From an optimization exercise on the open Yosys and OpenROAD flow, aimed at small area, a short achievable clock period and few clock cycles; shortcuts taken in it are not production practice. At most, simulation tests tie the RTL to the original design; equivalence was not proved. The series may have gaps, and a smaller design here may also do less where the tests do not look. Function not checked in run 2: the RTL went through the layout flow alone. Power and IR drop assume default switching activity.

==> flow/design.v <==
module CHIP #(                                                                                  
    parameter BIT_W = 32                                                                        
)(                                                                                              
        input               i_clk,                                                              
        input               i_rst_n,                                                            
        input  [BIT_W-1:0]  i_IMEM_data,                                                        
        output [BIT_W-1:0]  o_IMEM_addr,                                                        
        output              o_IMEM_cen,   
        input               i_DMEM_stall,    
        input  [BIT_W-1:0]  i_DMEM_rdata,                                                       
        output              o_DMEM_cen,   
        output              o_DMEM_wen,    
        output [BIT_W-1:0]  o_DMEM_addr,                                                        
        output [BIT_W-1:0]  o_DMEM_wdata                                                        
);                                                                                              
        parameter       OP_AUIPC = 7'b0010111;
        parameter       OP_JAL   = 7'b1101111;
        parameter       OP_JALR  = 7'b1100111;
        parameter       R_type   = 7'b0110011;
        parameter       add      = 5'b00000;
        parameter       sub      = 5'b10000;
        parameter       mul      = 5'b01000;
        parameter       anD      = 5'b00111;
        parameter       xoR      = 5'b00100;
        parameter       I_type   = 7'b0010011;
        parameter       addi     = 3'b000;
        parameter       slli     = 3'b001;
        parameter       slti     = 3'b010;
        parameter       srai     = 3'b101;
        parameter       OP_ECALL = 7'b1110011;
        parameter       OP_LW    = 7'b0000011;  
        parameter       OP_SW    = 7'b0100011;  
        parameter       SB_type  = 7'b1100011;  
        parameter       beq      = 3'b000;
        parameter       bne      = 3'b001;
        parameter       blt      = 3'b100;
        parameter       bge      = 3'b101;
        parameter       Single   = 1'b0;
        parameter       Multi    = 1'b1;
        reg   [  BIT_W-1:0] PC, next_PC;
        wire                mem_cen, mem_wen;   
        wire                reg_wen;
        wire                mem_wait;
        reg                 br_taken;
        wire  [  BIT_W-1:0] Read_data1, Read_data2;  
        reg   [  BIT_W-1:0] Write_data;  
        wire  [        4:0] Read_register1, Read_register2, Write_register;  
        wire  [        6:0] op;
        reg   [  BIT_W-1:0] ALU_result;
        reg   [  BIT_W-1:0] ImmGen;
        wire  [        4:0] ALU_Control;
        reg                 state,state_nxt;
        wire  [        1:0] mode;
        wire  [2*BIT_W-1:0] out;
        wire                ready;
        wire                valid; 
        assign o_IMEM_addr = PC;
        assign Read_register1= i_IMEM_data[19:15];
        assign Read_register2 = i_IMEM_data[24:20];
        assign Write_register  = i_IMEM_data[11:7];
        assign op = i_IMEM_data[6:0];
        assign mem_cen = (op == OP_LW) | (op == OP_SW);
        assign mem_wait = mem_cen & i_DMEM_stall;
        assign reg_wen = !((op == SB_type) | (op == OP_SW) | (op == OP_ECALL)) && (state_nxt != Multi) && !mem_wait;
        assign o_IMEM_cen = 1'b1;
        assign ALU_Control = {i_IMEM_data[30], i_IMEM_data[25], i_IMEM_data[14:12]};
        assign mode = 2'b0;
        assign valid = ((state == Single) && (state_nxt == Multi))? 1'b1 : 1'b0;
        assign mem_wen = (op == OP_SW);
        assign o_DMEM_wen = mem_wen;
        assign o_DMEM_addr = ALU_result;
        assign o_DMEM_wdata = Read_data2;
        assign o_DMEM_cen = mem_cen;
    Reg_file reg0(               
        .i_clk  (i_clk),             
        .i_rst_n(i_rst_n),         
        .wen    (reg_wen),          
        .rs1    (Read_register1),                
        .rs2    (Read_register2),                
        .rd     (Write_register),                 
        .wdata  (Write_data),             
        .rdata1 (Read_data1),           
        .rdata2 (Read_data2)
    );
    MULDIV_unit hw2(
        .i_clk  (i_clk),
        .i_rst_n(i_rst_n),
        .i_valid(valid),
        .o_done (ready),
        .i_inst (mode),
        .i_A    (Read_data1),
        .i_B    (Read_data2),
        .o_data (out)
    );
    always @(*) begin
        if ((state_nxt == Multi) || mem_wait) next_PC = PC;
        else begin
            case (op)
            SB_type: next_PC = br_taken? (PC + (ImmGen << 1)) : (PC + 4);
            OP_ECALL: next_PC = PC;
            OP_JAL : next_PC = ALU_result;
            OP_JALR: next_PC = ALU_result;
            default: next_PC = PC + 4;
            endcase 
        end      
    end
    always @(*) begin
        case (op)
            OP_JAL:     Write_data = PC + 4;
            OP_JALR:    Write_data = PC + 4;
            OP_LW:      Write_data = i_DMEM_rdata;
            default:    Write_data = ALU_result;
        endcase
    end
    always @(*) begin
        case (op)
            SB_type :   ImmGen = {{21{i_IMEM_data[31]}}, i_IMEM_data[7], i_IMEM_data[30:25], i_IMEM_data[11:8]};
            OP_AUIPC:   ImmGen = {i_IMEM_data[31:12], 12'b0};
            OP_JAL:     ImmGen = {{12{i_IMEM_data[31]}}, i_IMEM_data[19:12], i_IMEM_data[20], i_IMEM_data[30:21], 1'b0};
            OP_SW:      ImmGen=  {{21{i_IMEM_data[31]}}, i_IMEM_data[30:25], i_IMEM_data[11:7]};
            R_type:  ImmGen = 32'b0;
            I_type:  begin
                case (ALU_Control[2:0])
                    slli:    ImmGen = {27'b0, i_IMEM_data[24:20]};
                    srai:    ImmGen = {27'b0, i_IMEM_data[24:20]};
                    default: ImmGen = {{21{i_IMEM_data[31]}}, i_IMEM_data[30:20]};
                endcase
            end
            default: ImmGen = {{21{i_IMEM_data[31]}}, i_IMEM_data[30:20]};
        endcase 
    end
    always @(*) begin
        case (op)
            SB_type:    ALU_result = Read_data1 - Read_data2;
            OP_AUIPC:   ALU_result = PC + ImmGen;
            OP_JAL:     ALU_result = PC + ImmGen;
            R_type: begin
                case (ALU_Control)
                    add:     ALU_result = Read_data1 + Read_data2;
                    sub:     ALU_result = Read_data1 - Read_data2;
                    anD:     ALU_result = Read_data1 & Read_data2;
                    xoR:     ALU_result = Read_data1 ^ Read_data2;
                    mul:     ALU_result = out[31:0];
                    default: ALU_result = 32'b0;
                endcase
            end
            I_type:  begin
                case (ALU_Control[2:0])
                    addi:    ALU_result = Read_data1 + ImmGen;
                    slli:    ALU_result = Read_data1 << ImmGen;
                    slti:    ALU_result = {31'b0, ($signed(Read_data1) < $signed(ImmGen))};
                    srai:    ALU_result = $signed(Read_data1) >>> ImmGen[4:0];
                    default: ALU_result = 32'b0;
                endcase
            end
            default: ALU_result = Read_data1 + ImmGen;
        endcase
    end
    always @(*) begin
        case (ALU_Control[2:0])
            beq:     br_taken = (Read_data1 == Read_data2);
            bne:     br_taken = (Read_data1 != Read_data2);
            blt:     br_taken = ($signed(Read_data1) <  $signed(Read_data2));
            bge:     br_taken = ($signed(Read_data1) >= $signed(Read_data2));
            default: br_taken = 1'b0;
        endcase
    end
    always @(*) begin
        case (state)
            Single:  state_nxt = ((op == R_type) && (ALU_Control == mul))? Multi : Single;
            Multi:   state_nxt = ready? Single : Multi;
            default: state_nxt = Single;
        endcase
    end
    always @(posedge i_clk or negedge i_rst_n) begin
        if (!i_rst_n) begin
            PC <= 32'h00010000;  
            state <= Single;
        end
        else begin
            PC <= next_PC;
            state <= state_nxt;
        end
    end
endmodule
module Reg_file(i_clk, i_rst_n, wen, rs1, rs2, rd, wdata, rdata1, rdata2);
    parameter BITS = 32;
    parameter word_depth = 32;
    parameter addr_width = 5;  
    input i_clk, i_rst_n, wen;  
    input [BITS-1:0] wdata;
    input [addr_width-1:0] rs1, rs2, rd;
    output [BITS-1:0] rdata1, rdata2;
    reg [BITS-1:0] mem [0:word_depth-1];
    reg [BITS-1:0] mem_nxt [0:word_depth-1];
    integer i;
    assign rdata1 = mem[rs1];
    assign rdata2 = mem[rs2];
    always @(*) begin
        for (i=0; i<word_depth; i=i+1)
            mem_nxt[i] = (wen && (rd == i)) ? wdata : mem[i];
    end
    always @(posedge i_clk or negedge i_rst_n) begin
        if (!i_rst_n) begin
            mem[0] <= 0;
            for (i=1; i<word_depth; i=i+1) begin
                case(i)
                    32'd2: mem[i] <= 32'hbffffff0;
                    32'd3: mem[i] <= 32'h10008000;
                    default: mem[i] <= 32'h0;
                endcase
            end
        end
        else begin
            mem[0] <= 0;
            for (i=1; i<word_depth; i=i+1)
                mem[i] <= mem_nxt[i];
        end       
    end
endmodule
module MULDIV_unit(i_clk, i_rst_n, i_valid, i_A, i_B, i_inst, o_data, o_done);
    parameter DATA_W = 32;
    input                       i_clk;
    input                       i_rst_n;
    input                       i_valid;
    input [DATA_W - 1 : 0]      i_A;
    input [DATA_W - 1 : 0]      i_B;
    input [         1 : 0]      i_inst;
    output [2*DATA_W - 1 : 0]   o_data;
    output                      o_done;
    parameter S_IDLE = 2'd0;
    parameter S_MUL  = 2'd1;
    parameter S_OUT  = 2'd2;
    reg        [            3 : 0]       state, next_state;
    reg        [            4 : 0]       count, next_count;
    reg        [ 2*DATA_W - 1 : 0]       shift;
    reg        [ 2*DATA_W - 1 : 0]       next_shift;
    reg        [      DATA_W  : 0]       output_data;
    reg        [   DATA_W - 1 : 0]       input_data;
    reg        [   DATA_W - 1 : 0]       next_input_data;
    reg                                  o_valid;
    assign o_data = shift;
    assign o_done = o_valid;
    always @(*) begin
        case(state)
            S_IDLE  : begin
                if (i_valid && i_inst==2'b0) begin
                    next_state <= S_MUL;
                end
                else begin
                    next_state <= S_IDLE;
                end
            end
            S_MUL   : begin
                if (count==31) begin
                    next_state <= S_OUT;
                end
                else begin
                    next_state <= S_MUL;
                end
            end
            S_OUT   : begin
                next_state <= S_IDLE;                  
            end
            default : next_state <= 0;
        endcase
    end
    always @(*) begin
        if(state==S_MUL && count<31) begin
            next_count = count + 1;
        end
        else begin
            next_count = 0;
        end
    end
    always @(*) begin
        case(state)
            S_IDLE   : begin
                output_data = 0;
            end           
            S_MUL   : begin
                if (shift[0] == 1) begin
                    output_data = i_B + shift[63:32];
                end 
                else begin
                    output_data = shift[63:32];
                end
            end
            S_OUT   : begin
                    output_data = 0;                 
            end
            default : output_data = 0;
        endcase
    end
    always @(*) begin
        if(state==S_OUT) o_valid = 1;
        else o_valid = 0;
    end
    always @(*) begin
        if (!i_valid) begin
            next_input_data = 0;
        end
        else begin
            next_input_data = i_B;
        end
    end
    always @(*) begin
        case(state)
            S_IDLE   : begin
                if (!i_valid) begin
                    next_shift[31:0] = 0;
                    next_shift[63:32] = 32'b0;
                end
                else begin
                    next_shift[31:0] = i_A;
                    next_shift[63:32] = 32'b0;
                end
            end
            S_MUL   : begin
                next_shift = {output_data, shift[31:1]};
            end
            S_OUT   : begin
                next_shift = shift;                 
            end
            default : next_shift = shift;
        endcase
    end
    always @(posedge i_clk or negedge i_rst_n) begin
        if (!i_rst_n) begin
            state <= S_IDLE;
            shift <= 0;
            count <= 0;
            input_data <= 0;
        end
        else begin
            state <= next_state;
            count <= next_count;
            shift <= next_shift;
            input_data <= next_input_data;
        end
    end
endmodule
==> flow/run.sh <==
#!/bin/bash
# synth_recipe.tcl (not shown) runs the flow's synth.tcl, then flattens the netlist and writes it again
# the make line also repeats each setting of config.mk as NAME=value (left out here)
make -C /OpenROAD-flow-scripts/flow DESIGN_CONFIG=/design/flow/config.mk WORK_HOME=/design/flow/orfs CLKGATE_MAP_FILE= SYNTH_SCRIPT=/design/flow/synth_recipe.tcl finish
==> flow/config.mk <==
export PLATFORM = sky130hd
export DESIGN_NAME = CHIP
export DESIGN_NICKNAME = CHIP
export VERILOG_FILES = /design/flow/design.v
export SDC_FILE = /design/flow/constraint.sdc
export NUM_CORES = 8
export LEC_CHECK = 0
export CAP_MARGIN = 20
export CORE_MARGIN = 2
export CORE_UTILIZATION = 40
export SETUP_SLACK_MARGIN = 0.5
export SLEW_MARGIN = 20
==> flow/constraint.sdc <==
create_clock -name core_clock -period 11.0 [get_ports {i_clk}]
set_input_delay 2.2000 -clock core_clock [delete_from_list [all_inputs] [get_ports {i_clk}]]
set_output_delay 2.2000 -clock core_clock [all_outputs]
set_load 0.01 [all_outputs]
### Metal 2, run 1

(1.5 px per um)
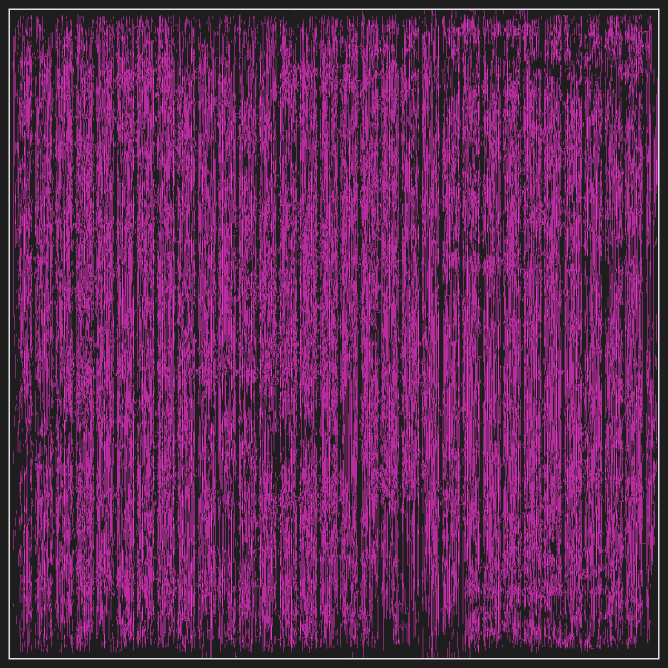
- longest straight run: 187 um
- nets with wire on the layer: 8106
- share of all routed wire: 40%
- main direction: vertical
met2 Use GR: 75.5%
Vias: 86558
Detailed Route WL: 519000 um

### The clock network, run 1

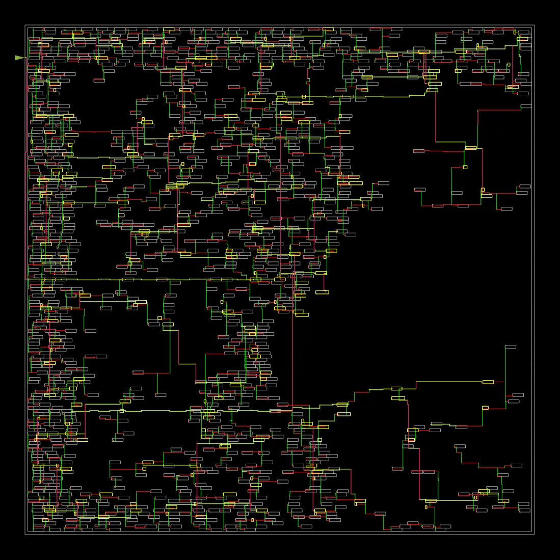
Seq cells: 1096
clock sink total: 1096
Clock Power: 0.00474 W
clk_buf instances: 190
Clock Latency Late Sink: 0.84 ns

### Track usage over the die, run 1

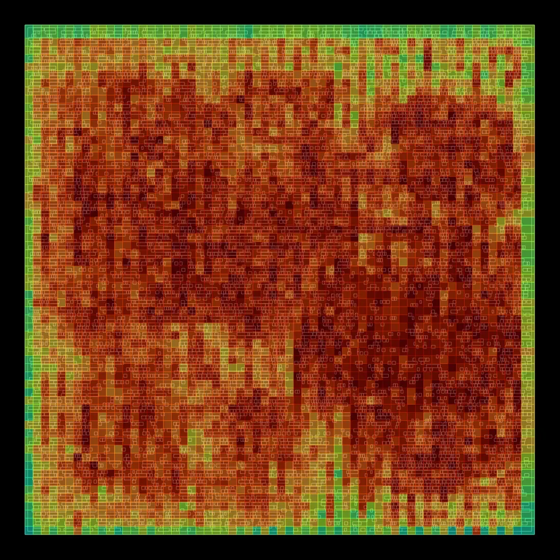
GRT Total Usage: 54.1%
WL/cell: 43.4 um
met1 Use GR: 61.7%
Top Usage Layer GRT: met2
GR Util met3: 22.9%

==> qor.txt, run 1 <==
status: complete, no violations
pre-CTS setup slack: -0.544 ns
YS warnings: 5
syn_area_per_cell: 8.56 um2
Synth Register Bits: 1096
RSZ-0062 raised after global routing: yes
syn_nets: 8862
Die W: 432 um
R2R setup slack: 3.91 ns
main flop type after synthesis: dfrtp_1
Layout Cells excl Fill: 11970
post_cts resized: 137
DR WL met2: 206000 um
worst path required time: 8.80 ns
Min-Delay Path Class: register to register
Root Driver: clkbuf_16
initial antenna violation count: 52
cts bufs inserted: 134
GRT overflow: 0
crit path max-delay cell type: a2111o_1
Layout Nets: 9728
Static Leak: 42.3 nW
Crit. End Element: primary output
cts hold-fix bufs: 0
Reg area: 27500 um2
NonClk Buf Share: 13.9%
Logic pwr share: 44.2%
list of most frequent post-synthesis cells: dfrtp_1, nand2_1, o21ai_0
number of diodes: 43
Non-clk invs: 183
Max Transition Viols Final: 0
CP dominant cell by count: buf_4
multi-input logic area: 44000 um2
maximum clock path buffer count: 3
Top Consumer: combinational cells
detailed placement HPWL: 380000 um
share of the synthesized area in the top cell type: 36.4%
most common cell in the netlist: dfrtp_1
Die Y: 432 um
sw power: 0.00887 W
synth unique cells: 118
register share of the cell area: 29.6%
Max Used Layer: met5
WP depth: 25
post-synthesis sequential area ratio: 37.5%
ys async rst share: 100%
overall power: 0.0196 W
# port buffers: 164
M1 WL: 178000 um
# Taps: 2385
fraction of area in multi-input gates: 47.4%
IO Count: 166
commonest non-fill, non-tap cell in the layout: buf_4
Worst Skew: 0.0815 ns
Bufs and invs on worst path: 10
Largest register FFs: 992
Initial Util: 40.2%
Clock power frac: 24.1%
hold path startpoint: hw2.count[0]
Post-CTS Setup Inserts: 30
#MultiIn Comb: 6556
Post-synth EDFFs: 0
first-pass detailed-route iteration total: 12
first-pass GRT wire length: 695000 um
clk tree area frac: 5.00%
initial detailed-routing violation count: 15648
R2R cell count: 22
drt drc: 0
Slew @ Worst Pin: 1.33 ns
Area Growth Syn to Fin: 26.5%
Fin Setup TNS: 0 ns
fmax: 0.0934 GHz
largest family of logic cells by synthesized area: compound AO/OA/AOI/OAI gates
reg2reg start: reg0.mem[25][18]
largest net degree at the start of global routing: 171
XOR/XNOR Fraction of Synth Area: 1.90%
Power Density: 212 nW/um2
most frequent cells in the layout: buf_4, dfrtp_1, nand2_1, o21ai_0, a22oi_1
Final Hold Viols: 0
biggest regs: reg0.mem (992), hw2.shift (64), PC (32)
hold depth: 1
# fillers: 17240
vias per std cell: 7.23
Synth Cell Area: 73300 um2
Top delay family on crit path: buffers and inverters
clock transition at the registers of the reported paths: 0.06 ns
Biggest register: reg0.mem
top post-synthesis cells by area: dfrtp_1, o21ai_0, a22oi_1, nand2_1, and3_1
P_seq: 0.00622 W
dpl cells: 11614
Worst Setup SP: i_IMEM_data[18]
Compound-Gate Fraction of Synth Area: 26.9%
Testbench counts for the RTL of run 1, summed over its fixed seeds: cycles 95,004.
### Clock network drawn from the DEF, run 1

(1.5 px per um)
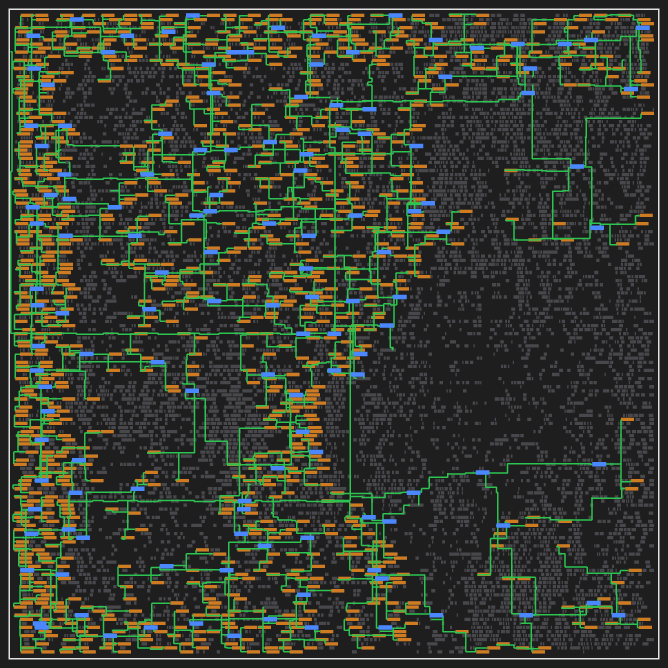

## Run 2: files that changed since run 1, shown whole
==> flow/design.v <==
module CHIP #(
    parameter BIT_W = 32
)(
    input               i_clk,
    input               i_rst_n,
    input  [BIT_W-1:0]  i_IMEM_data,
    output [BIT_W-1:0]  o_IMEM_addr,
    output              o_IMEM_cen,
    input               i_DMEM_stall,
    input  [BIT_W-1:0]  i_DMEM_rdata,
    output              o_DMEM_cen,
    output              o_DMEM_wen,
    output [BIT_W-1:0]  o_DMEM_addr,
    output [BIT_W-1:0]  o_DMEM_wdata
);
    localparam [6:0] OP_R     = 7'b0110011;
    localparam [6:0] OP_I     = 7'b0010011;
    localparam [6:0] OP_AUIPC = 7'b0010111;
    localparam [6:0] OP_JAL   = 7'b1101111;
    localparam [6:0] OP_JALR  = 7'b1100111;
    localparam [6:0] OP_LW    = 7'b0000011;
    localparam [6:0] OP_SW    = 7'b0100011;
    localparam [6:0] OP_BR    = 7'b1100011;
    localparam [6:0] OP_ECALL = 7'b1110011;
    localparam [31:0] PC_RESET = 32'h00010000;
    localparam [31:0] SP_RESET = 32'hbffffff0;
    localparam [31:0] GP_RESET = 32'h10008000;
    reg  [31:0] pc_f;
    reg  [31:0] ir;
    reg  [31:0] pc_d;
    reg         v_d;
    reg         v_e;
    reg  [31:0] x_e, y_e, b_e, t_e;
    reg  [4:0]  rd_e;
    reg         e_wr;        
    reg         e_ld, e_st, e_mul, e_br, e_jalr;
    reg         e_sub;
    reg  [2:0]  e_sel;       
    reg  [2:0]  e_f3;        
    reg         p_cen, p_wen, p_ld;
    reg  [31:0] p_addr, p_wdata;
    reg  [4:0]  p_rd;
    reg         w_v, w_wen, w_ld;
    reg  [31:0] w_addr, w_wdata;
    reg  [4:0]  w_rd;
    reg         r_v;
    reg  [4:0]  r_rd;
    reg  [31:0] r_data;
    reg         m_busy, m_done;
    reg  [4:0]  m_rd;
    reg  [31:0] m_a, m_b, m_acc;
    reg  [31:0] rf [1:31];
    reg  [31:1] rf_v;
    wire [6:0] op_d  = ir[6:0];
    wire [4:0] rd_d  = ir[11:7];
    wire [4:0] rs1_d = ir[19:15];
    wire [4:0] rs2_d = ir[24:20];
    wire [2:0] f3_d  = ir[14:12];
    wire d_r     = (op_d == OP_R);
    wire d_i     = (op_d == OP_I);
    wire d_auipc = (op_d == OP_AUIPC);
    wire d_jal   = (op_d == OP_JAL);
    wire d_jalr  = (op_d == OP_JALR);
    wire d_ld    = (op_d == OP_LW);
    wire d_st    = (op_d == OP_SW);
    wire d_br    = (op_d == OP_BR);
    wire d_ecall = (op_d == OP_ECALL);
    wire d_mul   = d_r & ir[25];
    wire d_use1  = d_r | d_i | d_jalr | d_ld | d_st | d_br;
    wire d_use2  = d_r | d_st | d_br;
    wire d_wrany = (d_r | d_i | d_auipc | d_jal | d_jalr | d_ld) & (rd_d != 5'd0);
    wire [31:0] imm_i = {{20{ir[31]}}, ir[31:20]};
    wire [31:0] imm_s = {{20{ir[31]}}, ir[31:25], ir[11:7]};
    wire [31:0] imm_u = {ir[31:12], 12'b0};
    wire [31:0] imm_b = {{19{ir[31]}}, ir[31], ir[7], ir[30:25], ir[11:8], 1'b0};
    wire [31:0] imm_j = {{11{ir[31]}}, ir[31], ir[19:12], ir[20], ir[30:21], 1'b0};
    function [31:0] rf_init;
        input [4:0] r;
        begin
            case (r)
                5'd2:    rf_init = SP_RESET;
                5'd3:    rf_init = GP_RESET;
                default: rf_init = 32'd0;
            endcase
        end
    endfunction
    wire [31:0] rf_rd1 = (rs1_d == 5'd0) ? 32'd0 : (rf_v[rs1_d] ? rf[rs1_d] : rf_init(rs1_d));
    wire [31:0] rf_rd2 = (rs2_d == 5'd0) ? 32'd0 : (rf_v[rs2_d] ? rf[rs2_d] : rf_init(rs2_d));
    wire [31:0] ex_res;
    wire        ex_wr_now;           
    wire [31:0] rs1_val = (ex_wr_now && rd_e == rs1_d) ? ex_res : rf_rd1;
    wire [31:0] rs2_val = (ex_wr_now && rd_e == rs2_d) ? ex_res : rf_rd2;
    wire pe_e = v_e & (e_ld | e_mul) & (rd_e != 5'd0);
    wire pe_p = p_cen & p_ld;
    wire pe_w = w_v & w_ld;
    wire pe_m = m_busy | m_done;
    function busy_reg;
        input [4:0] r;
        begin
            busy_reg = (r != 5'd0) &&
                       ((pe_e && rd_e == r) || (pe_p && p_rd == r) || (pe_w && w_rd == r) ||
                        (r_v && r_rd == r) || (pe_m && m_rd == r));
        end
    endfunction
    wire hazard_d = v_d & ((d_use1 & busy_reg(rs1_d)) | (d_use2 & busy_reg(rs2_d)) |
                           (d_wrany & busy_reg(rd_d)) | d_ecall);
    wire [31:0] y_in = e_sub ? ~y_e : y_e;
    wire [32:0] sum33 = {1'b0, x_e} + {1'b0, y_in} + {32'd0, e_sub};
    wire [31:0] sum = sum33[31:0];
    wire        lt = (x_e[31] ^ y_e[31]) ? x_e[31] : sum[31];
    wire        eq = (x_e == y_e);
    wire [31:0] shl = x_e << y_e[4:0];
    wire [31:0] sra = $signed(x_e) >>> y_e[4:0];
    reg  [31:0] res;
    always @(*) begin
        case (e_sel)
            3'd0:    res = sum;
            3'd1:    res = x_e & y_e;
            3'd2:    res = x_e ^ y_e;
            3'd3:    res = {31'd0, lt};
            3'd4:    res = shl;
            3'd5:    res = sra;
            default: res = b_e;             
        endcase
    end
    assign ex_res = res;
    reg taken;
    always @(*) begin
        case (e_f3)
            3'b000:  taken = eq;
            3'b001:  taken = ~eq;
            3'b100:  taken = lt;
            3'b101:  taken = ~lt;
            default: taken = 1'b0;
        endcase
    end
    wire wp_r = r_v;
    wire wp_m = m_done & ~r_v;
    wire port_taken = r_v | m_done;
    wire stall_e = v_e & (((e_ld | e_st) & w_v) |
                          (e_mul & (m_busy | m_done)) |
                          (e_wr & port_taken));
    wire go_e = v_e & ~stall_e;
    assign ex_wr_now = go_e & e_wr;
    wire redirect_e = go_e & ((e_br & taken) | e_jalr);
    wire [31:0] target_e = e_jalr ? {sum[31:1], 1'b0} : t_e;
    wire stall_d = stall_e | hazard_d;
    wire go_d = v_d & ~stall_d;
    wire redirect_d = go_d & d_jal;
    wire [31:0] target_d = pc_d + (d_jal ? imm_j : imm_b);
    always @(posedge i_clk or negedge i_rst_n) begin
        if (!i_rst_n) begin
            pc_f <= PC_RESET;
            v_d  <= 1'b0;
        end else begin
            if (redirect_e) begin
                pc_f <= target_e;
                v_d  <= 1'b0;
            end else if (!stall_d) begin
                pc_f <= redirect_d ? target_d : pc_f + 32'd4;
                v_d  <= ~redirect_d;
            end
        end
    end
    always @(posedge i_clk) begin
        if (!redirect_e && !stall_d) begin
            ir   <= i_IMEM_data;
            pc_d <= pc_f;
        end
    end
    assign o_IMEM_addr = pc_f;
    assign o_IMEM_cen  = 1'b1;
    always @(posedge i_clk or negedge i_rst_n) begin
        if (!i_rst_n) begin
            v_e <= 1'b0;
        end else begin
            if (redirect_e) v_e <= 1'b0;
            else if (!stall_e) v_e <= v_d & ~hazard_d;
        end
    end
    always @(posedge i_clk) begin
        if (!stall_e) begin
            x_e    <= d_auipc ? pc_d : rs1_val;
            y_e    <= d_auipc ? imm_u :
                      d_st    ? imm_s :
                      (d_r | d_br) ? rs2_val : imm_i;
            b_e    <= (d_jal | d_jalr) ? pc_f : rs2_val;    
            t_e    <= target_d;
            rd_e   <= rd_d;
            e_wr   <= ((d_r & ~d_mul) | d_i | d_auipc | d_jal | d_jalr) & (rd_d != 5'd0);
            e_ld   <= d_ld;
            e_st   <= d_st;
            e_mul  <= d_mul;
            e_br   <= d_br;
            e_jalr <= d_jalr;
            e_sub  <= (d_r & ir[30]) | d_br | (d_i & f3_d == 3'b010);
            e_f3   <= f3_d;
            if (d_jal | d_jalr)                  e_sel <= 3'd6;
            else if (d_r & f3_d == 3'b111)       e_sel <= 3'd1;
            else if (d_r & f3_d == 3'b100)       e_sel <= 3'd2;
            else if (d_i & f3_d == 3'b010)       e_sel <= 3'd3;
            else if (d_i & f3_d == 3'b001)       e_sel <= 3'd4;
            else if (d_i & f3_d == 3'b101)       e_sel <= 3'd5;
            else                                 e_sel <= 3'd0;
        end
    end
    wire        wb_en   = wp_r | wp_m | ex_wr_now;
    wire [4:0]  wb_rd   = wp_r ? r_rd : wp_m ? m_rd : rd_e;
    wire [31:0] wb_data = wp_r ? r_data : wp_m ? m_acc : ex_res;
    integer k;
    always @(posedge i_clk) begin
        for (k = 1; k < 32; k = k + 1)
            if (wb_en && wb_rd == k) rf[k] <= wb_data;
    end
    always @(posedge i_clk or negedge i_rst_n) begin
        if (!i_rst_n) rf_v <= 31'd0;
        else if (wb_en && wb_rd != 5'd0) rf_v[wb_rd] <= 1'b1;
    end
    wire enq = go_e & (e_ld | e_st);
    wire port_free = ~p_cen | ~i_DMEM_stall;      
    wire q_ld = e_ld & (rd_e != 5'd0);
    always @(posedge i_clk or negedge i_rst_n) begin
        if (!i_rst_n) begin
            p_cen <= 1'b0;
            w_v   <= 1'b0;
            r_v   <= 1'b0;
        end else begin
            r_v <= p_cen & ~i_DMEM_stall & p_ld;
            if (port_free) begin
                p_cen <= w_v | enq;
                w_v   <= 1'b0;
            end else if (enq) begin
                w_v   <= 1'b1;
            end
        end
    end
    always @(posedge i_clk) begin
        if (port_free) begin
            p_wen   <= w_v ? w_wen   : e_st;
            p_ld    <= w_v ? w_ld    : q_ld;
            p_addr  <= w_v ? w_addr  : sum;
            p_wdata <= w_v ? w_wdata : b_e;
            p_rd    <= w_v ? w_rd    : rd_e;
        end
        if (enq) begin
            w_wen   <= e_st;
            w_ld    <= q_ld;
            w_addr  <= sum;
            w_wdata <= b_e;
            w_rd    <= rd_e;
        end
        r_rd   <= p_rd;
        r_data <= i_DMEM_rdata;
    end
    assign o_DMEM_cen   = p_cen;
    assign o_DMEM_wen   = p_wen;
    assign o_DMEM_addr  = p_addr;
    assign o_DMEM_wdata = p_wdata;
    wire        m_start = go_e & e_mul;
    wire [31:0] m_pp0 = m_b[0] ? m_a : 32'd0;
    wire [31:0] m_pp1 = m_b[1] ? {m_a[30:0], 1'b0} : 32'd0;
    wire [31:0] m_nacc = m_acc + m_pp0 + m_pp1;
    wire [31:0] m_nb = {2'b00, m_b[31:2]};
    always @(posedge i_clk or negedge i_rst_n) begin
        if (!i_rst_n) begin
            m_busy <= 1'b0;
            m_done <= 1'b0;
        end else begin
            if (m_start) begin
                m_busy <= 1'b1;
            end else if (m_busy && m_nb == 32'd0) begin
                m_busy <= 1'b0;
                m_done <= 1'b1;
            end else if (wp_m) begin
                m_done <= 1'b0;
            end
        end
    end
    always @(posedge i_clk) begin
        if (m_start) begin
            m_a   <= x_e;
            m_b   <= y_e;
            m_acc <= 32'd0;
            m_rd  <= rd_e;
        end else if (m_busy) begin
            m_a   <= {m_a[29:0], 2'b00};
            m_b   <= m_nb;
            m_acc <= m_nacc;
        end
    end
endmodule
### Clock network drawn from the DEF, run 2

(1.5 px per um)
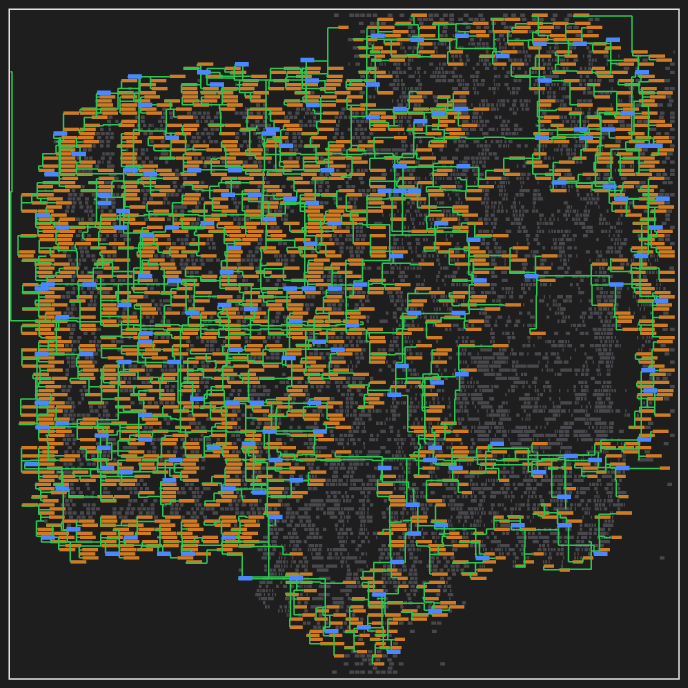
- blue: clock drivers (count 172)
- orange: flip-flops (count 1552)
- green: clock wires (length 20.1 mm)
- flops lie: widely spread

==> run 2 against run 1 <==
- still clean
- clock power grew 25%
- critical path depth shrank 12
- synthesized area grew 6.4%
- sequential power grew 25%
- sequential cell count grew 456
- cell count shrank 25%
- critical path type is now register to register
- critical endpoint is now v_e
- highest routed layer unchanged
==> qor.txt, run 2 <==
status: complete, no violations
Slew @ Worst Pin: 1.30 ns
vias per std cell: 7.47
Vias: 67323
# Taps: 2542
cts bufs inserted: 172
Max Used Layer: met5
Static Leak: 30.9 nW
#MultiIn Comb: 4086
Non-clk invs: 77
CP dominant cell by count: buf_4
register share of the cell area: 50.8%
first-pass detailed-route iteration total: 11
IO Count: 166
RSZ-0062 raised after global routing: no
maximum clock path buffer count: 3
Fin Setup TNS: 0 ns
most frequent cells in the layout: edfxtp_1, nand2_1, a221oi_1, a22o_1, nor2_1
# port buffers: 164
commonest non-fill, non-tap cell in the layout: edfxtp_1
YS warnings: 34
# fillers: 17155
Detailed Route WL: 381000 um
Die Y: 445 um
syn_area_per_cell: 12.6 um2
worst path required time: 11.77 ns
Clock Latency Late Sink: 0.90 ns
Final Hold Viols: 0
Clock power frac: 34.7%
cts hold-fix bufs: 0
Top Consumer: sequential cells
fmax: 0.176 GHz
initial detailed-routing violation count: 13776
drt drc: 0
crit path max-delay cell type: nand4b_1
met1 Use GR: 43.9%
overall power: 0.0171 W
Max Transition Viols Final: 0
Worst Setup SP: e_sub
dpl cells: 8664
Top Usage Layer GRT: met2
P_seq: 0.00776 W
Power Density: 190 nW/um2
share of the synthesized area in the top cell type: 54.4%
### The clock network, run 2

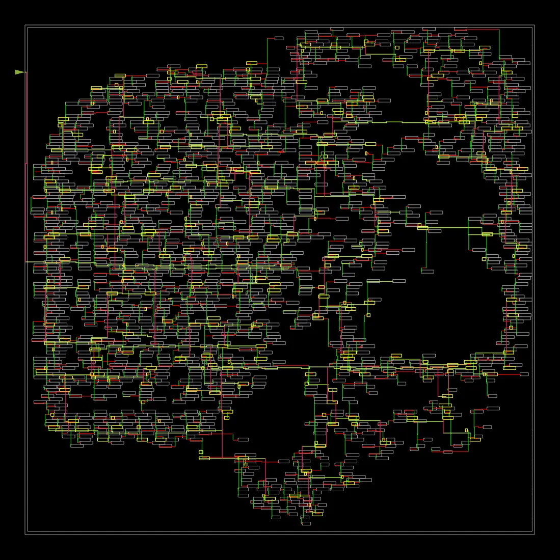
clock sink total: 1552
clk_buf instances: 214
Clock Power: 0.00593 W

### Metal 2, run 2

(1 px per um)
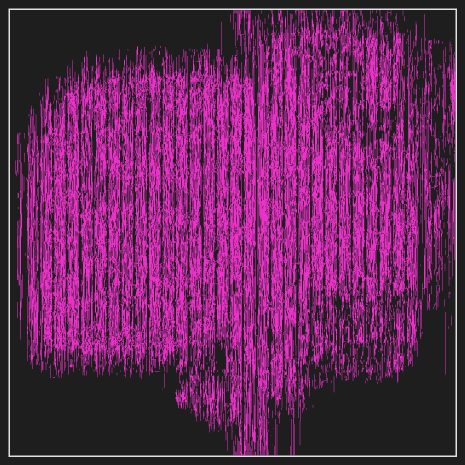

==> run 3: changes to the inputs <==
--- a/flow/design.v
+++ b/flow/design.v
@@ -31,5 +31,5 @@
     reg         v_d;
     reg         v_e;
-    reg  [31:0] x_e, y_e, b_e, t_e;
+    reg  [31:0] x_e, y_e, b_e;    
     reg  [4:0]  rd_e;
     reg         e_wr;        
@@ -41,10 +41,4 @@
     reg  [31:0] p_addr, p_wdata;
     reg  [4:0]  p_rd;
-    reg         w_v, w_wen, w_ld;
-    reg  [31:0] w_addr, w_wdata;
-    reg  [4:0]  w_rd;
-    reg         r_v;
-    reg  [4:0]  r_rd;
-    reg  [31:0] r_data;
     reg         m_busy, m_done;
     reg  [4:0]  m_rd;
@@ -93,5 +87,4 @@
     wire pe_e = v_e & (e_ld | e_mul) & (rd_e != 5'd0);
     wire pe_p = p_cen & p_ld;
-    wire pe_w = w_v & w_ld;
     wire pe_m = m_busy | m_done;
     function busy_reg;
@@ -99,6 +92,6 @@
         begin
             busy_reg = (r != 5'd0) &&
-                       ((pe_e && rd_e == r) || (pe_p && p_rd == r) || (pe_w && w_rd == r) ||
-                        (r_v && r_rd == r) || (pe_m && m_rd == r));
+                       ((pe_e && rd_e == r) || (pe_p && p_rd == r) ||
+                        (pe_m && m_rd == r));
         end
     endfunction
@@ -135,8 +128,9 @@
         endcase
     end
-    wire wp_r = r_v;
-    wire wp_m = m_done & ~r_v;
-    wire port_taken = r_v | m_done;
-    wire stall_e = v_e & (((e_ld | e_st) & w_v) |
+    wire ld_done = p_cen & p_ld & ~i_DMEM_stall;
+    wire wp_r = ld_done;
+    wire wp_m = m_done & ~ld_done;
+    wire port_taken = ld_done | m_done;
+    wire stall_e = v_e & (((e_ld | e_st) & p_cen & i_DMEM_stall) |
                           (e_mul & (m_busy | m_done)) |
                           (e_wr & port_taken));
@@ -144,9 +138,13 @@
     assign ex_wr_now = go_e & e_wr;
     wire redirect_e = go_e & ((e_br & taken) | e_jalr);
-    wire [31:0] target_e = e_jalr ? {sum[31:1], 1'b0} : t_e;
+    wire [31:0] target_e = e_jalr ? {sum[31:1], 1'b0} : b_e;
     wire stall_d = stall_e | hazard_d;
-    wire go_d = v_d & ~stall_d;
-    wire redirect_d = go_d & d_jal;
-    wire [31:0] target_d = pc_d + (d_jal ? imm_j : imm_b);
+    wire [31:0] link_d   = pc_d + 32'd4;
+    wire [31:0] target_b = pc_d + imm_b;      
+    wire [31:0] f_inst = i_IMEM_data;
+    wire        f_jal  = (f_inst[6:0] == OP_JAL);
+    wire [31:0] f_imm_j = {{11{f_inst[31]}}, f_inst[31], f_inst[19:12], f_inst[20], f_inst[30:21], 1'b0};
+    wire [31:0] target_j = pc_f + f_imm_j;
+    wire [31:0] pc_4 = pc_f + 32'd4;
     always @(posedge i_clk or negedge i_rst_n) begin
         if (!i_rst_n) begin
@@ -158,12 +156,12 @@
                 v_d  <= 1'b0;
             end else if (!stall_d) begin
-                pc_f <= redirect_d ? target_d : pc_f + 32'd4;
-                v_d  <= ~redirect_d;
+                pc_f <= f_jal ? target_j : pc_4;
+                v_d  <= 1'b1;
             end
         end
     end
     always @(posedge i_clk) begin
-        if (!redirect_e && !stall_d) begin
-            ir   <= i_IMEM_data;
+        if (!stall_d) begin
+            ir   <= f_inst;
             pc_d <= pc_f;
         end
@@ -185,6 +183,5 @@
                       d_st    ? imm_s :
                       (d_r | d_br) ? rs2_val : imm_i;
-            b_e    <= (d_jal | d_jalr) ? pc_f : rs2_val;    
-            t_e    <= target_d;
+            b_e    <= (d_jal | d_jalr) ? link_d : d_br ? target_b : rs2_val;
             rd_e   <= rd_d;
             e_wr   <= ((d_r & ~d_mul) | d_i | d_auipc | d_jal | d_jalr) & (rd_d != 5'd0);
@@ -206,6 +203,6 @@
     end
     wire        wb_en   = wp_r | wp_m | ex_wr_now;
-    wire [4:0]  wb_rd   = wp_r ? r_rd : wp_m ? m_rd : rd_e;
-    wire [31:0] wb_data = wp_r ? r_data : wp_m ? m_acc : ex_res;
+    wire [4:0]  wb_rd   = wp_r ? p_rd : wp_m ? m_rd : rd_e;
+    wire [31:0] wb_data = wp_r ? i_DMEM_rdata : wp_m ? m_acc : ex_res;
     integer k;
     always @(posedge i_clk) begin
@@ -223,33 +220,16 @@
         if (!i_rst_n) begin
             p_cen <= 1'b0;
-            w_v   <= 1'b0;
-            r_v   <= 1'b0;
-        end else begin
-            r_v <= p_cen & ~i_DMEM_stall & p_ld;
-            if (port_free) begin
-                p_cen <= w_v | enq;
-                w_v   <= 1'b0;
-            end else if (enq) begin
-                w_v   <= 1'b1;
-            end
+        end else begin
+            if (port_free) p_cen <= enq;
         end
     end
     always @(posedge i_clk) begin
         if (port_free) begin
-            p_wen   <= w_v ? w_wen   : e_st;
-            p_ld    <= w_v ? w_ld    : q_ld;
-            p_addr  <= w_v ? w_addr  : sum;
-            p_wdata <= w_v ? w_wdata : b_e;
-            p_rd    <= w_v ? w_rd    : rd_e;
-        end
-        if (enq) begin
-            w_wen   <= e_st;
-            w_ld    <= q_ld;
-            w_addr  <= sum;
-            w_wdata <= b_e;
-            w_rd    <= rd_e;
-        end
-        r_rd   <= p_rd;
-        r_data <= i_DMEM_rdata;
+            p_wen   <= e_st;
+            p_ld    <= q_ld;
+            p_addr  <= sum;
+            p_wdata <= b_e;
+            p_rd    <= rd_e;
+        end
     end
     assign o_DMEM_cen   = p_cen;
==> flow/flow/run.sh (new file) <==
#!/bin/bash
set -euo pipefail
MARGIN=$(cat "$(dirname "$0")/margin.txt")
bash standard.sh SETUP_SLACK_MARGIN="$MARGIN" finish > flow_make.log 2>&1
==> flow/flow/margin.txt (new file) <==
6.5
==> flow/standard.sh (new file) <==
#!/bin/bash
# synth_recipe.tcl (not shown) runs the flow's synth.tcl, then flattens the netlist and writes it again
# the make line also repeats each setting of config.mk as NAME=value (left out here)
make -C /OpenROAD-flow-scripts/flow DESIGN_CONFIG=/design/flow/config.mk WORK_HOME=/design/flow/orfs CLKGATE_MAP_FILE= SYNTH_SCRIPT=/design/flow/synth_recipe.tcl "${@:-finish}"
--- a/flow/config.mk
+++ b/flow/config.mk
@@ -6,4 +6,5 @@
 export NUM_CORES = 8
 export LEC_CHECK = 0
+export ABC_CLOCK_PERIOD_IN_PS = 3500
 export CAP_MARGIN = 20
 export CORE_MARGIN = 2
removed: flow/run.sh
### Metal 2, run 3

(1 px per um)
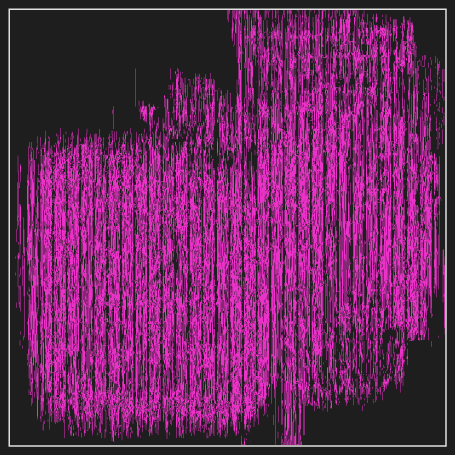
- wire length on this layer: 156 mm
- main direction: vertical
Vias: 67087
met2 Use GR: 54.9%
Detailed Route WL: 384000 um

==> run 3 against run 2 <==
- still clean on timing, DRC and antenna
- register-to-register slack improved by 1.0 ns
- cell count grew 0.49%
- global-route usage up 1.6 points
- non-clock buffer count grew 87
- critical path type unchanged
- critical endpoint is now x_e[28]
- largest power group unchanged
==> qor.txt, run 3 <==
reg2reg start: ir[19]
met1 Use GR: 45.0%
Synth Register Bits: 1410
drt drc: 0
Top Consumer: sequential cells
main flop type after synthesis: edfxtp_1
hold depth: 1
Seq cells: 1410
# port buffers: 164
first-pass detailed-route iteration total: 11
YS warnings: 34
cts hold-fix bufs: 0
fmax: 0.215 GHz
most frequent cells in the layout: edfxtp_1, nand2_1, a221oi_1, a22o_1, buf_4
syn_nets: 6461
dpl cells: 8665
R2R setup slack: 6.36 ns
Max Used Layer: met5
most common cell in the netlist: edfxtp_1
Min-Delay Path Class: register to register
multi-input logic area: 32700 um2
post-synthesis sequential area ratio: 56.0%
RSZ-0062 raised after global routing: yes
status: complete, no violations
Root Driver: clkbuf_16
initial detailed-routing violation count: 13869
cts bufs inserted: 153
Final Hold Viols: 0
overall power: 0.0171 W
R2R cell count: 12
NonClk Buf Share: 5.03%
Crit. End Element: register
Logic pwr share: 26.4%
P_seq: 0.00719 W
vias per std cell: 7.40
synth unique cells: 100
GRT Total Usage: 38.9%
Bufs and invs on worst path: 3
fraction of area in multi-input gates: 37.4%
clock transition at the registers of the reported paths: 0.06 ns
IO Count: 166
Power Density: 196 nW/um2
worst path required time: 11.65 ns
Worst Setup SP: ir[19]
Static Leak: 30.7 nW
#MultiIn Comb: 4278
first-pass GRT wire length: 513000 um
Top Usage Layer GRT: met2
Synth Cell Area: 74400 um2
Worst Skew: 0.117 ns
pre-CTS setup slack: 4.29 ns
Post-synth EDFFs: 1310
crit path max-delay cell type: buf_4
maximum clock path buffer count: 3
Max Transition Viols Final: 0
list of most frequent post-synthesis cells: edfxtp_1, nand2_1, nor2_1
Biggest register: rf
Post-CTS Setup Inserts: 38
number of diodes: 30
Fin Setup TNS: 0 ns
largest family of logic cells by synthesized area: compound AO/OA/AOI/OAI gates
largest net degree at the start of global routing: 78
initial antenna violation count: 46
# Taps: 2480
Clock Latency Late Sink: 0.87 ns
sw power: 0.00591 W
Testbench counts for the RTL of run 3, summed over its fixed seeds: cycles 76,688.
### Clock network drawn from the DEF, run 3

(1.5 px per um)
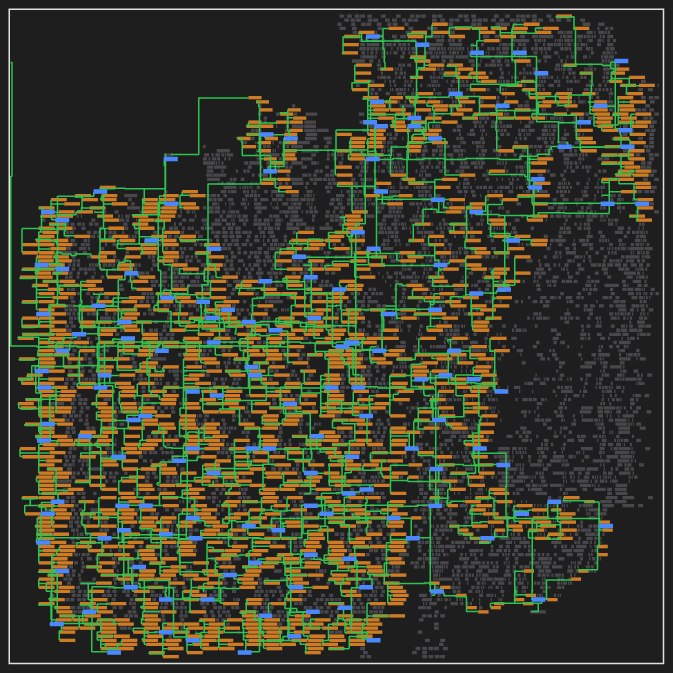
- blue: clock drivers (count 153)
- green: clock wires (length 18500 um)
- orange: flip-flops (count 1410)
- flops lie: widely spread
- routed clock nets: 154

### The clock network, run 3

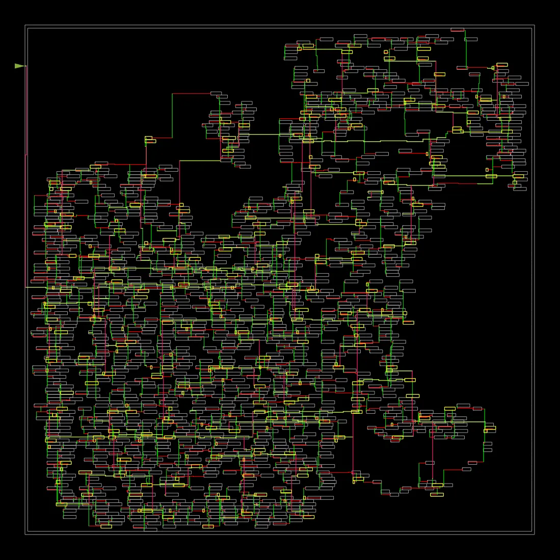

==> run 4: changes to the inputs <==
--- a/flow/design.v
+++ b/flow/design.v
@@ -237,5 +237,5 @@
     assign o_DMEM_addr  = p_addr;
     assign o_DMEM_wdata = p_wdata;
-    wire        m_start = go_e & e_mul;
+    wire        m_start = v_e & e_mul & ~m_busy & ~m_done;    
     wire [31:0] m_pp0 = m_b[0] ? m_a : 32'd0;
     wire [31:0] m_pp1 = m_b[1] ? {m_a[30:0], 1'b0} : 32'd0;
@@ -258,12 +258,10 @@
     end
     always @(posedge i_clk) begin
+        m_a <= m_start ? x_e : {m_a[29:0], 2'b00};
+        m_b <= m_start ? y_e : m_nb;
         if (m_start) begin
-            m_a   <= x_e;
-            m_b   <= y_e;
             m_acc <= 32'd0;
             m_rd  <= rd_e;
         end else if (m_busy) begin
-            m_a   <= {m_a[29:0], 2'b00};
-            m_b   <= m_nb;
             m_acc <= m_nacc;
         end
==> flow/flow/margin.txt (replaced) <==
7.0
### The clock network, run 4

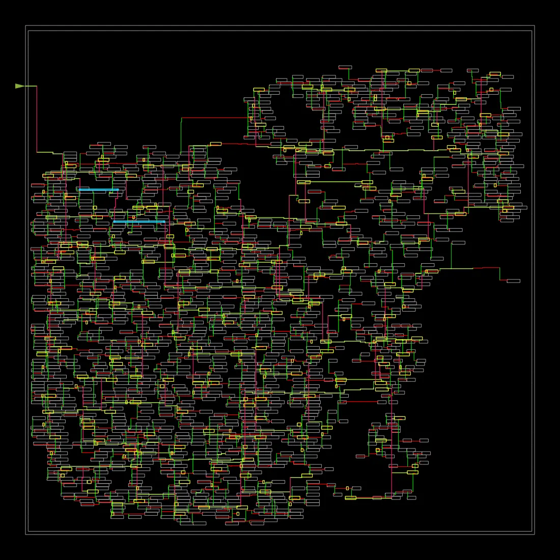
cts bufs inserted: 149
Clock Latency Late Sink: 0.85 ns

### Nets reached from selected ports, run 4

(1 px per um)
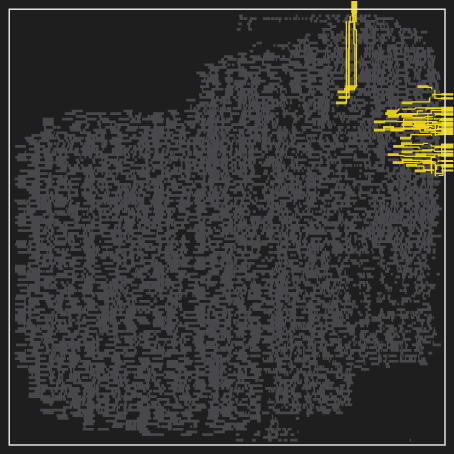
- yellow: o_DMEM_wdata (direction output; end cells 32; buffers 32; wire 1410 um)

==> run 4 against run 3 <==
- still clean
- synthesized area decreased by 0.46%
- worst hold slack got worse by 0.044 ns
- routed wire length increased by 4.9%
- cell count increased by 3.8%
- non-clock buffer count increased by 320
- fmax increased by 2.8%
- global-route usage increased by 1.4 points
- highest routed layer unchanged
==> qor.txt, run 4 <==
status: complete, no violations
Post-synth EDFFs: 1246
post_cts resized: 662
Max Transition Viols Final: 0
M1 WL: 130000 um
Post-CTS Setup Inserts: 217
vias per std cell: 7.51
synth unique cells: 101
list of most frequent post-synthesis cells: edfxtp_1, nand2_1, nor2_1
Die Y: 434 um
clk tree area frac: 5.04%
Biggest register: rf
Clock power frac: 30.2%
CP dominant cell by count: buf_4
Root Driver: clkbuf_16
clock transition at the registers of the reported paths: 0.06 ns
Synth Cell Area: 74000 um2
Seq cells: 1410
worst path required time: 11.72 ns
Worst Skew: 0.0812 ns
Min-Delay Path Class: register to register
share of the synthesized area in the top cell type: 50.5%
XOR/XNOR Fraction of Synth Area: 2.56%
largest family of logic cells by synthesized area: compound AO/OA/AOI/OAI gates
commonest non-fill, non-tap cell in the layout: edfxtp_1
slowest stage delay, CP: 0.55 ns
initial detailed-routing violation count: 15655
crit path max-delay cell type: or4_4
Crit. End Element: register
DR WL met2: 159000 um
first-pass GRT wire length: 523000 um
top post-synthesis cells by area: edfxtp_1, a22oi_1, a221oi_1, ha_1, a22o_1
syn_area_per_cell: 11.9 um2
reg2reg start: ir[19]
GRT Total Usage: 40.2%
Vias: 70670
multi-input logic area: 36000 um2
number of diodes: 37
Area Growth Syn to Fin: 27.6%
sw frac: 33.9%
fmax: 0.222 GHz
Compound-Gate Fraction of Synth Area: 20.1%
Top Usage Layer GRT: met2
Static Leak: 33.5 nW
R2R setup slack: 6.58 ns
GR Util met3: 18.8%
most frequent cells in the layout: edfxtp_1, nand2_1, buf_4, nor2_1, a22oi_1
# port buffers: 164
Layout Nets: 7063
Slew @ Worst Pin: 1.29 ns
RSZ-0062 raised after global routing: yes
#MultiIn Comb: 4340
detailed placement HPWL: 232000 um
CP max FO: 6
Top delay family on crit path: simple AND/OR/NAND/NOR gates
IO Count: 166
hold path startpoint: m_b[17]
initial antenna violation count: 25
NonClk Buf Share: 9.74%
Synth Register Bits: 1410
Die W: 434 um
drt drc: 0
# fillers: 15760
WP depth: 16
largest net degree at the start of global routing: 89
Final Hold Viols: 0
Non-clk invs: 70
R2R cell count: 12
Layout Cells excl Fill: 9409
Power Density: 177 nW/um2
pre-CTS setup slack: 4.14 ns
clock sink total: 1410
hold depth: 2
register share of the cell area: 43.5%
WL/cell: 42.8 um
Clock Power: 0.00507 W
Fin Setup TNS: 0 ns
overall power: 0.0168 W
YS warnings: 34
Detailed Route WL: 403000 um
Top Consumer: sequential cells
main flop type after synthesis: edfxtp_1
syn_nets: 6476
P_seq: 0.00684 W
Worst Setup SP: i_DMEM_stall
met1 Use GR: 47.1%
GRT overflow: 0
Largest register FFs: 992
ys async rst share: 4.82%
Max Used Layer: met5
Testbench counts for the RTL of run 4, summed over its fixed seeds: cycles 76,688.
### Track usage over the die, run 4

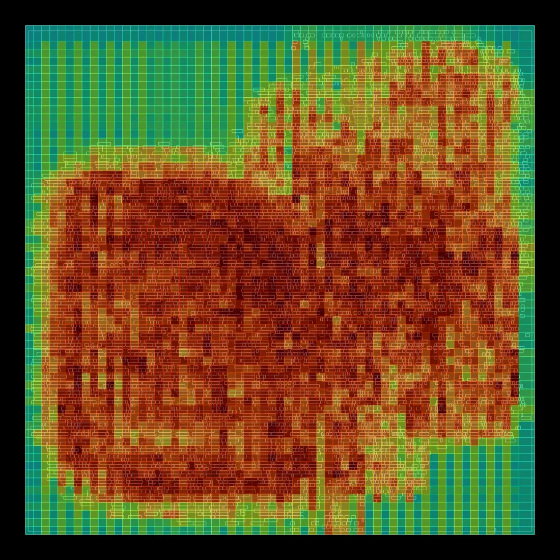

==> run 5: changes to the inputs <==
--- a/flow/design.v
+++ b/flow/design.v
@@ -83,7 +83,7 @@
     wire [31:0] ex_res;
     wire        ex_wr_now;           
-    wire [31:0] rs1_val = (ex_wr_now && rd_e == rs1_d) ? ex_res : rf_rd1;
-    wire [31:0] rs2_val = (ex_wr_now && rd_e == rs2_d) ? ex_res : rf_rd2;
-    wire pe_e = v_e & (e_ld | e_mul) & (rd_e != 5'd0);
+    wire [31:0] rs1_val = rf_rd1;
+    wire [31:0] rs2_val = rf_rd2;
+    wire pe_e = v_e & (e_ld | e_mul | e_wr) & (rd_e != 5'd0);
     wire pe_p = p_cen & p_ld;
     wire pe_m = m_busy | m_done;
### Track usage over the die, run 5

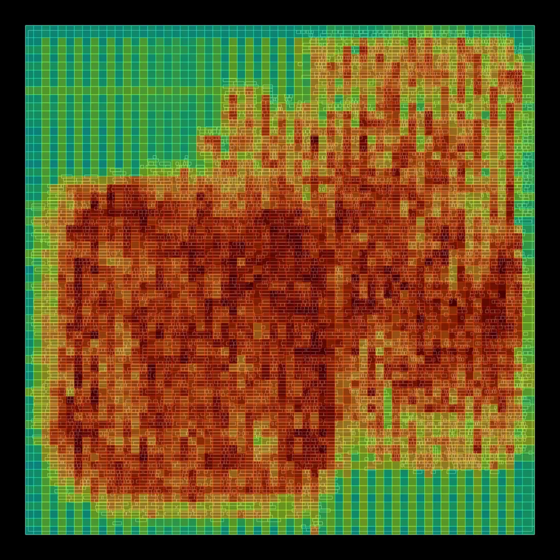
met2 Use GR: 54.8%
met1 Use GR: 46.5%
Finished Core Util: 50.0%
GR Util met3: 19.0%

==> run 5 against run 4 <==
- the layout now fails its checks (max-capacitance violations, max-slew violations)
- non-clock buffer count decreased by 205
- synthesized cell count decreased by 0.74%
- register-to-register slack improved by 0.17 ns
- setup slack improved by 0.26 ns
- critical endpoint is now rf[7][18]
- utilization decreased by 1.5 points
- count of clock-buffer cells in the layout decreased by 7
- highest routed layer unchanged
- cell count decreased by 4.0%
- sequential power decreased by 2%
- clock skew increased by 0.0076 ns
- via count decreased by 4.9%
- routed wire length decreased by 4.7%
==> qor.txt, run 5 <==
status: finished with violations
Violated Checks: max-capacitance violations, max-slew violations
Compound-Gate Fraction of Synth Area: 19.7%
Logic pwr share: 25.5%
WP depth: 16
reg2reg start: x_e[2]
Non-clk invs: 73
Bufs and invs on worst path: 5
clk tree area frac: 5.98%
Synth Cell Area: 73000 um2
Top Usage Layer GRT: met2
share of the synthesized area in the top cell type: 51.3%
pre-CTS setup slack: 4.73 ns
clock transition at the registers of the reported paths: 0.07 ns
# port buffers: 164
register share of the cell area: 45.4%
# Taps: 2370
Clock Latency Late Sink: 0.87 ns
most common cell in the netlist: edfxtp_1
slowest stage delay, CP: 0.95 ns
Max Transition Viols Final: 3
top post-synthesis cells by area: edfxtp_1, a22oi_1, ha_1, a221oi_1, a22o_1
hold path startpoint: m_b[21]
R2R cell count: 16
Reg area: 41100 um2
Vias: 67240
Static Leak: 32.1 nW
CP dominant cell by count: buf_12
most frequent cells in the layout: edfxtp_1, a22oi_1, nand2_1, nor2_1, buf_4
Clock power frac: 33.9%
Power Density: 183 nW/um2
Post-CTS Setup Inserts: 131
fraction of area in multi-input gates: 37.6%
main flop type after synthesis: edfxtp_1
Detailed Route WL: 384000 um
fmax: 0.235 GHz
YS warnings: 34
syn_area_per_cell: 11.9 um2
dpl cells: 8445
M1 WL: 127000 um
multi-input logic area: 34100 um2
commonest non-fill, non-tap cell in the layout: edfxtp_1
Root Driver: clkbuf_16
Top Consumer: sequential cells
Crit. End Element: register
clock sink total: 1410
Layout Nets: 6782
maximum clock path buffer count: 3
Largest register FFs: 992
Post-synth EDFFs: 1246
NonClk Buf Share: 7.30%
initial detailed-routing violation count: 14389
Max Cap Viol: 1
Final Hold Viols: 0
Synth Register Bits: 1410
CP max FO: 11
syn_nets: 6430
R2R setup slack: 6.75 ns
largest net degree at the start of global routing: 89
Min-Delay Path Class: register to register
RSZ-0062 raised after global routing: yes
Die W: 431 um
P_seq: 0.00670 W
XOR/XNOR Fraction of Synth Area: 2.53%
detailed placement HPWL: 221000 um
clk_buf instances: 175
number of diodes: 23
post_cts resized: 522
crit path max-delay cell type: edfxtp_1
cts hold-fix bufs: 0
IO Count: 166
Testbench counts for the RTL of run 5, summed over its fixed seeds: cycles 79,174.
### Metal 2, run 5

(1.5 px per um)
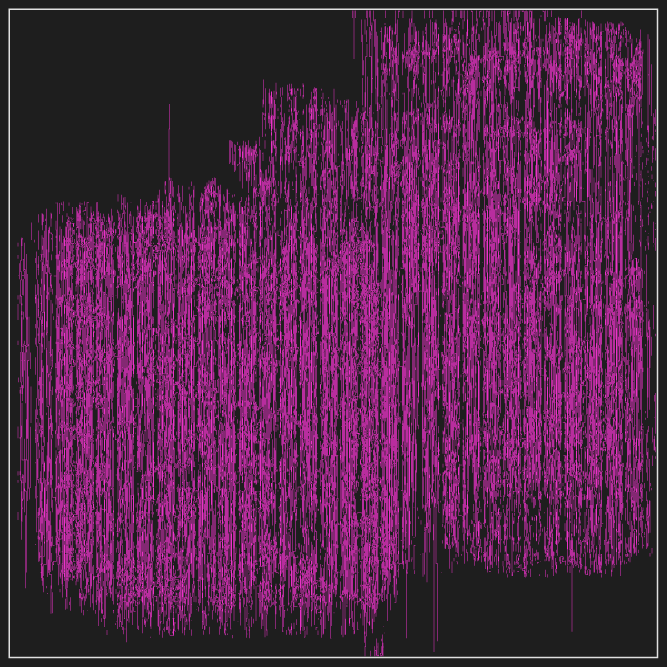
- nets with wire on the layer: 5921
- share of all routed wire: 40%

### Clock network drawn from the DEF, run 5

(1.5 px per um)
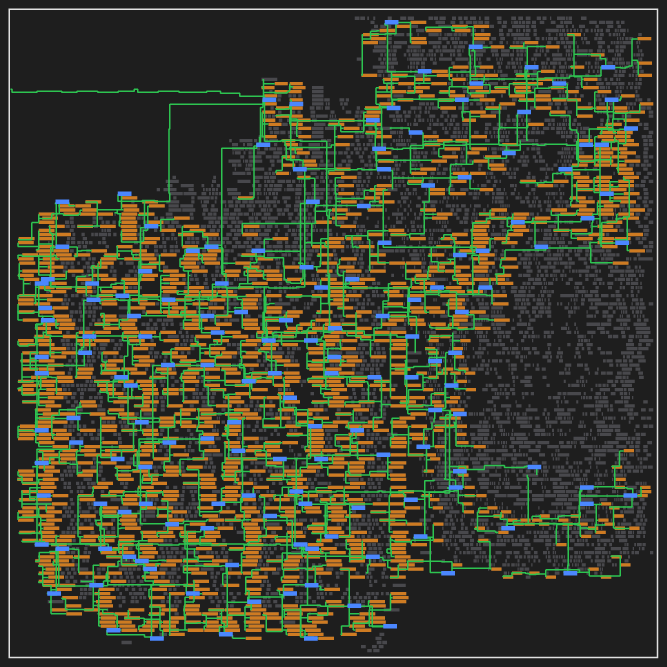

==> run 6: changes to the inputs <==
--- a/flow/design.v
+++ b/flow/design.v
@@ -30,4 +30,5 @@
     reg  [31:0] pc_d;
     reg         v_d;
+    reg  [31:0] oh1_d, oh2_d;    
     reg         v_e;
     reg  [31:0] x_e, y_e, b_e;    
@@ -79,6 +80,17 @@
         end
     endfunction
-    wire [31:0] rf_rd1 = (rs1_d == 5'd0) ? 32'd0 : (rf_v[rs1_d] ? rf[rs1_d] : rf_init(rs1_d));
-    wire [31:0] rf_rd2 = (rs2_d == 5'd0) ? 32'd0 : (rf_v[rs2_d] ? rf[rs2_d] : rf_init(rs2_d));
+    function [31:0] rf_sel;
+        input [31:0] oh;
+        integer j;
+        begin
+            rf_sel = 32'd0;
+            for (j = 1; j < 32; j = j + 1)
+                rf_sel = rf_sel | ({32{oh[j]}} & rf[j]);
+        end
+    endfunction
+    wire        rf_v1  = |(oh1_d & {rf_v, 1'b1});
+    wire        rf_v2  = |(oh2_d & {rf_v, 1'b1});
+    wire [31:0] rf_rd1 = rf_v1 ? rf_sel(oh1_d) : ({32{oh1_d[2]}} & SP_RESET) | ({32{oh1_d[3]}} & GP_RESET);
+    wire [31:0] rf_rd2 = rf_v2 ? rf_sel(oh2_d) : ({32{oh2_d[2]}} & SP_RESET) | ({32{oh2_d[3]}} & GP_RESET);
     wire [31:0] ex_res;
     wire        ex_wr_now;           
@@ -163,6 +175,8 @@
     always @(posedge i_clk) begin
         if (!stall_d) begin
-            ir   <= f_inst;
-            pc_d <= pc_f;
+            ir    <= f_inst;
+            pc_d  <= pc_f;
+            oh1_d <= 32'd1 << f_inst[19:15];
+            oh2_d <= 32'd1 << f_inst[24:20];
         end
     end
==> flow/flow/run.sh (replaced) <==
#!/bin/bash
set -uo pipefail
HERE=$(dirname "$0")
MARGIN=$(cat "$HERE/margin.txt")
RPT=orfs/reports/sky130hd/CHIP/base/6_finish.rpt

violations() {
  # prints the number of max slew / max cap violations in the finish report
  awk '/report_check_types/ {on=1} on && /VIOLATED/ {n++} /max_slew_check_slack/ {on=0} END {print n+0}' "$RPT"
}

bash standard.sh SETUP_SLACK_MARGIN="$MARGIN" finish > flow_make.log 2>&1
rc=$?
if [[ $rc -ne 0 || ! -f "$RPT" || $(violations) -ne 0 ]]; then
  mv orfs orfs_first
  rm -f out/final.def
  bash standard.sh SETUP_SLACK_MARGIN="$MARGIN" SKIP_GATE_CLONING=1 finish > flow_make_2.log 2>&1
  rc=$?

fi
exit $rc
### Clock network drawn from the DEF, run 6

(1.5 px per um)
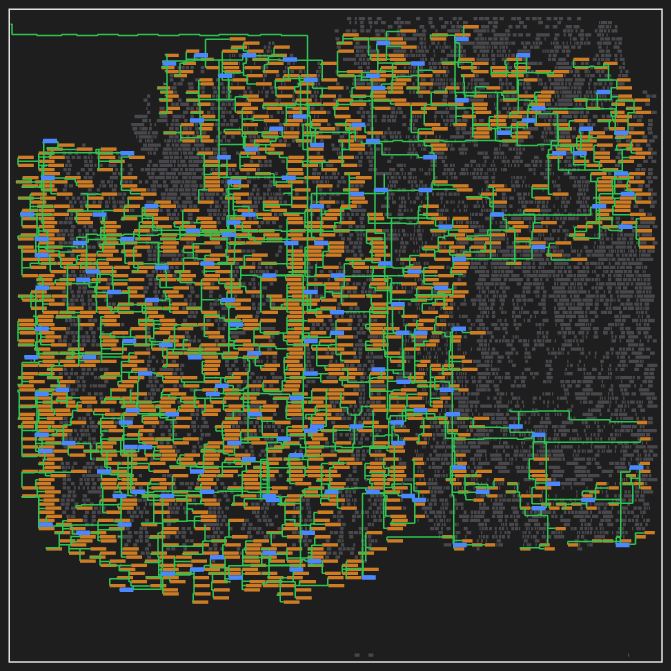
- blue: clock drivers (count 154)
- orange: flip-flops (count 1474)
- green: clock wires (length 18200 um)
- routed clock nets: 155

### M3 wires, run 6

(1 px per um)
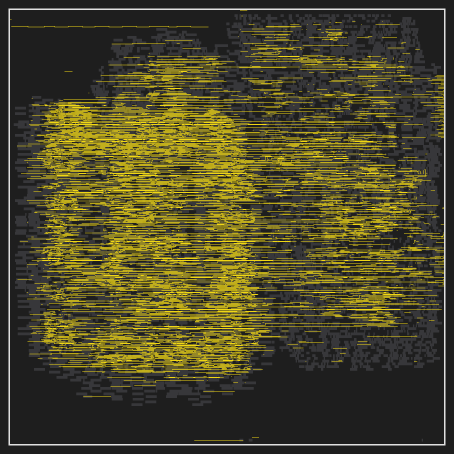
- nets with wire on the layer: 1544
- longest straight run: 268 um
- wire length on this layer: 66.9 mm

==> run 6 against run 5 <==
- now clean on timing, DRC and antenna
- via count rose by 0.37%
- clock power fell by 0.7%
- non-clock buffer count rose by 46
- critical path type unchanged
- critical endpoint is now rf[21][28]
- final area rose by 0.57%
==> qor.txt, run 6 <==
post_cts resized: 417
met1 Use GR: 46.5%
ys async rst share: 4.61%
P_seq: 0.00701 W
Die Y: 434 um
Fin Setup TNS: 0 ns
most frequent cells in the layout: edfxtp_1, nand2_1, nor2_1, a22oi_1, buf_4
worst path required time: 11.66 ns
number of diodes: 25
multi-input logic area: 31900 um2
Top delay family on crit path: compound AO/OA/AOI/OAI gates
Area Growth Syn to Fin: 23.0%
Min-Delay Path Class: register to register
Biggest register: rf
share of the synthesized area in the top cell type: 53.2%
CP dominant cell by count: buf_12
post-synthesis sequential area ratio: 58.1%
Max Cap Viol: 0
syn_nets: 6384
Detailed Route WL: 382000 um
Post-CTS Setup Inserts: 187
clk_buf instances: 187
Root Driver: clkbuf_16
syn_area_per_cell: 12.1 um2
initial detailed-routing violation count: 15007
largest net degree at the start of global routing: 75
fraction of area in multi-input gates: 35.0%
dpl cells: 8561
first-pass GRT wire length: 502000 um
top post-synthesis cells by area: edfxtp_1, a22oi_1, a221oi_1, a22o_1, ha_1
Compound-Gate Fraction of Synth Area: 19.5%
drt drc: 0
crit path max-delay cell type: edfxtp_1
CP max FO: 8
Finished Core Util: 49.6%
Worst Skew: 0.0942 ns
RSZ-0062 raised after global routing: yes
most common cell in the netlist: edfxtp_1
Clock Power: 0.00557 W
Largest register FFs: 992
detailed placement HPWL: 226000 um
Synth Cell Area: 74000 um2
Crit. End Element: register
M1 WL: 125000 um
WL/cell: 41.8 um
Clock Latency Late Sink: 0.86 ns
status: complete, no violations
fmax: 0.233 GHz
DR WL met2: 152000 um
list of most frequent post-synthesis cells: edfxtp_1, nor2_1, nand2_1
# Taps: 2464
# fillers: 15955
first-pass detailed-route iteration total: 12
Testbench counts for the RTL of run 6, summed over its fixed seeds: cycles 79,174.
### Metal 2, run 6

(1.5 px per um)
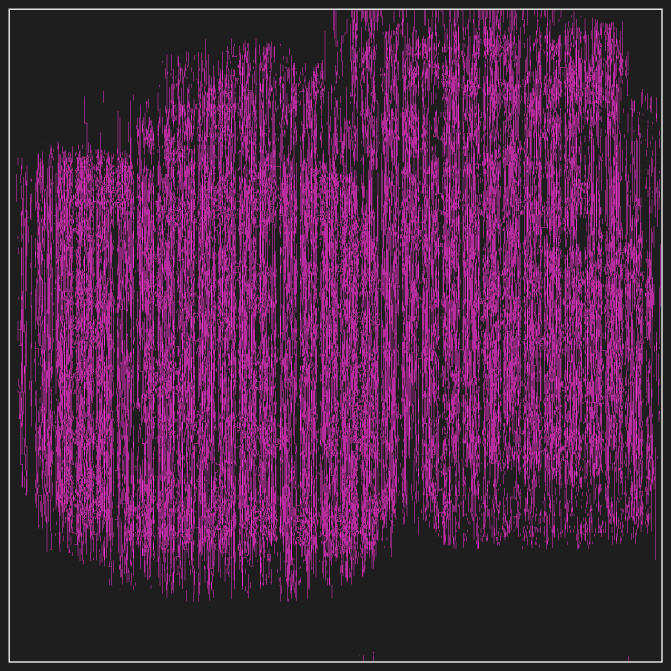

==> run 7: changes to the inputs <==
--- a/flow/design.v
+++ b/flow/design.v
@@ -95,7 +95,7 @@
     wire [31:0] ex_res;
     wire        ex_wr_now;           
-    wire [31:0] rs1_val = rf_rd1;
-    wire [31:0] rs2_val = rf_rd2;
-    wire pe_e = v_e & (e_ld | e_mul | e_wr) & (rd_e != 5'd0);
+    wire [31:0] rs1_val = (ex_wr_now && rd_e == rs1_d) ? ex_res : rf_rd1;
+    wire [31:0] rs2_val = (ex_wr_now && rd_e == rs2_d) ? ex_res : rf_rd2;
+    wire pe_e = v_e & (e_ld | e_mul) & (rd_e != 5'd0);
     wire pe_p = p_cen & p_ld;
     wire pe_m = m_busy | m_done;
### Metal 2, run 7

(1 px per um)
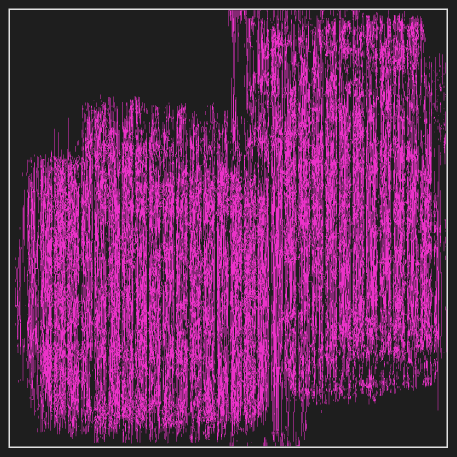
- main direction: vertical
- longest straight run: 199 um

### Clock network drawn from the DEF, run 7

(1.5 px per um)
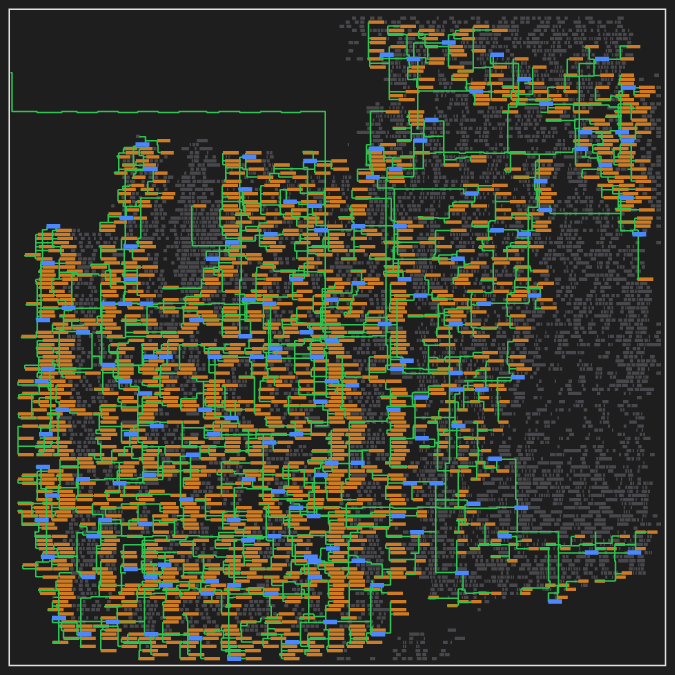
- orange: flip-flops (count 1474)
- blue: clock drivers (count 158)
- green: clock wires (length 18400 um)
- routed clock nets: 159
- flops lie: widely spread

==> run 7 against run 6 <==
- first-iteration DRC count up 2.6%
- still clean
- routed wire length up 3.7%
- combinational power fell by 8.4%
- largest cell class unchanged
- worst hold slack improved by 0.027 ns
- critical path depth stayed put
==> qor.txt, run 7 <==
Die Y: 437 um
Post-CTS Setup Inserts: 131
# fillers: 16093
Synth Cell Area: 74800 um2
sw power: 0.00511 W
largest family of logic cells by synthesized area: compound AO/OA/AOI/OAI gates
most frequent cells in the layout: edfxtp_1, nand2_1, nor2_1, buf_4, a22oi_1
ys async rst share: 4.61%
dpl cells: 8680
Crit. End Element: register
Finished Core Util: 49.5%
most common cell in the netlist: edfxtp_1
Min-Delay Path Class: register to register
top post-synthesis cells by area: edfxtp_1, a22oi_1, a221oi_1, a22o_1, ha_1
Die W: 437 um
vias per std cell: 7.43
Max Used Layer: met5
RSZ-0062 raised after global routing: yes
XOR/XNOR Fraction of Synth Area: 2.47%
met2 Use GR: 56.2%
clk tree area frac: 5.90%
Fin Setup TNS: 0 ns
Static Leak: 32.9 nW
syn_nets: 6457
drt drc: 0
Slew @ Worst Pin: 1.30 ns
initial antenna violation count: 34
WL/cell: 42.7 um
number of diodes: 32
Layout Nets: 6893
cts hold-fix bufs: 0
GRT Total Usage: 39.7%
GRT overflow: 0
Seq cells: 1474
Max Transition Viols Final: 0
Layout Cells excl Fill: 9268
met1 Use GR: 47.1%
crit path max-delay cell type: edfxtp_1
share of the synthesized area in the top cell type: 52.6%
P_seq: 0.00695 W
initial detailed-routing violation count: 15394
#MultiIn Comb: 4251
Logic pwr share: 22.7%
Area Growth Syn to Fin: 22.7%
CP max FO: 15
Top Usage Layer GRT: met2
Detailed Route WL: 396000 um
Clock Power: 0.00564 W
synth unique cells: 90
Worst Skew: 0.0940 ns
clk_buf instances: 187
Bufs and invs on worst path: 6
YS warnings: 2
DR WL met2: 159000 um
CP dominant cell by count: buf_4
fmax: 0.230 GHz
Top delay family on crit path: compound AO/OA/AOI/OAI gates
reg2reg start: e_sub
Max Cap Viol: 0
M1 WL: 129000 um
GR Util met3: 17.6%
worst path required time: 11.72 ns
Reg area: 43000 um2
# Taps: 2480
Clock power frac: 34.6%
WP depth: 18
maximum clock path buffer count: 3
first-pass GRT wire length: 525000 um
detailed placement HPWL: 234000 um
Clock Latency Late Sink: 0.87 ns
cts bufs inserted: 158
multi-input logic area: 32900 um2
status: complete, no violations
Synth Register Bits: 1474
Post-synth EDFFs: 1310
first-pass detailed-route iteration total: 14
commonest non-fill, non-tap cell in the layout: edfxtp_1
Testbench counts for the RTL of run 7, summed over its fixed seeds: cycles 76,688.
### Track usage over the die, run 7

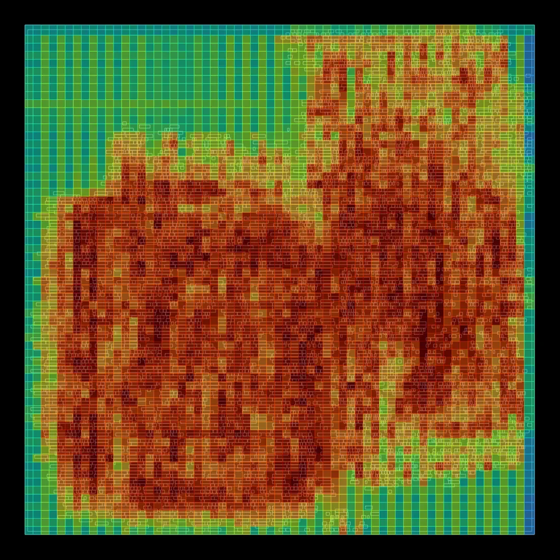

==> run 8: changes to the inputs <==
--- a/flow/design.v
+++ b/flow/design.v
@@ -152,5 +152,4 @@
     wire [31:0] target_e = e_jalr ? {sum[31:1], 1'b0} : b_e;
     wire stall_d = stall_e | hazard_d;
-    wire [31:0] link_d   = pc_d + 32'd4;
     wire [31:0] target_b = pc_d + imm_b;      
     wire [31:0] f_inst = i_IMEM_data;
@@ -193,9 +192,10 @@
     always @(posedge i_clk) begin
         if (!stall_e) begin
-            x_e    <= d_auipc ? pc_d : rs1_val;
-            y_e    <= d_auipc ? imm_u :
+            x_e    <= (d_auipc | d_jal) ? pc_d : rs1_val;
+            y_e    <= d_jal   ? 32'd4 :
+                      d_auipc ? imm_u :
                       d_st    ? imm_s :
                       (d_r | d_br) ? rs2_val : imm_i;
-            b_e    <= (d_jal | d_jalr) ? link_d : d_br ? target_b : rs2_val;
+            b_e    <= d_jalr ? pc_f : d_br ? target_b : rs2_val;
             rd_e   <= rd_d;
             e_wr   <= ((d_r & ~d_mul) | d_i | d_auipc | d_jal | d_jalr) & (rd_d != 5'd0);
@@ -207,5 +207,5 @@
             e_sub  <= (d_r & ir[30]) | d_br | (d_i & f3_d == 3'b010);
             e_f3   <= f3_d;
-            if (d_jal | d_jalr)                  e_sel <= 3'd6;
+            if (d_jalr)                          e_sel <= 3'd6;
             else if (d_r & f3_d == 3'b111)       e_sel <= 3'd1;
             else if (d_r & f3_d == 3'b100)       e_sel <= 3'd2;
==> flow/flow/margin.txt (replaced) <==
6.75
### Track usage over the die, run 8

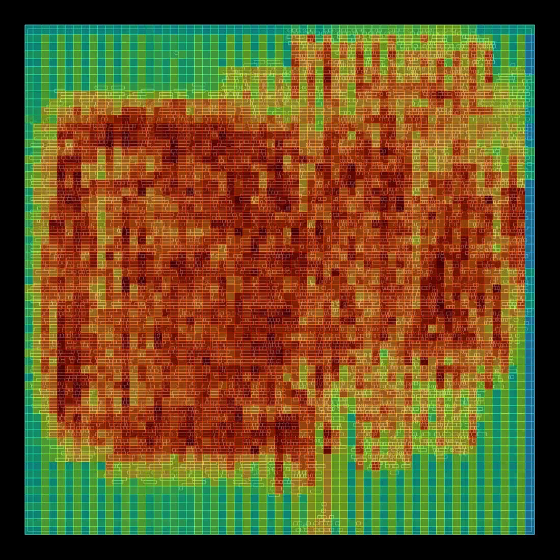
met1 Use GR: 45.8%
WL/cell: 41.7 um
GR Util met3: 17.9%
GRT Total Usage: 38.5%
met2 Use GR: 54.0%

==> run 8 against run 7 <==
- utilization is 1.7 points lower
- fmax is 2.4% lower
- clock skew is 0.028 ns lower
- power is 3.8% lower
- critical path depth is 8 lower
- count of clock-buffer cells in the layout stayed put
- synthesized area is 0.36% lower
- routed wire length is 4.0% lower
- cell count is 1.6% lower
- critical endpoint is now y_e[17]
==> qor.txt, run 8 <==
most frequent cells in the layout: edfxtp_1, nand2_1, nor2_1, a22oi_1, a221oi_1
reg2reg start: oh2_d[14]
share of the synthesized area in the top cell type: 52.8%
first-pass GRT wire length: 509000 um
Reg area: 43000 um2
cts hold-fix bufs: 0
number of diodes: 29
dpl cells: 8680
R2R setup slack: 6.56 ns
Worst Setup SP: oh2_d[14]
Layout Cells excl Fill: 9118
Synth Cell Area: 74600 um2
Min-Delay Path Class: register to register
Post-synth EDFFs: 1310
Seq cells: 1474
detailed placement HPWL: 231000 um
Vias: 67302
IO Count: 166
Max Used Layer: met5
post-synthesis sequential area ratio: 57.6%
Largest register FFs: 992
pre-CTS setup slack: 4.16 ns
slowest stage delay, CP: 1.22 ns
initial antenna violation count: 35
syn_nets: 6465
Max Cap Viol: 0
CP dominant cell by count: buf_4
WP depth: 10
sw frac: 30.9%
RSZ-0062 raised after global routing: yes
Fin Setup TNS: 0 ns
clock sink total: 1474
top post-synthesis cells by area: edfxtp_1, a22oi_1, a221oi_1, a22o_1, ha_1
Static Leak: 31.3 nW
worst path required time: 11.55 ns
CP max FO: 33
Power Density: 177 nW/um2
most common cell in the netlist: edfxtp_1
cts bufs inserted: 157
largest net degree at the start of global routing: 81
Post-CTS Setup Inserts: 51
Non-clk invs: 86
register share of the cell area: 48.6%
Clock power frac: 34.9%
status: complete, no violations
crit path max-delay cell type: o41ai_2
Clock Latency Late Sink: 0.84 ns
commonest non-fill, non-tap cell in the layout: edfxtp_1
Compound-Gate Fraction of Synth Area: 20.3%
first-pass detailed-route iteration total: 11
synth unique cells: 95
Die Y: 436 um
Top delay family on crit path: compound AO/OA/AOI/OAI gates
main flop type after synthesis: edfxtp_1
drt drc: 0
initial detailed-routing violation count: 14890
DR WL met2: 153000 um
Max Transition Viols Final: 0
GRT overflow: 0
NonClk Buf Share: 5.61%
vias per std cell: 7.38
Bufs and invs on worst path: 3
XOR/XNOR Fraction of Synth Area: 1.93%
clk_buf instances: 187
Testbench counts for the RTL of run 8, summed over its fixed seeds: cycles 76,688.
### Clock network drawn from the DEF, run 8

(1.5 px per um)
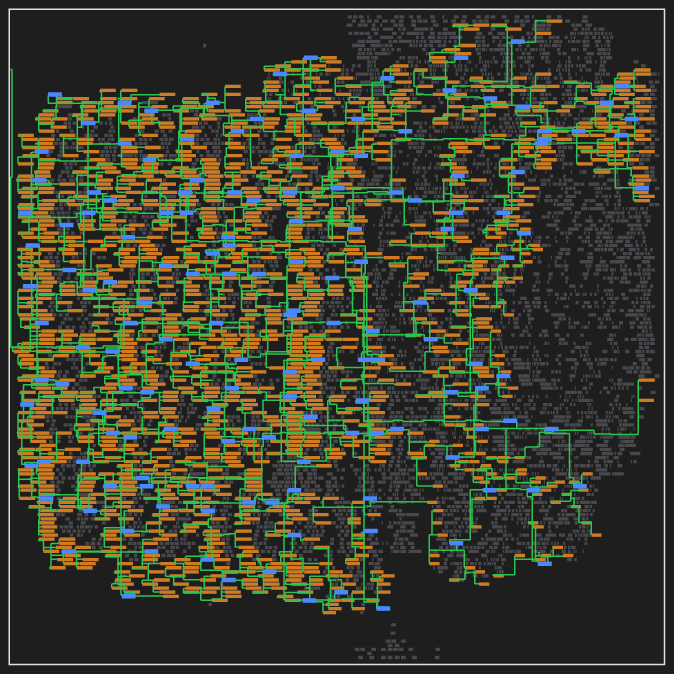
- orange: flip-flops (count 1474)
- blue: clock drivers (count 157)
- green: clock wires (length 18300 um)
- routed clock nets: 158

### Nets reached from selected ports, run 8

(1 px per um)
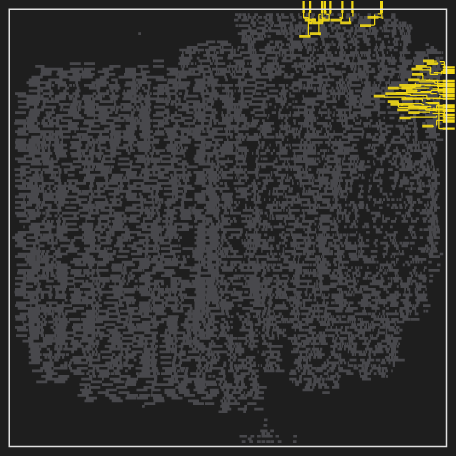

==> run 9: changes to the inputs <==
--- a/flow/design.v
+++ b/flow/design.v
@@ -37,5 +37,6 @@
     reg         e_ld, e_st, e_mul, e_br, e_jalr;
     reg         e_sub;
-    reg  [2:0]  e_sel;       
+    reg  [6:0]  e_sel;       
+    reg  [4:0]  e_sh;        
     reg  [2:0]  e_f3;        
     reg         p_cen, p_wen, p_ld;
@@ -115,18 +116,13 @@
     wire        lt = (x_e[31] ^ y_e[31]) ? x_e[31] : sum[31];
     wire        eq = (x_e == y_e);
-    wire [31:0] shl = x_e << y_e[4:0];
-    wire [31:0] sra = $signed(x_e) >>> y_e[4:0];
-    reg  [31:0] res;
-    always @(*) begin
-        case (e_sel)
-            3'd0:    res = sum;
-            3'd1:    res = x_e & y_e;
-            3'd2:    res = x_e ^ y_e;
-            3'd3:    res = {31'd0, lt};
-            3'd4:    res = shl;
-            3'd5:    res = sra;
-            default: res = b_e;             
-        endcase
-    end
+    wire [31:0] shl = x_e << e_sh;
+    wire [31:0] sra = $signed(x_e) >>> e_sh;
+    wire [31:0] res = ({32{e_sel[0]}} & sum) |
+                      ({32{e_sel[1]}} & (x_e & y_e)) |
+                      ({32{e_sel[2]}} & (x_e ^ y_e)) |
+                      ({32{e_sel[3]}} & {31'd0, lt}) |
+                      ({32{e_sel[4]}} & shl) |
+                      ({32{e_sel[5]}} & sra) |
+                      ({32{e_sel[6]}} & b_e);           
     assign ex_res = res;
     reg taken;
@@ -207,11 +203,12 @@
             e_sub  <= (d_r & ir[30]) | d_br | (d_i & f3_d == 3'b010);
             e_f3   <= f3_d;
-            if (d_jalr)                          e_sel <= 3'd6;
-            else if (d_r & f3_d == 3'b111)       e_sel <= 3'd1;
-            else if (d_r & f3_d == 3'b100)       e_sel <= 3'd2;
-            else if (d_i & f3_d == 3'b010)       e_sel <= 3'd3;
-            else if (d_i & f3_d == 3'b001)       e_sel <= 3'd4;
-            else if (d_i & f3_d == 3'b101)       e_sel <= 3'd5;
-            else                                 e_sel <= 3'd0;
+            e_sh   <= ir[24:20];
+            if (d_jalr)                          e_sel <= 7'b1000000;
+            else if (d_r & f3_d == 3'b111)       e_sel <= 7'b0000010;
+            else if (d_r & f3_d == 3'b100)       e_sel <= 7'b0000100;
+            else if (d_i & f3_d == 3'b010)       e_sel <= 7'b0001000;
+            else if (d_i & f3_d == 3'b001)       e_sel <= 7'b0010000;
+            else if (d_i & f3_d == 3'b101)       e_sel <= 7'b0100000;
+            else                                 e_sel <= 7'b0000001;
         end
     end
### Nets reached from selected ports, run 9

(1 px per um)
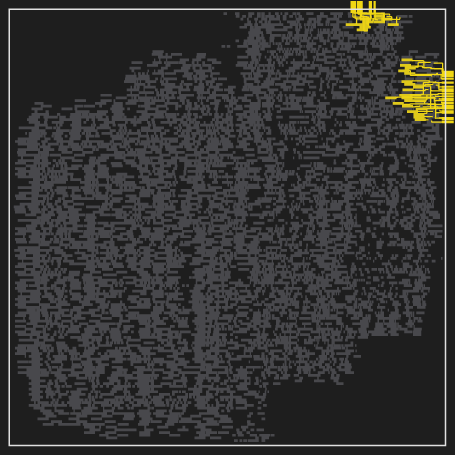
- yellow: o_DMEM_wdata (direction output; end cells 32; buffers 32; wire 1030 um)

### Metal 2, run 9

(1 px per um)
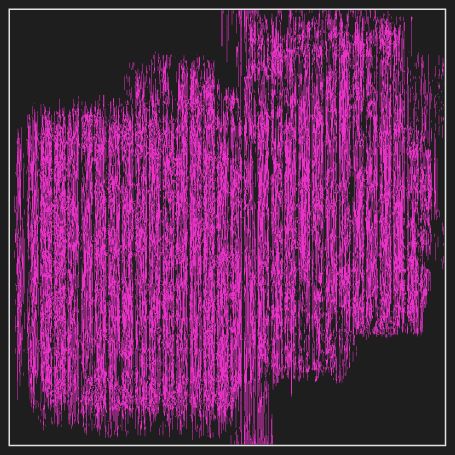
- share of all routed wire: 41%
- longest straight run: 119 um
- nets with wire on the layer: 5574
Vias: 65557
met2 Use GR: 55.1%
Detailed Route WL: 379000 um

==> run 9 against run 8 <==
- largest cell class unchanged
- sequential cell count increased by 9
- synthesized area fell by 0.45%
- routed wire length fell by 0.37%
- final area fell by 0.28%
- clock skew shrank 0.0016 ns
- cell count down 2.4%
- die area is 0.45% lower
==> qor.txt, run 9 <==
Fin Setup TNS: 0 ns
most common cell in the netlist: edfxtp_1
clock transition at the registers of the reported paths: 0.06 ns
Seq cells: 1483
initial antenna violation count: 22
# port buffers: 164
Crit. End Element: register
Top delay family on crit path: compound AO/OA/AOI/OAI gates
synth unique cells: 101
Area Growth Syn to Fin: 18.9%
number of diodes: 13
multi-input logic area: 31200 um2
Static Leak: 30.8 nW
RSZ-0062 raised after global routing: yes
NonClk Buf Share: 5.40%
Finished Core Util: 47.8%
# Taps: 2480
# fillers: 16296
hold path startpoint: m_b[11]
Power Density: 177 nW/um2
commonest non-fill, non-tap cell in the layout: edfxtp_1
Reg area: 43300 um2
post-synthesis sequential area ratio: 58.2%
Top Usage Layer GRT: met2
WP depth: 10
Clock Latency Late Sink: 0.85 ns
pre-CTS setup slack: 4.44 ns
Max Used Layer: met5
sw frac: 30.4%
register share of the cell area: 49.0%
DR WL met2: 155000 um
fmax: 0.234 GHz
Die W: 435 um
arrival time at the worst endpoint: 4.85 ns
Top Consumer: sequential cells
maximum clock path buffer count: 3
first-pass detailed-route iteration total: 11
Synth Cell Area: 74200 um2
largest net degree at the start of global routing: 133
ys async rst share: 4.59%
initial detailed-routing violation count: 14431
status: complete, no violations
Max Transition Viols Final: 0
Min-Delay Path Class: register to register
R2R setup slack: 6.72 ns
GRT Total Usage: 38.5%
overall power: 0.0157 W
worst path required time: 11.57 ns
XOR/XNOR Fraction of Synth Area: 2.06%
Post-synth EDFFs: 1319
Post-CTS Setup Inserts: 52
P_seq: 0.00698 W
clk tree area frac: 6.22%
M1 WL: 124000 um
reg2reg start: x_e[2]
slowest stage delay, CP: 0.83 ns
Final Hold Viols: 0
clk_buf instances: 194
hold depth: 2
R2R cell count: 10
Layout Cells excl Fill: 8901
most frequent cells in the layout: edfxtp_1, nand2_1, nor2_1, a22oi_1, a221oi_1
Largest register FFs: 992
share of the synthesized area in the top cell type: 53.4%
CP dominant cell by count: a21oi_1
Compound-Gate Fraction of Synth Area: 19.8%
Worst Skew: 0.0643 ns
syn_nets: 6283
met1 Use GR: 44.8%
Slew @ Worst Pin: 1.31 ns
Non-clk invs: 90
#MultiIn Comb: 4050
Final ANT Viol Nets: 0
Worst Setup SP: x_e[2]
Synth Register Bits: 1483
Placeable Area: 185000 um2
YS warnings: 2
Die Y: 435 um
Biggest register: rf
crit path max-delay cell type: edfxtp_1
GR Util met3: 16.9%
drt drc: 0
Clock power frac: 36.4%
syn_area_per_cell: 12.3 um2
fraction of area in multi-input gates: 35.4%
Bufs and invs on worst path: 1
main flop type after synthesis: edfxtp_1
first-pass GRT wire length: 506000 um
detailed placement HPWL: 225000 um
WL/cell: 42.6 um
clock sink total: 1483
GRT overflow: 0
largest family of logic cells by synthesized area: compound AO/OA/AOI/OAI gates
sw power: 0.00476 W
cts bufs inserted: 160
Initial Util: 40.2%
post_cts resized: 276
Layout Nets: 6536
Max Cap Viol: 0
cts hold-fix bufs: 0
dpl cells: 8498
CP max FO: 16
Testbench counts for the RTL of run 9, summed over its fixed seeds: cycles 76,688.
### M3 wires, run 9

(1 px per um)
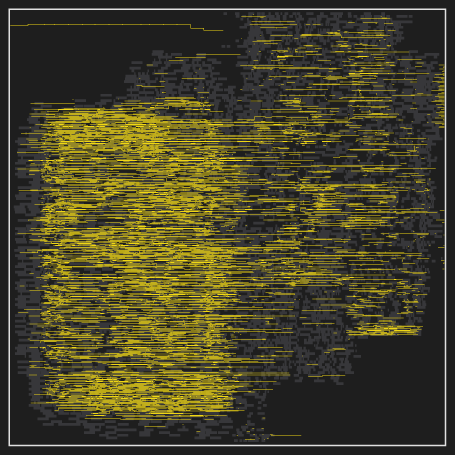

==> run 10: changes to the inputs <==
--- a/flow/design.v
+++ b/flow/design.v
@@ -28,5 +28,5 @@
     reg  [31:0] pc_f;
     reg  [31:0] ir;
-    reg  [31:0] pc_d;
+    reg  [31:0] pcx_d;           
     reg         v_d;
     reg  [31:0] oh1_d, oh2_d;    
@@ -69,6 +69,4 @@
     wire [31:0] imm_s = {{20{ir[31]}}, ir[31:25], ir[11:7]};
     wire [31:0] imm_u = {ir[31:12], 12'b0};
-    wire [31:0] imm_b = {{19{ir[31]}}, ir[31], ir[7], ir[30:25], ir[11:8], 1'b0};
-    wire [31:0] imm_j = {{11{ir[31]}}, ir[31], ir[19:12], ir[20], ir[30:21], 1'b0};
     function [31:0] rf_init;
         input [4:0] r;
@@ -148,9 +146,11 @@
     wire [31:0] target_e = e_jalr ? {sum[31:1], 1'b0} : b_e;
     wire stall_d = stall_e | hazard_d;
-    wire [31:0] target_b = pc_d + imm_b;      
     wire [31:0] f_inst = i_IMEM_data;
     wire        f_jal  = (f_inst[6:0] == OP_JAL);
+    wire        f_br   = (f_inst[6:0] == OP_BR);
     wire [31:0] f_imm_j = {{11{f_inst[31]}}, f_inst[31], f_inst[19:12], f_inst[20], f_inst[30:21], 1'b0};
-    wire [31:0] target_j = pc_f + f_imm_j;
+    wire [31:0] f_imm_b = {{19{f_inst[31]}}, f_inst[31], f_inst[7], f_inst[30:25], f_inst[11:8], 1'b0};
+    wire [31:0] target_j = pc_f + f_imm_j;    
+    wire [31:0] target_b = pc_f + f_imm_b;    
     wire [31:0] pc_4 = pc_f + 32'd4;
     always @(posedge i_clk or negedge i_rst_n) begin
@@ -171,5 +171,5 @@
         if (!stall_d) begin
             ir    <= f_inst;
-            pc_d  <= pc_f;
+            pcx_d <= f_br ? target_b : f_jal ? pc_4 : pc_f;
             oh1_d <= 32'd1 << f_inst[19:15];
             oh2_d <= 32'd1 << f_inst[24:20];
@@ -188,10 +188,9 @@
     always @(posedge i_clk) begin
         if (!stall_e) begin
-            x_e    <= (d_auipc | d_jal) ? pc_d : rs1_val;
-            y_e    <= d_jal   ? 32'd4 :
-                      d_auipc ? imm_u :
+            x_e    <= d_auipc ? pcx_d : rs1_val;
+            y_e    <= d_auipc ? imm_u :
                       d_st    ? imm_s :
                       (d_r | d_br) ? rs2_val : imm_i;
-            b_e    <= d_jalr ? pc_f : d_br ? target_b : rs2_val;
+            b_e    <= d_jalr ? pc_f : (d_br | d_jal) ? pcx_d : rs2_val;
             rd_e   <= rd_d;
             e_wr   <= ((d_r & ~d_mul) | d_i | d_auipc | d_jal | d_jalr) & (rd_d != 5'd0);
@@ -204,5 +203,5 @@
             e_f3   <= f3_d;
             e_sh   <= ir[24:20];
-            if (d_jalr)                          e_sel <= 7'b1000000;
+            if (d_jalr | d_jal)                  e_sel <= 7'b1000000;
             else if (d_r & f3_d == 3'b111)       e_sel <= 7'b0000010;
             else if (d_r & f3_d == 3'b100)       e_sel <= 7'b0000100;
@@ -223,5 +222,7 @@
     always @(posedge i_clk or negedge i_rst_n) begin
         if (!i_rst_n) rf_v <= 31'd0;
-        else if (wb_en && wb_rd != 5'd0) rf_v[wb_rd] <= 1'b1;
+        else
+            for (k = 1; k < 32; k = k + 1)
+                if (wb_en && wb_rd == k) rf_v[k] <= 1'b1;
     end
     wire enq = go_e & (e_ld | e_st);
==> flow/flow/margin.txt (replaced) <==
7.0
### M3 wires, run 10

(1 px per um)
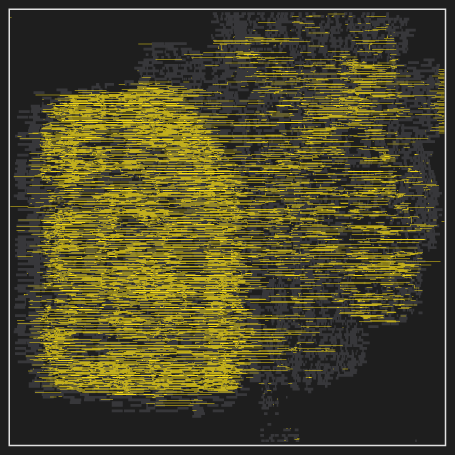
- longest straight run: 261 um
- nets with wire on the layer: 1555
- main direction: horizontal
- share of all routed wire: 17%
Detailed Route WL: 394000 um
GR Util met3: 19.2%
Vias: 68476

==> run 10 against run 9 <==
- still clean on timing, DRC and antenna
- die area about the same
- cell count increased by 3.6%
- critical path type unchanged
- sequential share of layout area shrank 1.7 points
- sequential power hardly changed
- largest cell class unchanged
- non-clock buffer count is 198 higher
==> qor.txt, run 10 <==
status: complete, no violations
Top Consumer: sequential cells
sw frac: 31.7%
WL/cell: 42.7 um
# fillers: 16017
syn_area_per_cell: 12.0 um2
CP max FO: 31
first-pass GRT wire length: 521000 um
clock sink total: 1483
drt drc: 0
maximum clock path buffer count: 3
R2R setup slack: 6.58 ns
WP depth: 13
Bufs and invs on worst path: 5
post_cts resized: 567
Clock Latency Late Sink: 0.85 ns
sw power: 0.00523 W
Final Hold Viols: 0
commonest non-fill, non-tap cell in the layout: edfxtp_1
hold depth: 2
largest family of logic cells by synthesized area: compound AO/OA/AOI/OAI gates
RSZ-0062 raised after global routing: yes
Initial Util: 40.2%
Biggest register: rf
clk_buf instances: 199
Die W: 435 um
most common cell in the netlist: edfxtp_1
GRT Total Usage: 39.6%
Slew @ Worst Pin: 1.34 ns
cts hold-fix bufs: 0
Compound-Gate Fraction of Synth Area: 19.5%
Root Driver: clkbuf_16
first-pass detailed-route iteration total: 13
Crit. End Element: register
met1 Use GR: 46.2%
Die Y: 435 um
multi-input logic area: 32400 um2
vias per std cell: 7.43
Top Usage Layer GRT: met2
register share of the cell area: 47.4%
Placeable Area: 185000 um2
Seq cells: 1483
Area Growth Syn to Fin: 23.1%
list of most frequent post-synthesis cells: edfxtp_1, nand2_1, nor2_1
clock transition at the registers of the reported paths: 0.07 ns
Post-synth EDFFs: 1319
Static Leak: 32.7 nW
Synth Cell Area: 74300 um2
arrival time at the worst endpoint: 4.89 ns
XOR/XNOR Fraction of Synth Area: 2.45%
R2R cell count: 13
Testbench counts for the RTL of run 10, summed over its fixed seeds: cycles 76,688.
### The clock network, run 10

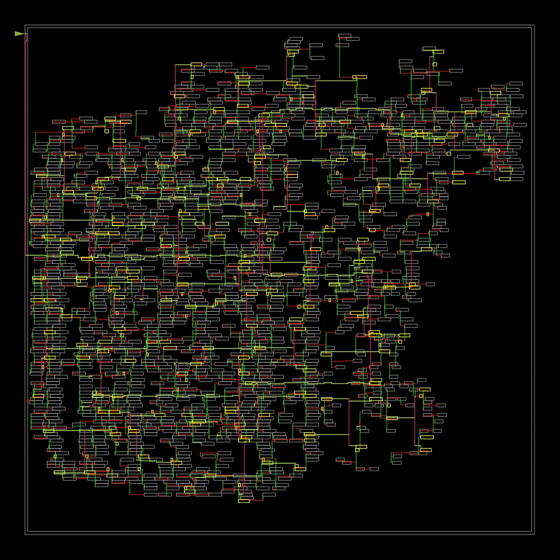
cts bufs inserted: 155
Clock Power: 0.00562 W

### Clock network drawn from the DEF, run 10

(1.5 px per um)
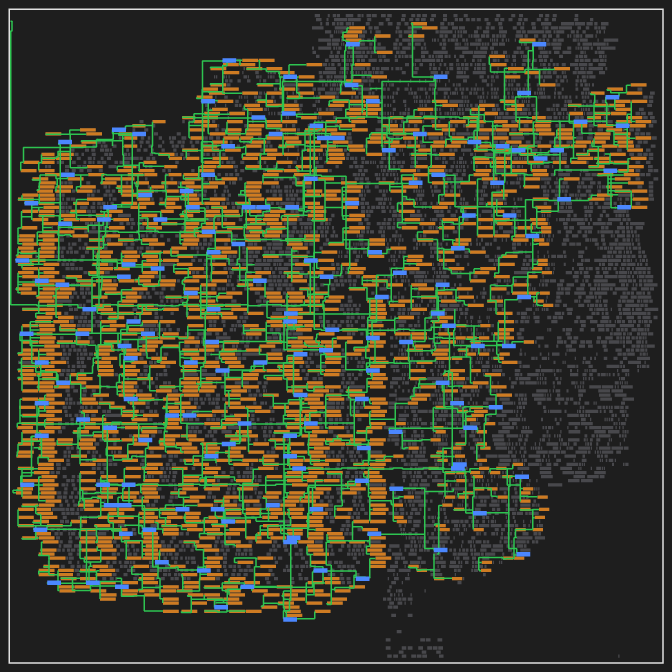

==> run 11: changes to the inputs <==
==> flow/flow/margin.txt (replaced) <==
6.75
### Clock network drawn from the DEF, run 11

(1.5 px per um)
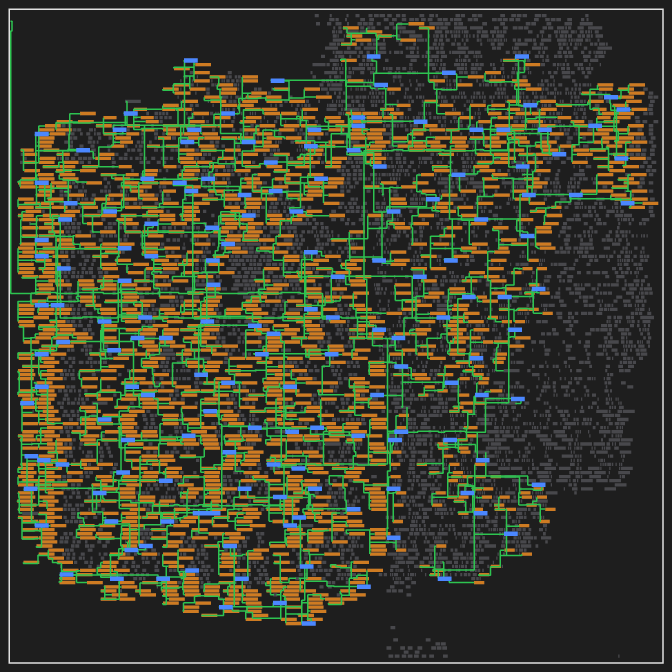
- green: clock wires (length 18700 um)
- blue: clock drivers (count 158)
- orange: flip-flops (count 1483)
- routed clock nets: 159
Clock Power: 0.00552 W
Clock power frac: 34.9%

==> run 11 against run 10 <==
- still clean on timing, DRC and antenna
- die area unchanged
- setup slack improved by 0.019 ns
- sequential share of layout area up 1.8 points
- worst hold slack worse by 0.0065 ns
- critical endpoint is now rf[5][19]
- largest power group unchanged
==> qor.txt, run 11 <==
Slew @ Worst Pin: 1.32 ns
WL/cell: 41.6 um
top post-synthesis cells by area: edfxtp_1, a22oi_1, a221oi_1, a22o_1, dfxtp_1
Final Hold Viols: 0
YS warnings: 2
detailed placement HPWL: 233000 um
GRT overflow: 0
sw frac: 31.3%
maximum clock path buffer count: 3
Reg area: 43300 um2
Bufs and invs on worst path: 1
fmax: 0.227 GHz
Seq cells: 1483
RSZ-0062 raised after global routing: yes
clock transition at the registers of the reported paths: 0.06 ns
Logic pwr share: 20.4%
ys async rst share: 4.59%
sw power: 0.00495 W
Final ANT Viol Nets: 0
dpl cells: 8610
critical path class: register to register
Root Driver: clkbuf_16
R2R cell count: 11
P_seq: 0.00707 W
slowest stage delay, CP: 0.72 ns
IO Count: 166
GRT Total Usage: 38.1%
hold path startpoint: m_b[14]
# Taps: 2480
vias per std cell: 7.31
Worst Skew: 0.0879 ns
initial detailed-routing violation count: 14513
Max Transition Viols Final: 0
Initial Util: 40.2%
XOR/XNOR Fraction of Synth Area: 2.45%
largest family of logic cells by synthesized area: compound AO/OA/AOI/OAI gates
synth unique cells: 82
fraction of area in multi-input gates: 34.9%
Post-CTS Setup Inserts: 81
Die Y: 435 um
Power Density: 180 nW/um2
reg2reg start: x_e[13]
GR Util met3: 15.2%
first-pass detailed-route iteration total: 14
Min-Delay Path Class: register to register
Top Usage Layer GRT: met2
list of most frequent post-synthesis cells: edfxtp_1, nand2_1, nor2_1
met1 Use GR: 46.1%
most common cell in the netlist: edfxtp_1
initial antenna violation count: 19
Synth Register Bits: 1483
Vias: 66069
M1 WL: 126000 um
Worst Setup SP: x_e[13]
Crit. End Element: register
pre-CTS setup slack: 3.20 ns
# port buffers: 164
multi-input logic area: 30700 um2
most frequent cells in the layout: edfxtp_1, nand2_1, nor2_1, a22oi_1, a221oi_1
#MultiIn Comb: 4182
WP depth: 11
share of the synthesized area in the top cell type: 53.3%
post-synthesis sequential area ratio: 58.2%
CP max FO: 31
register share of the cell area: 49.2%
Die W: 435 um
main flop type after synthesis: edfxtp_1
Placeable Area: 185000 um2
R2R setup slack: 6.60 ns
Non-clk invs: 62
worst path required time: 11.63 ns
Static Leak: 31.2 nW
cts hold-fix bufs: 0
Layout Nets: 6654
Biggest register: rf
clock sink total: 1483
arrival time at the worst endpoint: 5.03 ns
Cells after Synth: 6167
Max Used Layer: met5
# fillers: 16319
Top delay family on crit path: simple AND/OR/NAND/NOR gates
DR WL met2: 156000 um
clk_buf instances: 197
Layout Cells excl Fill: 9041
commonest non-fill, non-tap cell in the layout: edfxtp_1
CTS H-tree depth: 4
Fin Setup TNS: 0 ns
syn_area_per_cell: 12.0 um2
Post-synth EDFFs: 1319
Compound-Gate Fraction of Synth Area: 19.5%
clk tree area frac: 5.98%
Area Growth Syn to Fin: 18.6%
Max Cap Viol: 0
drt drc: 0
first-pass GRT wire length: 504000 um
Clock Latency Late Sink: 0.87 ns
syn_nets: 6405
met2 Use GR: 55.4%
post_cts resized: 315
Synth Cell Area: 74300 um2
crit path max-delay cell type: edfxtp_1
Finished Core Util: 47.6%
Top Consumer: sequential cells
Detailed Route WL: 376000 um
status: complete, no violations
NonClk Buf Share: 6.09%
Largest register FFs: 992
hold depth: 2
### Metal 2, run 11

(1 px per um)
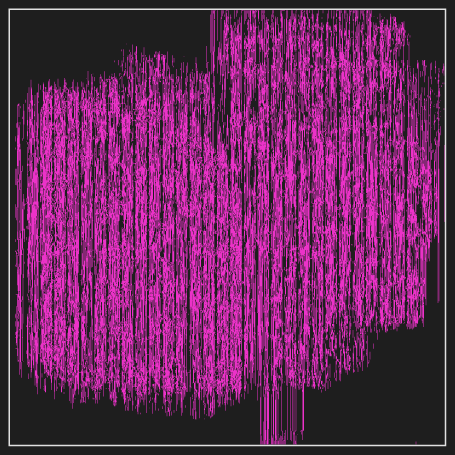
- nets with wire on the layer: 5689
- longest straight run: 175 um
- wire length on this layer: 156 mm
- share of all routed wire: 42%
- main direction: vertical

### Track usage over the die, run 11

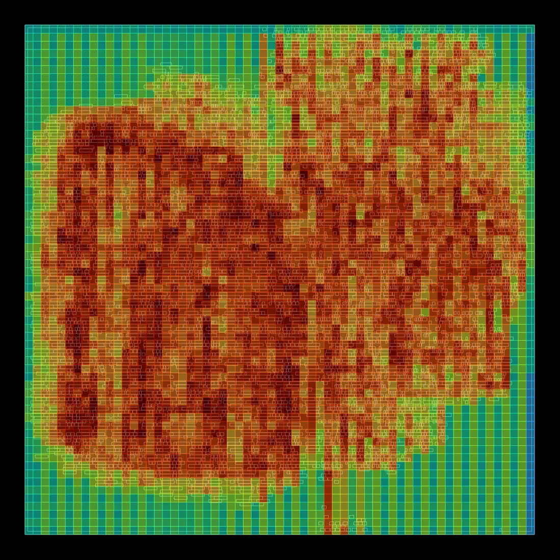

==> run 12: changes to the inputs <==
--- a/flow/design.v
+++ b/flow/design.v
@@ -29,4 +29,5 @@
     reg  [31:0] ir;
     reg  [31:0] pcx_d;           
+    reg         pred_d;          
     reg         v_d;
     reg  [31:0] oh1_d, oh2_d;    
@@ -37,4 +38,5 @@
     reg         e_ld, e_st, e_mul, e_br, e_jalr;
     reg         e_sub;
+    reg         e_pred;
     reg  [6:0]  e_sel;       
     reg  [4:0]  e_sh;        
@@ -143,5 +145,5 @@
     wire go_e = v_e & ~stall_e;
     assign ex_wr_now = go_e & e_wr;
-    wire redirect_e = go_e & ((e_br & taken) | e_jalr);
+    wire redirect_e = go_e & ((e_br & (taken ^ e_pred)) | e_jalr);
     wire [31:0] target_e = e_jalr ? {sum[31:1], 1'b0} : b_e;
     wire stall_d = stall_e | hazard_d;
@@ -149,4 +151,5 @@
     wire        f_jal  = (f_inst[6:0] == OP_JAL);
     wire        f_br   = (f_inst[6:0] == OP_BR);
+    wire        f_pred = f_br & f_inst[31];             
     wire [31:0] f_imm_j = {{11{f_inst[31]}}, f_inst[31], f_inst[19:12], f_inst[20], f_inst[30:21], 1'b0};
     wire [31:0] f_imm_b = {{19{f_inst[31]}}, f_inst[31], f_inst[7], f_inst[30:25], f_inst[11:8], 1'b0};
@@ -163,5 +166,5 @@
                 v_d  <= 1'b0;
             end else if (!stall_d) begin
-                pc_f <= f_jal ? target_j : pc_4;
+                pc_f <= f_jal ? target_j : f_pred ? target_b : pc_4;
                 v_d  <= 1'b1;
             end
@@ -171,5 +174,6 @@
         if (!stall_d) begin
             ir    <= f_inst;
-            pcx_d <= f_br ? target_b : f_jal ? pc_4 : pc_f;
+            pcx_d <= (f_br & ~f_pred) ? target_b : (f_jal | f_pred) ? pc_4 : pc_f;
+            pred_d <= f_pred;
             oh1_d <= 32'd1 << f_inst[19:15];
             oh2_d <= 32'd1 << f_inst[24:20];
@@ -202,4 +206,5 @@
             e_sub  <= (d_r & ir[30]) | d_br | (d_i & f3_d == 3'b010);
             e_f3   <= f3_d;
+            e_pred <= pred_d;
             e_sh   <= ir[24:20];
             if (d_jalr | d_jal)                  e_sel <= 7'b1000000;
==> flow/flow/run.sh (replaced) <==
#!/bin/bash
set -uo pipefail
HERE=$(dirname "$0")
MARGIN=$(cat "$HERE/margin.txt")
RPT=orfs/reports/sky130hd/CHIP/base/6_finish.rpt

violations() {
  # the number of max slew / max cap violations in the finish report
  awk '/report_check_types/ {on=1} on && /VIOLATED/ {n++} /max_slew_check_slack/ {on=0} END {print n+0}' "$RPT"
}

bash standard.sh SETUP_SLACK_MARGIN="$MARGIN" SKIP_GATE_CLONING=1 finish > flow_make.log 2>&1
rc=$?
if [[ $rc -ne 0 || ! -f "$RPT" || $(violations) -ne 0 ]]; then
  mv orfs orfs_first
  rm -f out/final.def
  MARGIN2=$(awk -v m="$MARGIN" 'BEGIN {print m - 0.25}')
  bash standard.sh SETUP_SLACK_MARGIN="$MARGIN2" SKIP_GATE_CLONING=1 finish > flow_make_2.log 2>&1
  rc=$?
fi
exit $rc
### Track usage over the die, run 12

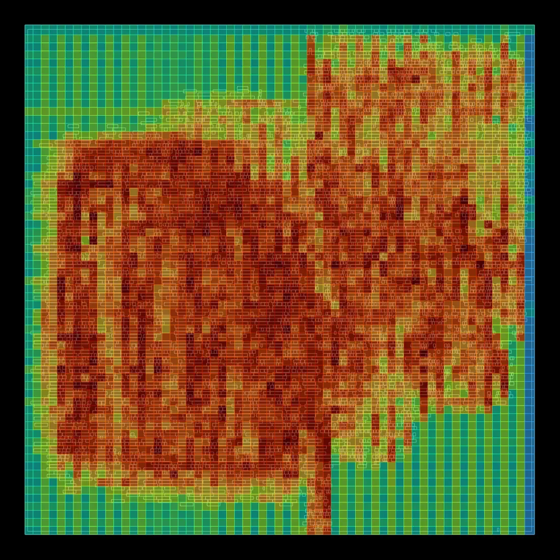
GR Util met3: 15.9%
WL/cell: 41.3 um

==> run 12 against run 11 <==
- still clean on timing, DRC and antenna
- critical path depth up 1
- non-clock buffer count down 9
- global-route usage down 0.92 points
- power up 2.5%
- first-iteration DRC count down 4.0%
- final area up 0.60%
- cell count down 1.7%
- clock skew down 0.0033 ns
- sequential power up 1%
- register-to-register slack better by 0.098 ns
- largest cell class unchanged
- largest power group unchanged
==> qor.txt, run 12 <==
status: complete, no violations
reg2reg start: x_e[18]
most frequent cells in the layout: edfxtp_1, nor2_1, a22oi_1, a221oi_1, a22o_1
Clock Power: 0.00554 W
multi-input logic area: 31400 um2
drt drc: 0
Min-Delay Path Class: register to register
Logic pwr share: 21.7%
GRT Total Usage: 37.2%
most common cell in the netlist: edfxtp_1
main flop type after synthesis: edfxtp_1
Synth Cell Area: 74700 um2
# fillers: 16441
CTS H-tree depth: 4
Biggest register: rf
clock transition at the registers of the reported paths: 0.07 ns
#MultiIn Comb: 4023
slowest stage delay, CP: 0.85 ns
Non-clk invs: 74
P_seq: 0.00715 W
cts bufs inserted: 158
Clock Latency Late Sink: 0.85 ns
CP max FO: 31
Finished Core Util: 47.8%
vias per std cell: 7.38
Cells after Synth: 6024
Clock power frac: 34.2%
Reg area: 43300 um2
Bufs and invs on worst path: 2
post_cts resized: 253
number of diodes: 17
Top Consumer: sequential cells
Root Driver: clkbuf_16
Crit. End Element: register
syn_nets: 6262
arrival time at the worst endpoint: 4.85 ns
R2R setup slack: 6.70 ns
Placeable Area: 185000 um2
Power Density: 183 nW/um2
WP depth: 12
largest net degree at the start of global routing: 81
Post-CTS Setup Inserts: 77
Post-synth EDFFs: 1321
Static Leak: 31.1 nW
dpl cells: 8458
Worst Skew: 0.0846 ns
M1 WL: 121000 um
overall power: 0.0162 W
Initial Util: 40.3%
synth unique cells: 107
register share of the cell area: 48.9%
Die Y: 436 um
fraction of area in multi-input gates: 35.5%
ys async rst share: 4.58%
met1 Use GR: 44.3%
XOR/XNOR Fraction of Synth Area: 2.44%
Area Growth Syn to Fin: 18.5%
GRT overflow: 0
Top delay family on crit path: compound AO/OA/AOI/OAI gates
largest family of logic cells by synthesized area: compound AO/OA/AOI/OAI gates
Die W: 436 um
pre-CTS setup slack: 4.21 ns
Seq cells: 1485
fmax: 0.232 GHz
DR WL met2: 152000 um
clock sink total: 1485
RSZ-0062 raised after global routing: yes
Max Used Layer: met5
Largest register FFs: 992
syn_area_per_cell: 12.4 um2
Compound-Gate Fraction of Synth Area: 19.4%
clk_buf instances: 190
# Taps: 2480
Worst Setup SP: x_e[18]
crit path max-delay cell type: edfxtp_1
met2 Use GR: 53.9%
Max Transition Viols Final: 0
Slew @ Worst Pin: 1.42 ns
YS warnings: 2
initial detailed-routing violation count: 13938
maximum clock path buffer count: 3
CP dominant cell by count: buf_4
list of most frequent post-synthesis cells: edfxtp_1, nor2_1, a22oi_1
Top Usage Layer GRT: met2
Max Cap Viol: 0
first-pass GRT wire length: 497000 um
share of the synthesized area in the top cell type: 53.1%
R2R cell count: 12
Final ANT Viol Nets: 0
NonClk Buf Share: 5.73%
hold depth: 1
Synth Register Bits: 1485
Vias: 65586
Layout Cells excl Fill: 8891
clk tree area frac: 6.01%
Testbench counts for the RTL of run 12, summed over its fixed seeds: cycles 76,381.
### Nets reached from selected ports, run 12

(1 px per um)
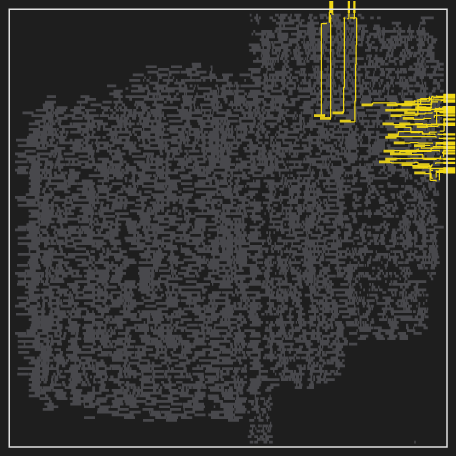
- yellow: o_DMEM_wdata (direction output; end cells 32; buffers 32; wire 1630 um)
IO Count: 166
# port buffers: 164

### M3 wires, run 12

(1 px per um)
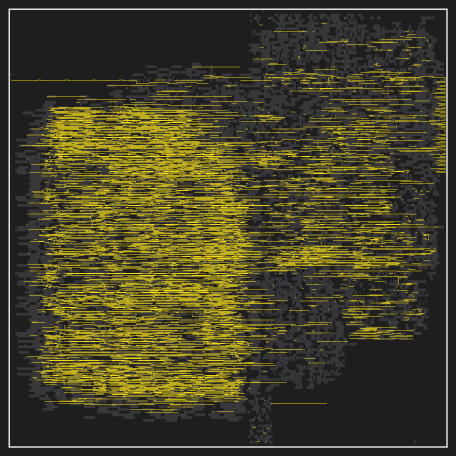

==> run 13: changes to the inputs <==
==> flow/flow/margin.txt (replaced) <==
6.5
### M3 wires, run 13

(1 px per um)
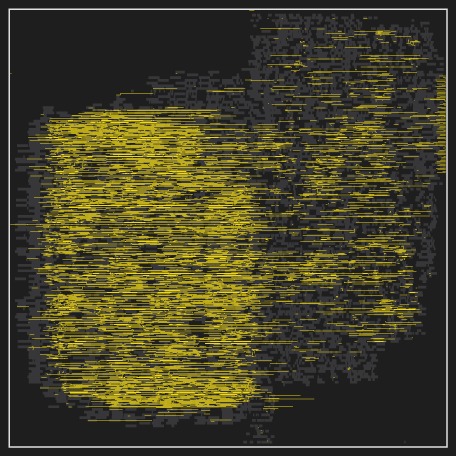
- longest straight run: 208 um
- share of all routed wire: 16%
- wire length on this layer: 57.0 mm
Vias: 64955
Detailed Route WL: 366000 um
GR Util met3: 15.5%

### Nets reached from selected ports, run 13

(1 px per um)
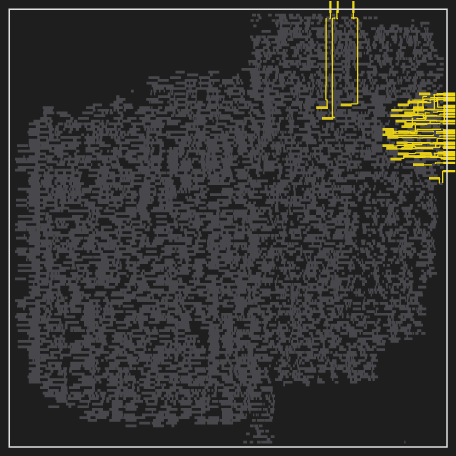
- yellow: o_DMEM_wdata (direction output; end cells 32; buffers 32; wire 1430 um)

==> run 13 against run 12 <==
- still clean on timing, DRC and antenna
- fmax fell by 6.2%
- first-iteration DRC count fell by 0.16%
- routed wire length fell by 0.41%
- sequential share of layout area rose by 0.34 points
- die area did not move
- sequential power barely moved
- global-route usage fell by 0.25 points
- synthesized cell count did not move
- worst hold slack improved by 0.013 ns
- power barely moved
- via count fell by 0.96%
- non-clock buffer count fell by 36
- critical endpoint is now rf[18][10]
- largest power group unchanged
==> qor.txt, run 13 <==
Max Transition Viols Final: 0
Non-clk invs: 74
# Taps: 2480
synth unique cells: 107
Final Hold Viols: 0
overall power: 0.0162 W
post-synthesis sequential area ratio: 57.9%
Clock power frac: 35.3%
multi-input logic area: 30900 um2
drt drc: 0
most frequent cells in the layout: edfxtp_1, nor2_1, a22oi_1, a221oi_1, a22o_1
Placeable Area: 185000 um2
initial antenna violation count: 18
P_seq: 0.00713 W
clk tree area frac: 6.24%
maximum clock path buffer count: 3
sw power: 0.00506 W
status: complete, no violations
Post-synth EDFFs: 1321
Die W: 436 um
Synth Cell Area: 74700 um2
cts hold-fix bufs: 0
largest family of logic cells by synthesized area: compound AO/OA/AOI/OAI gates
main flop type after synthesis: edfxtp_1
R2R setup slack: 6.46 ns
Cells after Synth: 6024
syn_nets: 6262
DR WL met2: 152000 um
dpl cells: 8466
Reg area: 43300 um2
first-pass GRT wire length: 493000 um
Max Cap Viol: 0
clock sink total: 1485
#MultiIn Comb: 4023
slowest stage delay, CP: 0.63 ns
Root Driver: clkbuf_16
R2R cell count: 13
Top Consumer: sequential cells
NonClk Buf Share: 5.46%
GRT Total Usage: 37.0%
Logic pwr share: 20.8%
Clock Latency Late Sink: 0.84 ns
Layout Cells excl Fill: 8850
post_cts resized: 158
# port buffers: 164
fraction of area in multi-input gates: 35.1%
Final ANT Viol Nets: 0
Die Y: 436 um
M1 WL: 121000 um
met2 Use GR: 53.7%
Top Usage Layer GRT: met2
ys async rst share: 4.58%
# fillers: 16538
YS warnings: 2
Clock Power: 0.00573 W
Synth Register Bits: 1485
fmax: 0.218 GHz
Fin Setup TNS: 0 ns
Power Density: 185 nW/um2
Static Leak: 31.0 nW
vias per std cell: 7.34
commonest non-fill, non-tap cell in the layout: edfxtp_1
most common cell in the netlist: edfxtp_1
critical path class: input port to register
reg2reg start: oh2_d[28]
Seq cells: 1485
initial detailed-routing violation count: 13916
detailed placement HPWL: 221000 um
Min-Delay Path Class: register to register
syn_area_per_cell: 12.4 um2
arrival time at the worst endpoint: 5.01 ns
cts bufs inserted: 159
WL/cell: 41.4 um
Compound-Gate Fraction of Synth Area: 19.4%
worst path required time: 11.42 ns
Slew @ Worst Pin: 1.31 ns
CP dominant cell by count: nor2_4
Finished Core Util: 47.4%
Layout Nets: 6465
Max Used Layer: met5
hold path startpoint: e_st
met1 Use GR: 43.8%
Biggest register: rf
Bufs and invs on worst path: 3
first-pass detailed-route iteration total: 13
Area Growth Syn to Fin: 17.6%
XOR/XNOR Fraction of Synth Area: 2.44%
Top delay family on crit path: buffers and inverters
Worst Setup SP: i_DMEM_stall
GRT overflow: 0
### Clock network drawn from the DEF, run 13

(1.5 px per um)
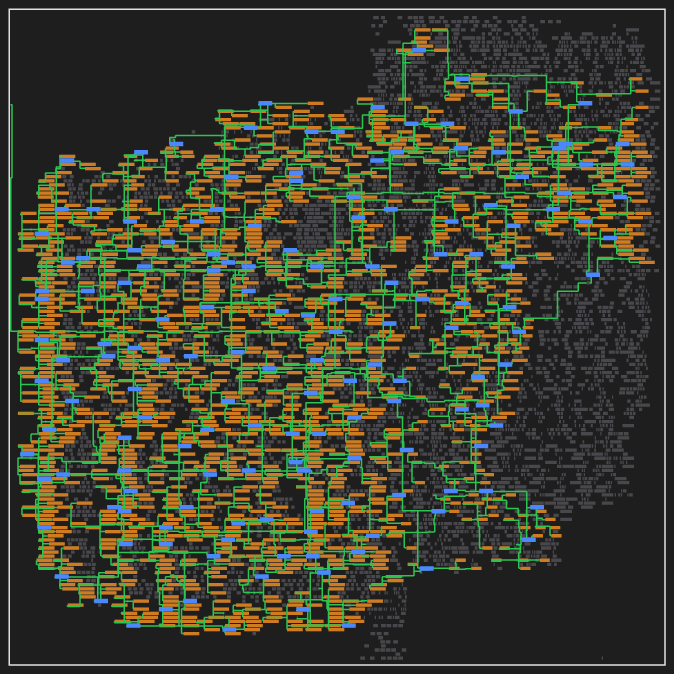

==> run 14: changes to the inputs <==
==> flow/flow/margin.txt (replaced) <==
6.75
--- a/flow/config.mk
+++ b/flow/config.mk
@@ -10,4 +10,6 @@
 export CORE_MARGIN = 2
 export CORE_UTILIZATION = 40
+export CTS_CLUSTER_DIAMETER = 60
+export CTS_CLUSTER_SIZE = 40
 export SETUP_SLACK_MARGIN = 0.5
 export SLEW_MARGIN = 20
### Clock network drawn from the DEF, run 14

(1.5 px per um)
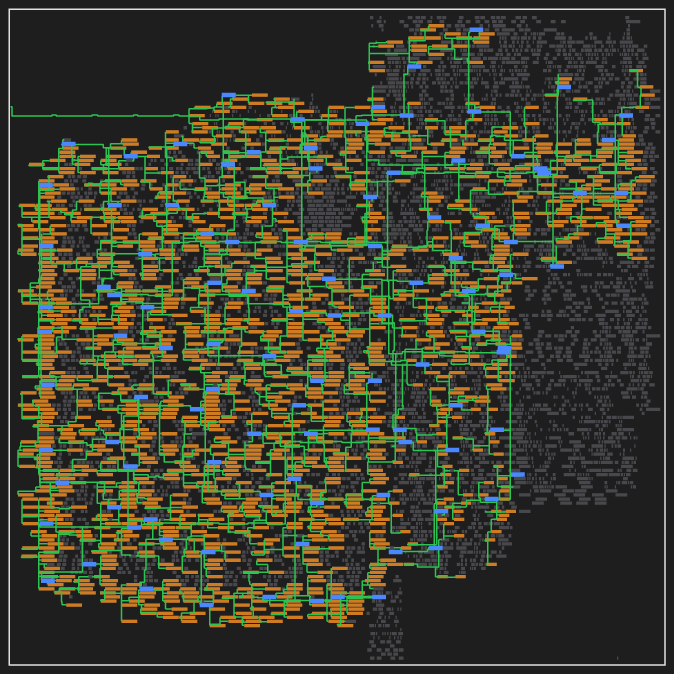
- blue: clock drivers (count 108)
- green: clock wires (length 17200 um)
- orange: flip-flops (count 1485)
- routed clock nets: 109
- flops lie: widely spread

==> run 14 against run 13 <==
- via count is 0.26% lower
- fmax up 6.8%
- still clean
- sequential power about the same
- final area decreased by 0.96%
- first-iteration DRC count increased by 1.3%
- largest cell class unchanged
- critical path depth rose by 2
- sequential share of layout area increased by 0.51 points
- highest routed layer unchanged
- die area is the same
- count of clock-buffer cells in the layout is 73 lower
- register-to-register slack improved by 0.25 ns
- critical path type unchanged
==> qor.txt, run 14 <==
Clock power frac: 30.1%
Compound-Gate Fraction of Synth Area: 19.4%
most frequent cells in the layout: edfxtp_1, nor2_1, a22oi_1, a221oi_1, a22o_1
# port buffers: 164
Clock Power: 0.00457 W
WP depth: 13
Root Driver: clkbuf_16
Die W: 436 um
RSZ-0062 raised after global routing: yes
cts bufs inserted: 108
drt drc: 0
pre-CTS setup slack: 4.21 ns
vias per std cell: 7.37
maximum clock path buffer count: 3
dpl cells: 8458
largest family of logic cells by synthesized area: compound AO/OA/AOI/OAI gates
synth unique cells: 107
Power Density: 174 nW/um2
CTS H-tree depth: 3
Biggest register: rf
Layout Cells excl Fill: 8792
met2 Use GR: 53.7%
first-pass GRT wire length: 491000 um
post-synthesis sequential area ratio: 57.9%
Cells after Synth: 6024
reg2reg start: e_sub
Detailed Route WL: 365000 um
slowest stage delay, CP: 0.37 ns
Top delay family on crit path: compound AO/OA/AOI/OAI gates
Initial Util: 40.3%
Reg area: 43300 um2
Bufs and invs on worst path: 1
Vias: 64788
met1 Use GR: 43.8%
Seq cells: 1485
syn_area_per_cell: 12.4 um2
commonest non-fill, non-tap cell in the layout: edfxtp_1
largest net degree at the start of global routing: 81
ys async rst share: 4.58%
Non-clk invs: 74
critical path class: input port to register
Post-CTS Setup Inserts: 71
initial detailed-routing violation count: 14099
XOR/XNOR Fraction of Synth Area: 2.44%
clk tree area frac: 4.63%
first-pass detailed-route iteration total: 12
main flop type after synthesis: edfxtp_1
Logic pwr share: 22.9%
# fillers: 16568
cts hold-fix bufs: 0
P_seq: 0.00713 W
initial antenna violation count: 22
Worst Skew: 0.105 ns
CP max FO: 7
Post-synth EDFFs: 1321
most common cell in the netlist: edfxtp_1
Max Transition Viols Final: 0
#MultiIn Comb: 4023
top post-synthesis cells by area: edfxtp_1, a22oi_1, a221oi_1, a22o_1, dfxtp_1
Final ANT Viol Nets: 0
detailed placement HPWL: 220000 um
number of diodes: 22
R2R cell count: 15
clock transition at the registers of the reported paths: 0.09 ns
Layout Nets: 6433
post_cts resized: 235
worst path required time: 11.74 ns
status: complete, no violations
arrival time at the worst endpoint: 5.04 ns
NonClk Buf Share: 5.68%
clock sink total: 1485
fraction of area in multi-input gates: 35.9%
WL/cell: 41.5 um
overall power: 0.0152 W
sw power: 0.00510 W
Min-Delay Path Class: register to register
hold depth: 0
Placeable Area: 185000 um2
IO Count: 166
fmax: 0.233 GHz
YS warnings: 2
CP dominant cell by count: mux2_2
Max Cap Viol: 0
Worst Setup SP: i_IMEM_data[28]
M1 WL: 120000 um
Slew @ Worst Pin: 1.39 ns
Clock Latency Late Sink: 0.84 ns
Finished Core Util: 46.9%
list of most frequent post-synthesis cells: edfxtp_1, nor2_1, a22oi_1
Synth Register Bits: 1485
syn_nets: 6262
GR Util met3: 15.4%
Max Used Layer: met5
GRT Total Usage: 36.8%
Top Usage Layer GRT: met2
GRT overflow: 0
### M3 wires, run 14

(1 px per um)
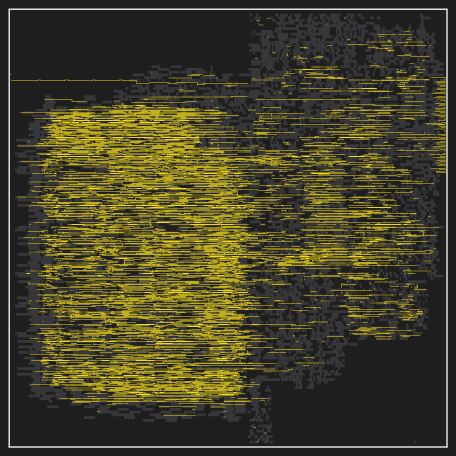
- longest straight run: 206 um
- nets with wire on the layer: 1275
- main direction: horizontal

-- afterwards: timing with drivers on the ports --
In the flow no input, the clock included, has a driving cell. The finished layouts below were timed again as built, in two steps.
Step 1 sets driving cells, clkbuf_16 on the clock port and buf_2 on the other inputs (assumed; they add their load-dependent delay and slew).
Step 2 adds t to the input delays and takes it off the output delays; t is the mean of the earliest and latest rising clock arrival at the registers after step 1. Input paths then give back, and output paths get back, about the clock's delay inside the block.
a / b / c = no drivers / after step 1 / after step 2; a / b = the first two.
run | shift t [ns] | setup slack, ns | pins driven straight from the clock port
run 1 | 0.888 | 0.299 / 0.223 / 0.223 | 1
run 2 | 0.935 | 5.328 / 5.328 / 5.328 | 1
run 3 | 0.905 | 6.358 / 6.358 / 5.521 | 1
run 4 | 0.904 | 6.487 / 6.422 / 5.518 | 1
run 5 | 0.907 | 6.749 / 6.749 / 5.899 | 1
run 6 | 0.894 | 6.709 / 6.709 / 5.913 | 1
run 7 | 0.899 | 6.661 / 6.661 / 5.804 | 1
run 8 | 0.905 | 6.557 / 6.557 / 5.739 | 1
run 9 | 0.913 | 6.720 / 6.651 / 5.861 | 1
run 10 | 0.895 | 6.578 / 6.578 / 5.906 | 1
run 11 | 0.910 | 6.597 / 6.597 / 5.914 | 1
run 12 | 0.883 | 6.695 / 6.695 / 5.901 | 1
run 13 | 0.885 | 6.410 / 6.400 / 5.514 | 1
run 14 | 0.860 | 6.704 / 6.656 / 5.894 | 1
The setup slack of run 4, which loses most, moves by -0.065 ns with the drivers and by -0.969 ns with both steps.
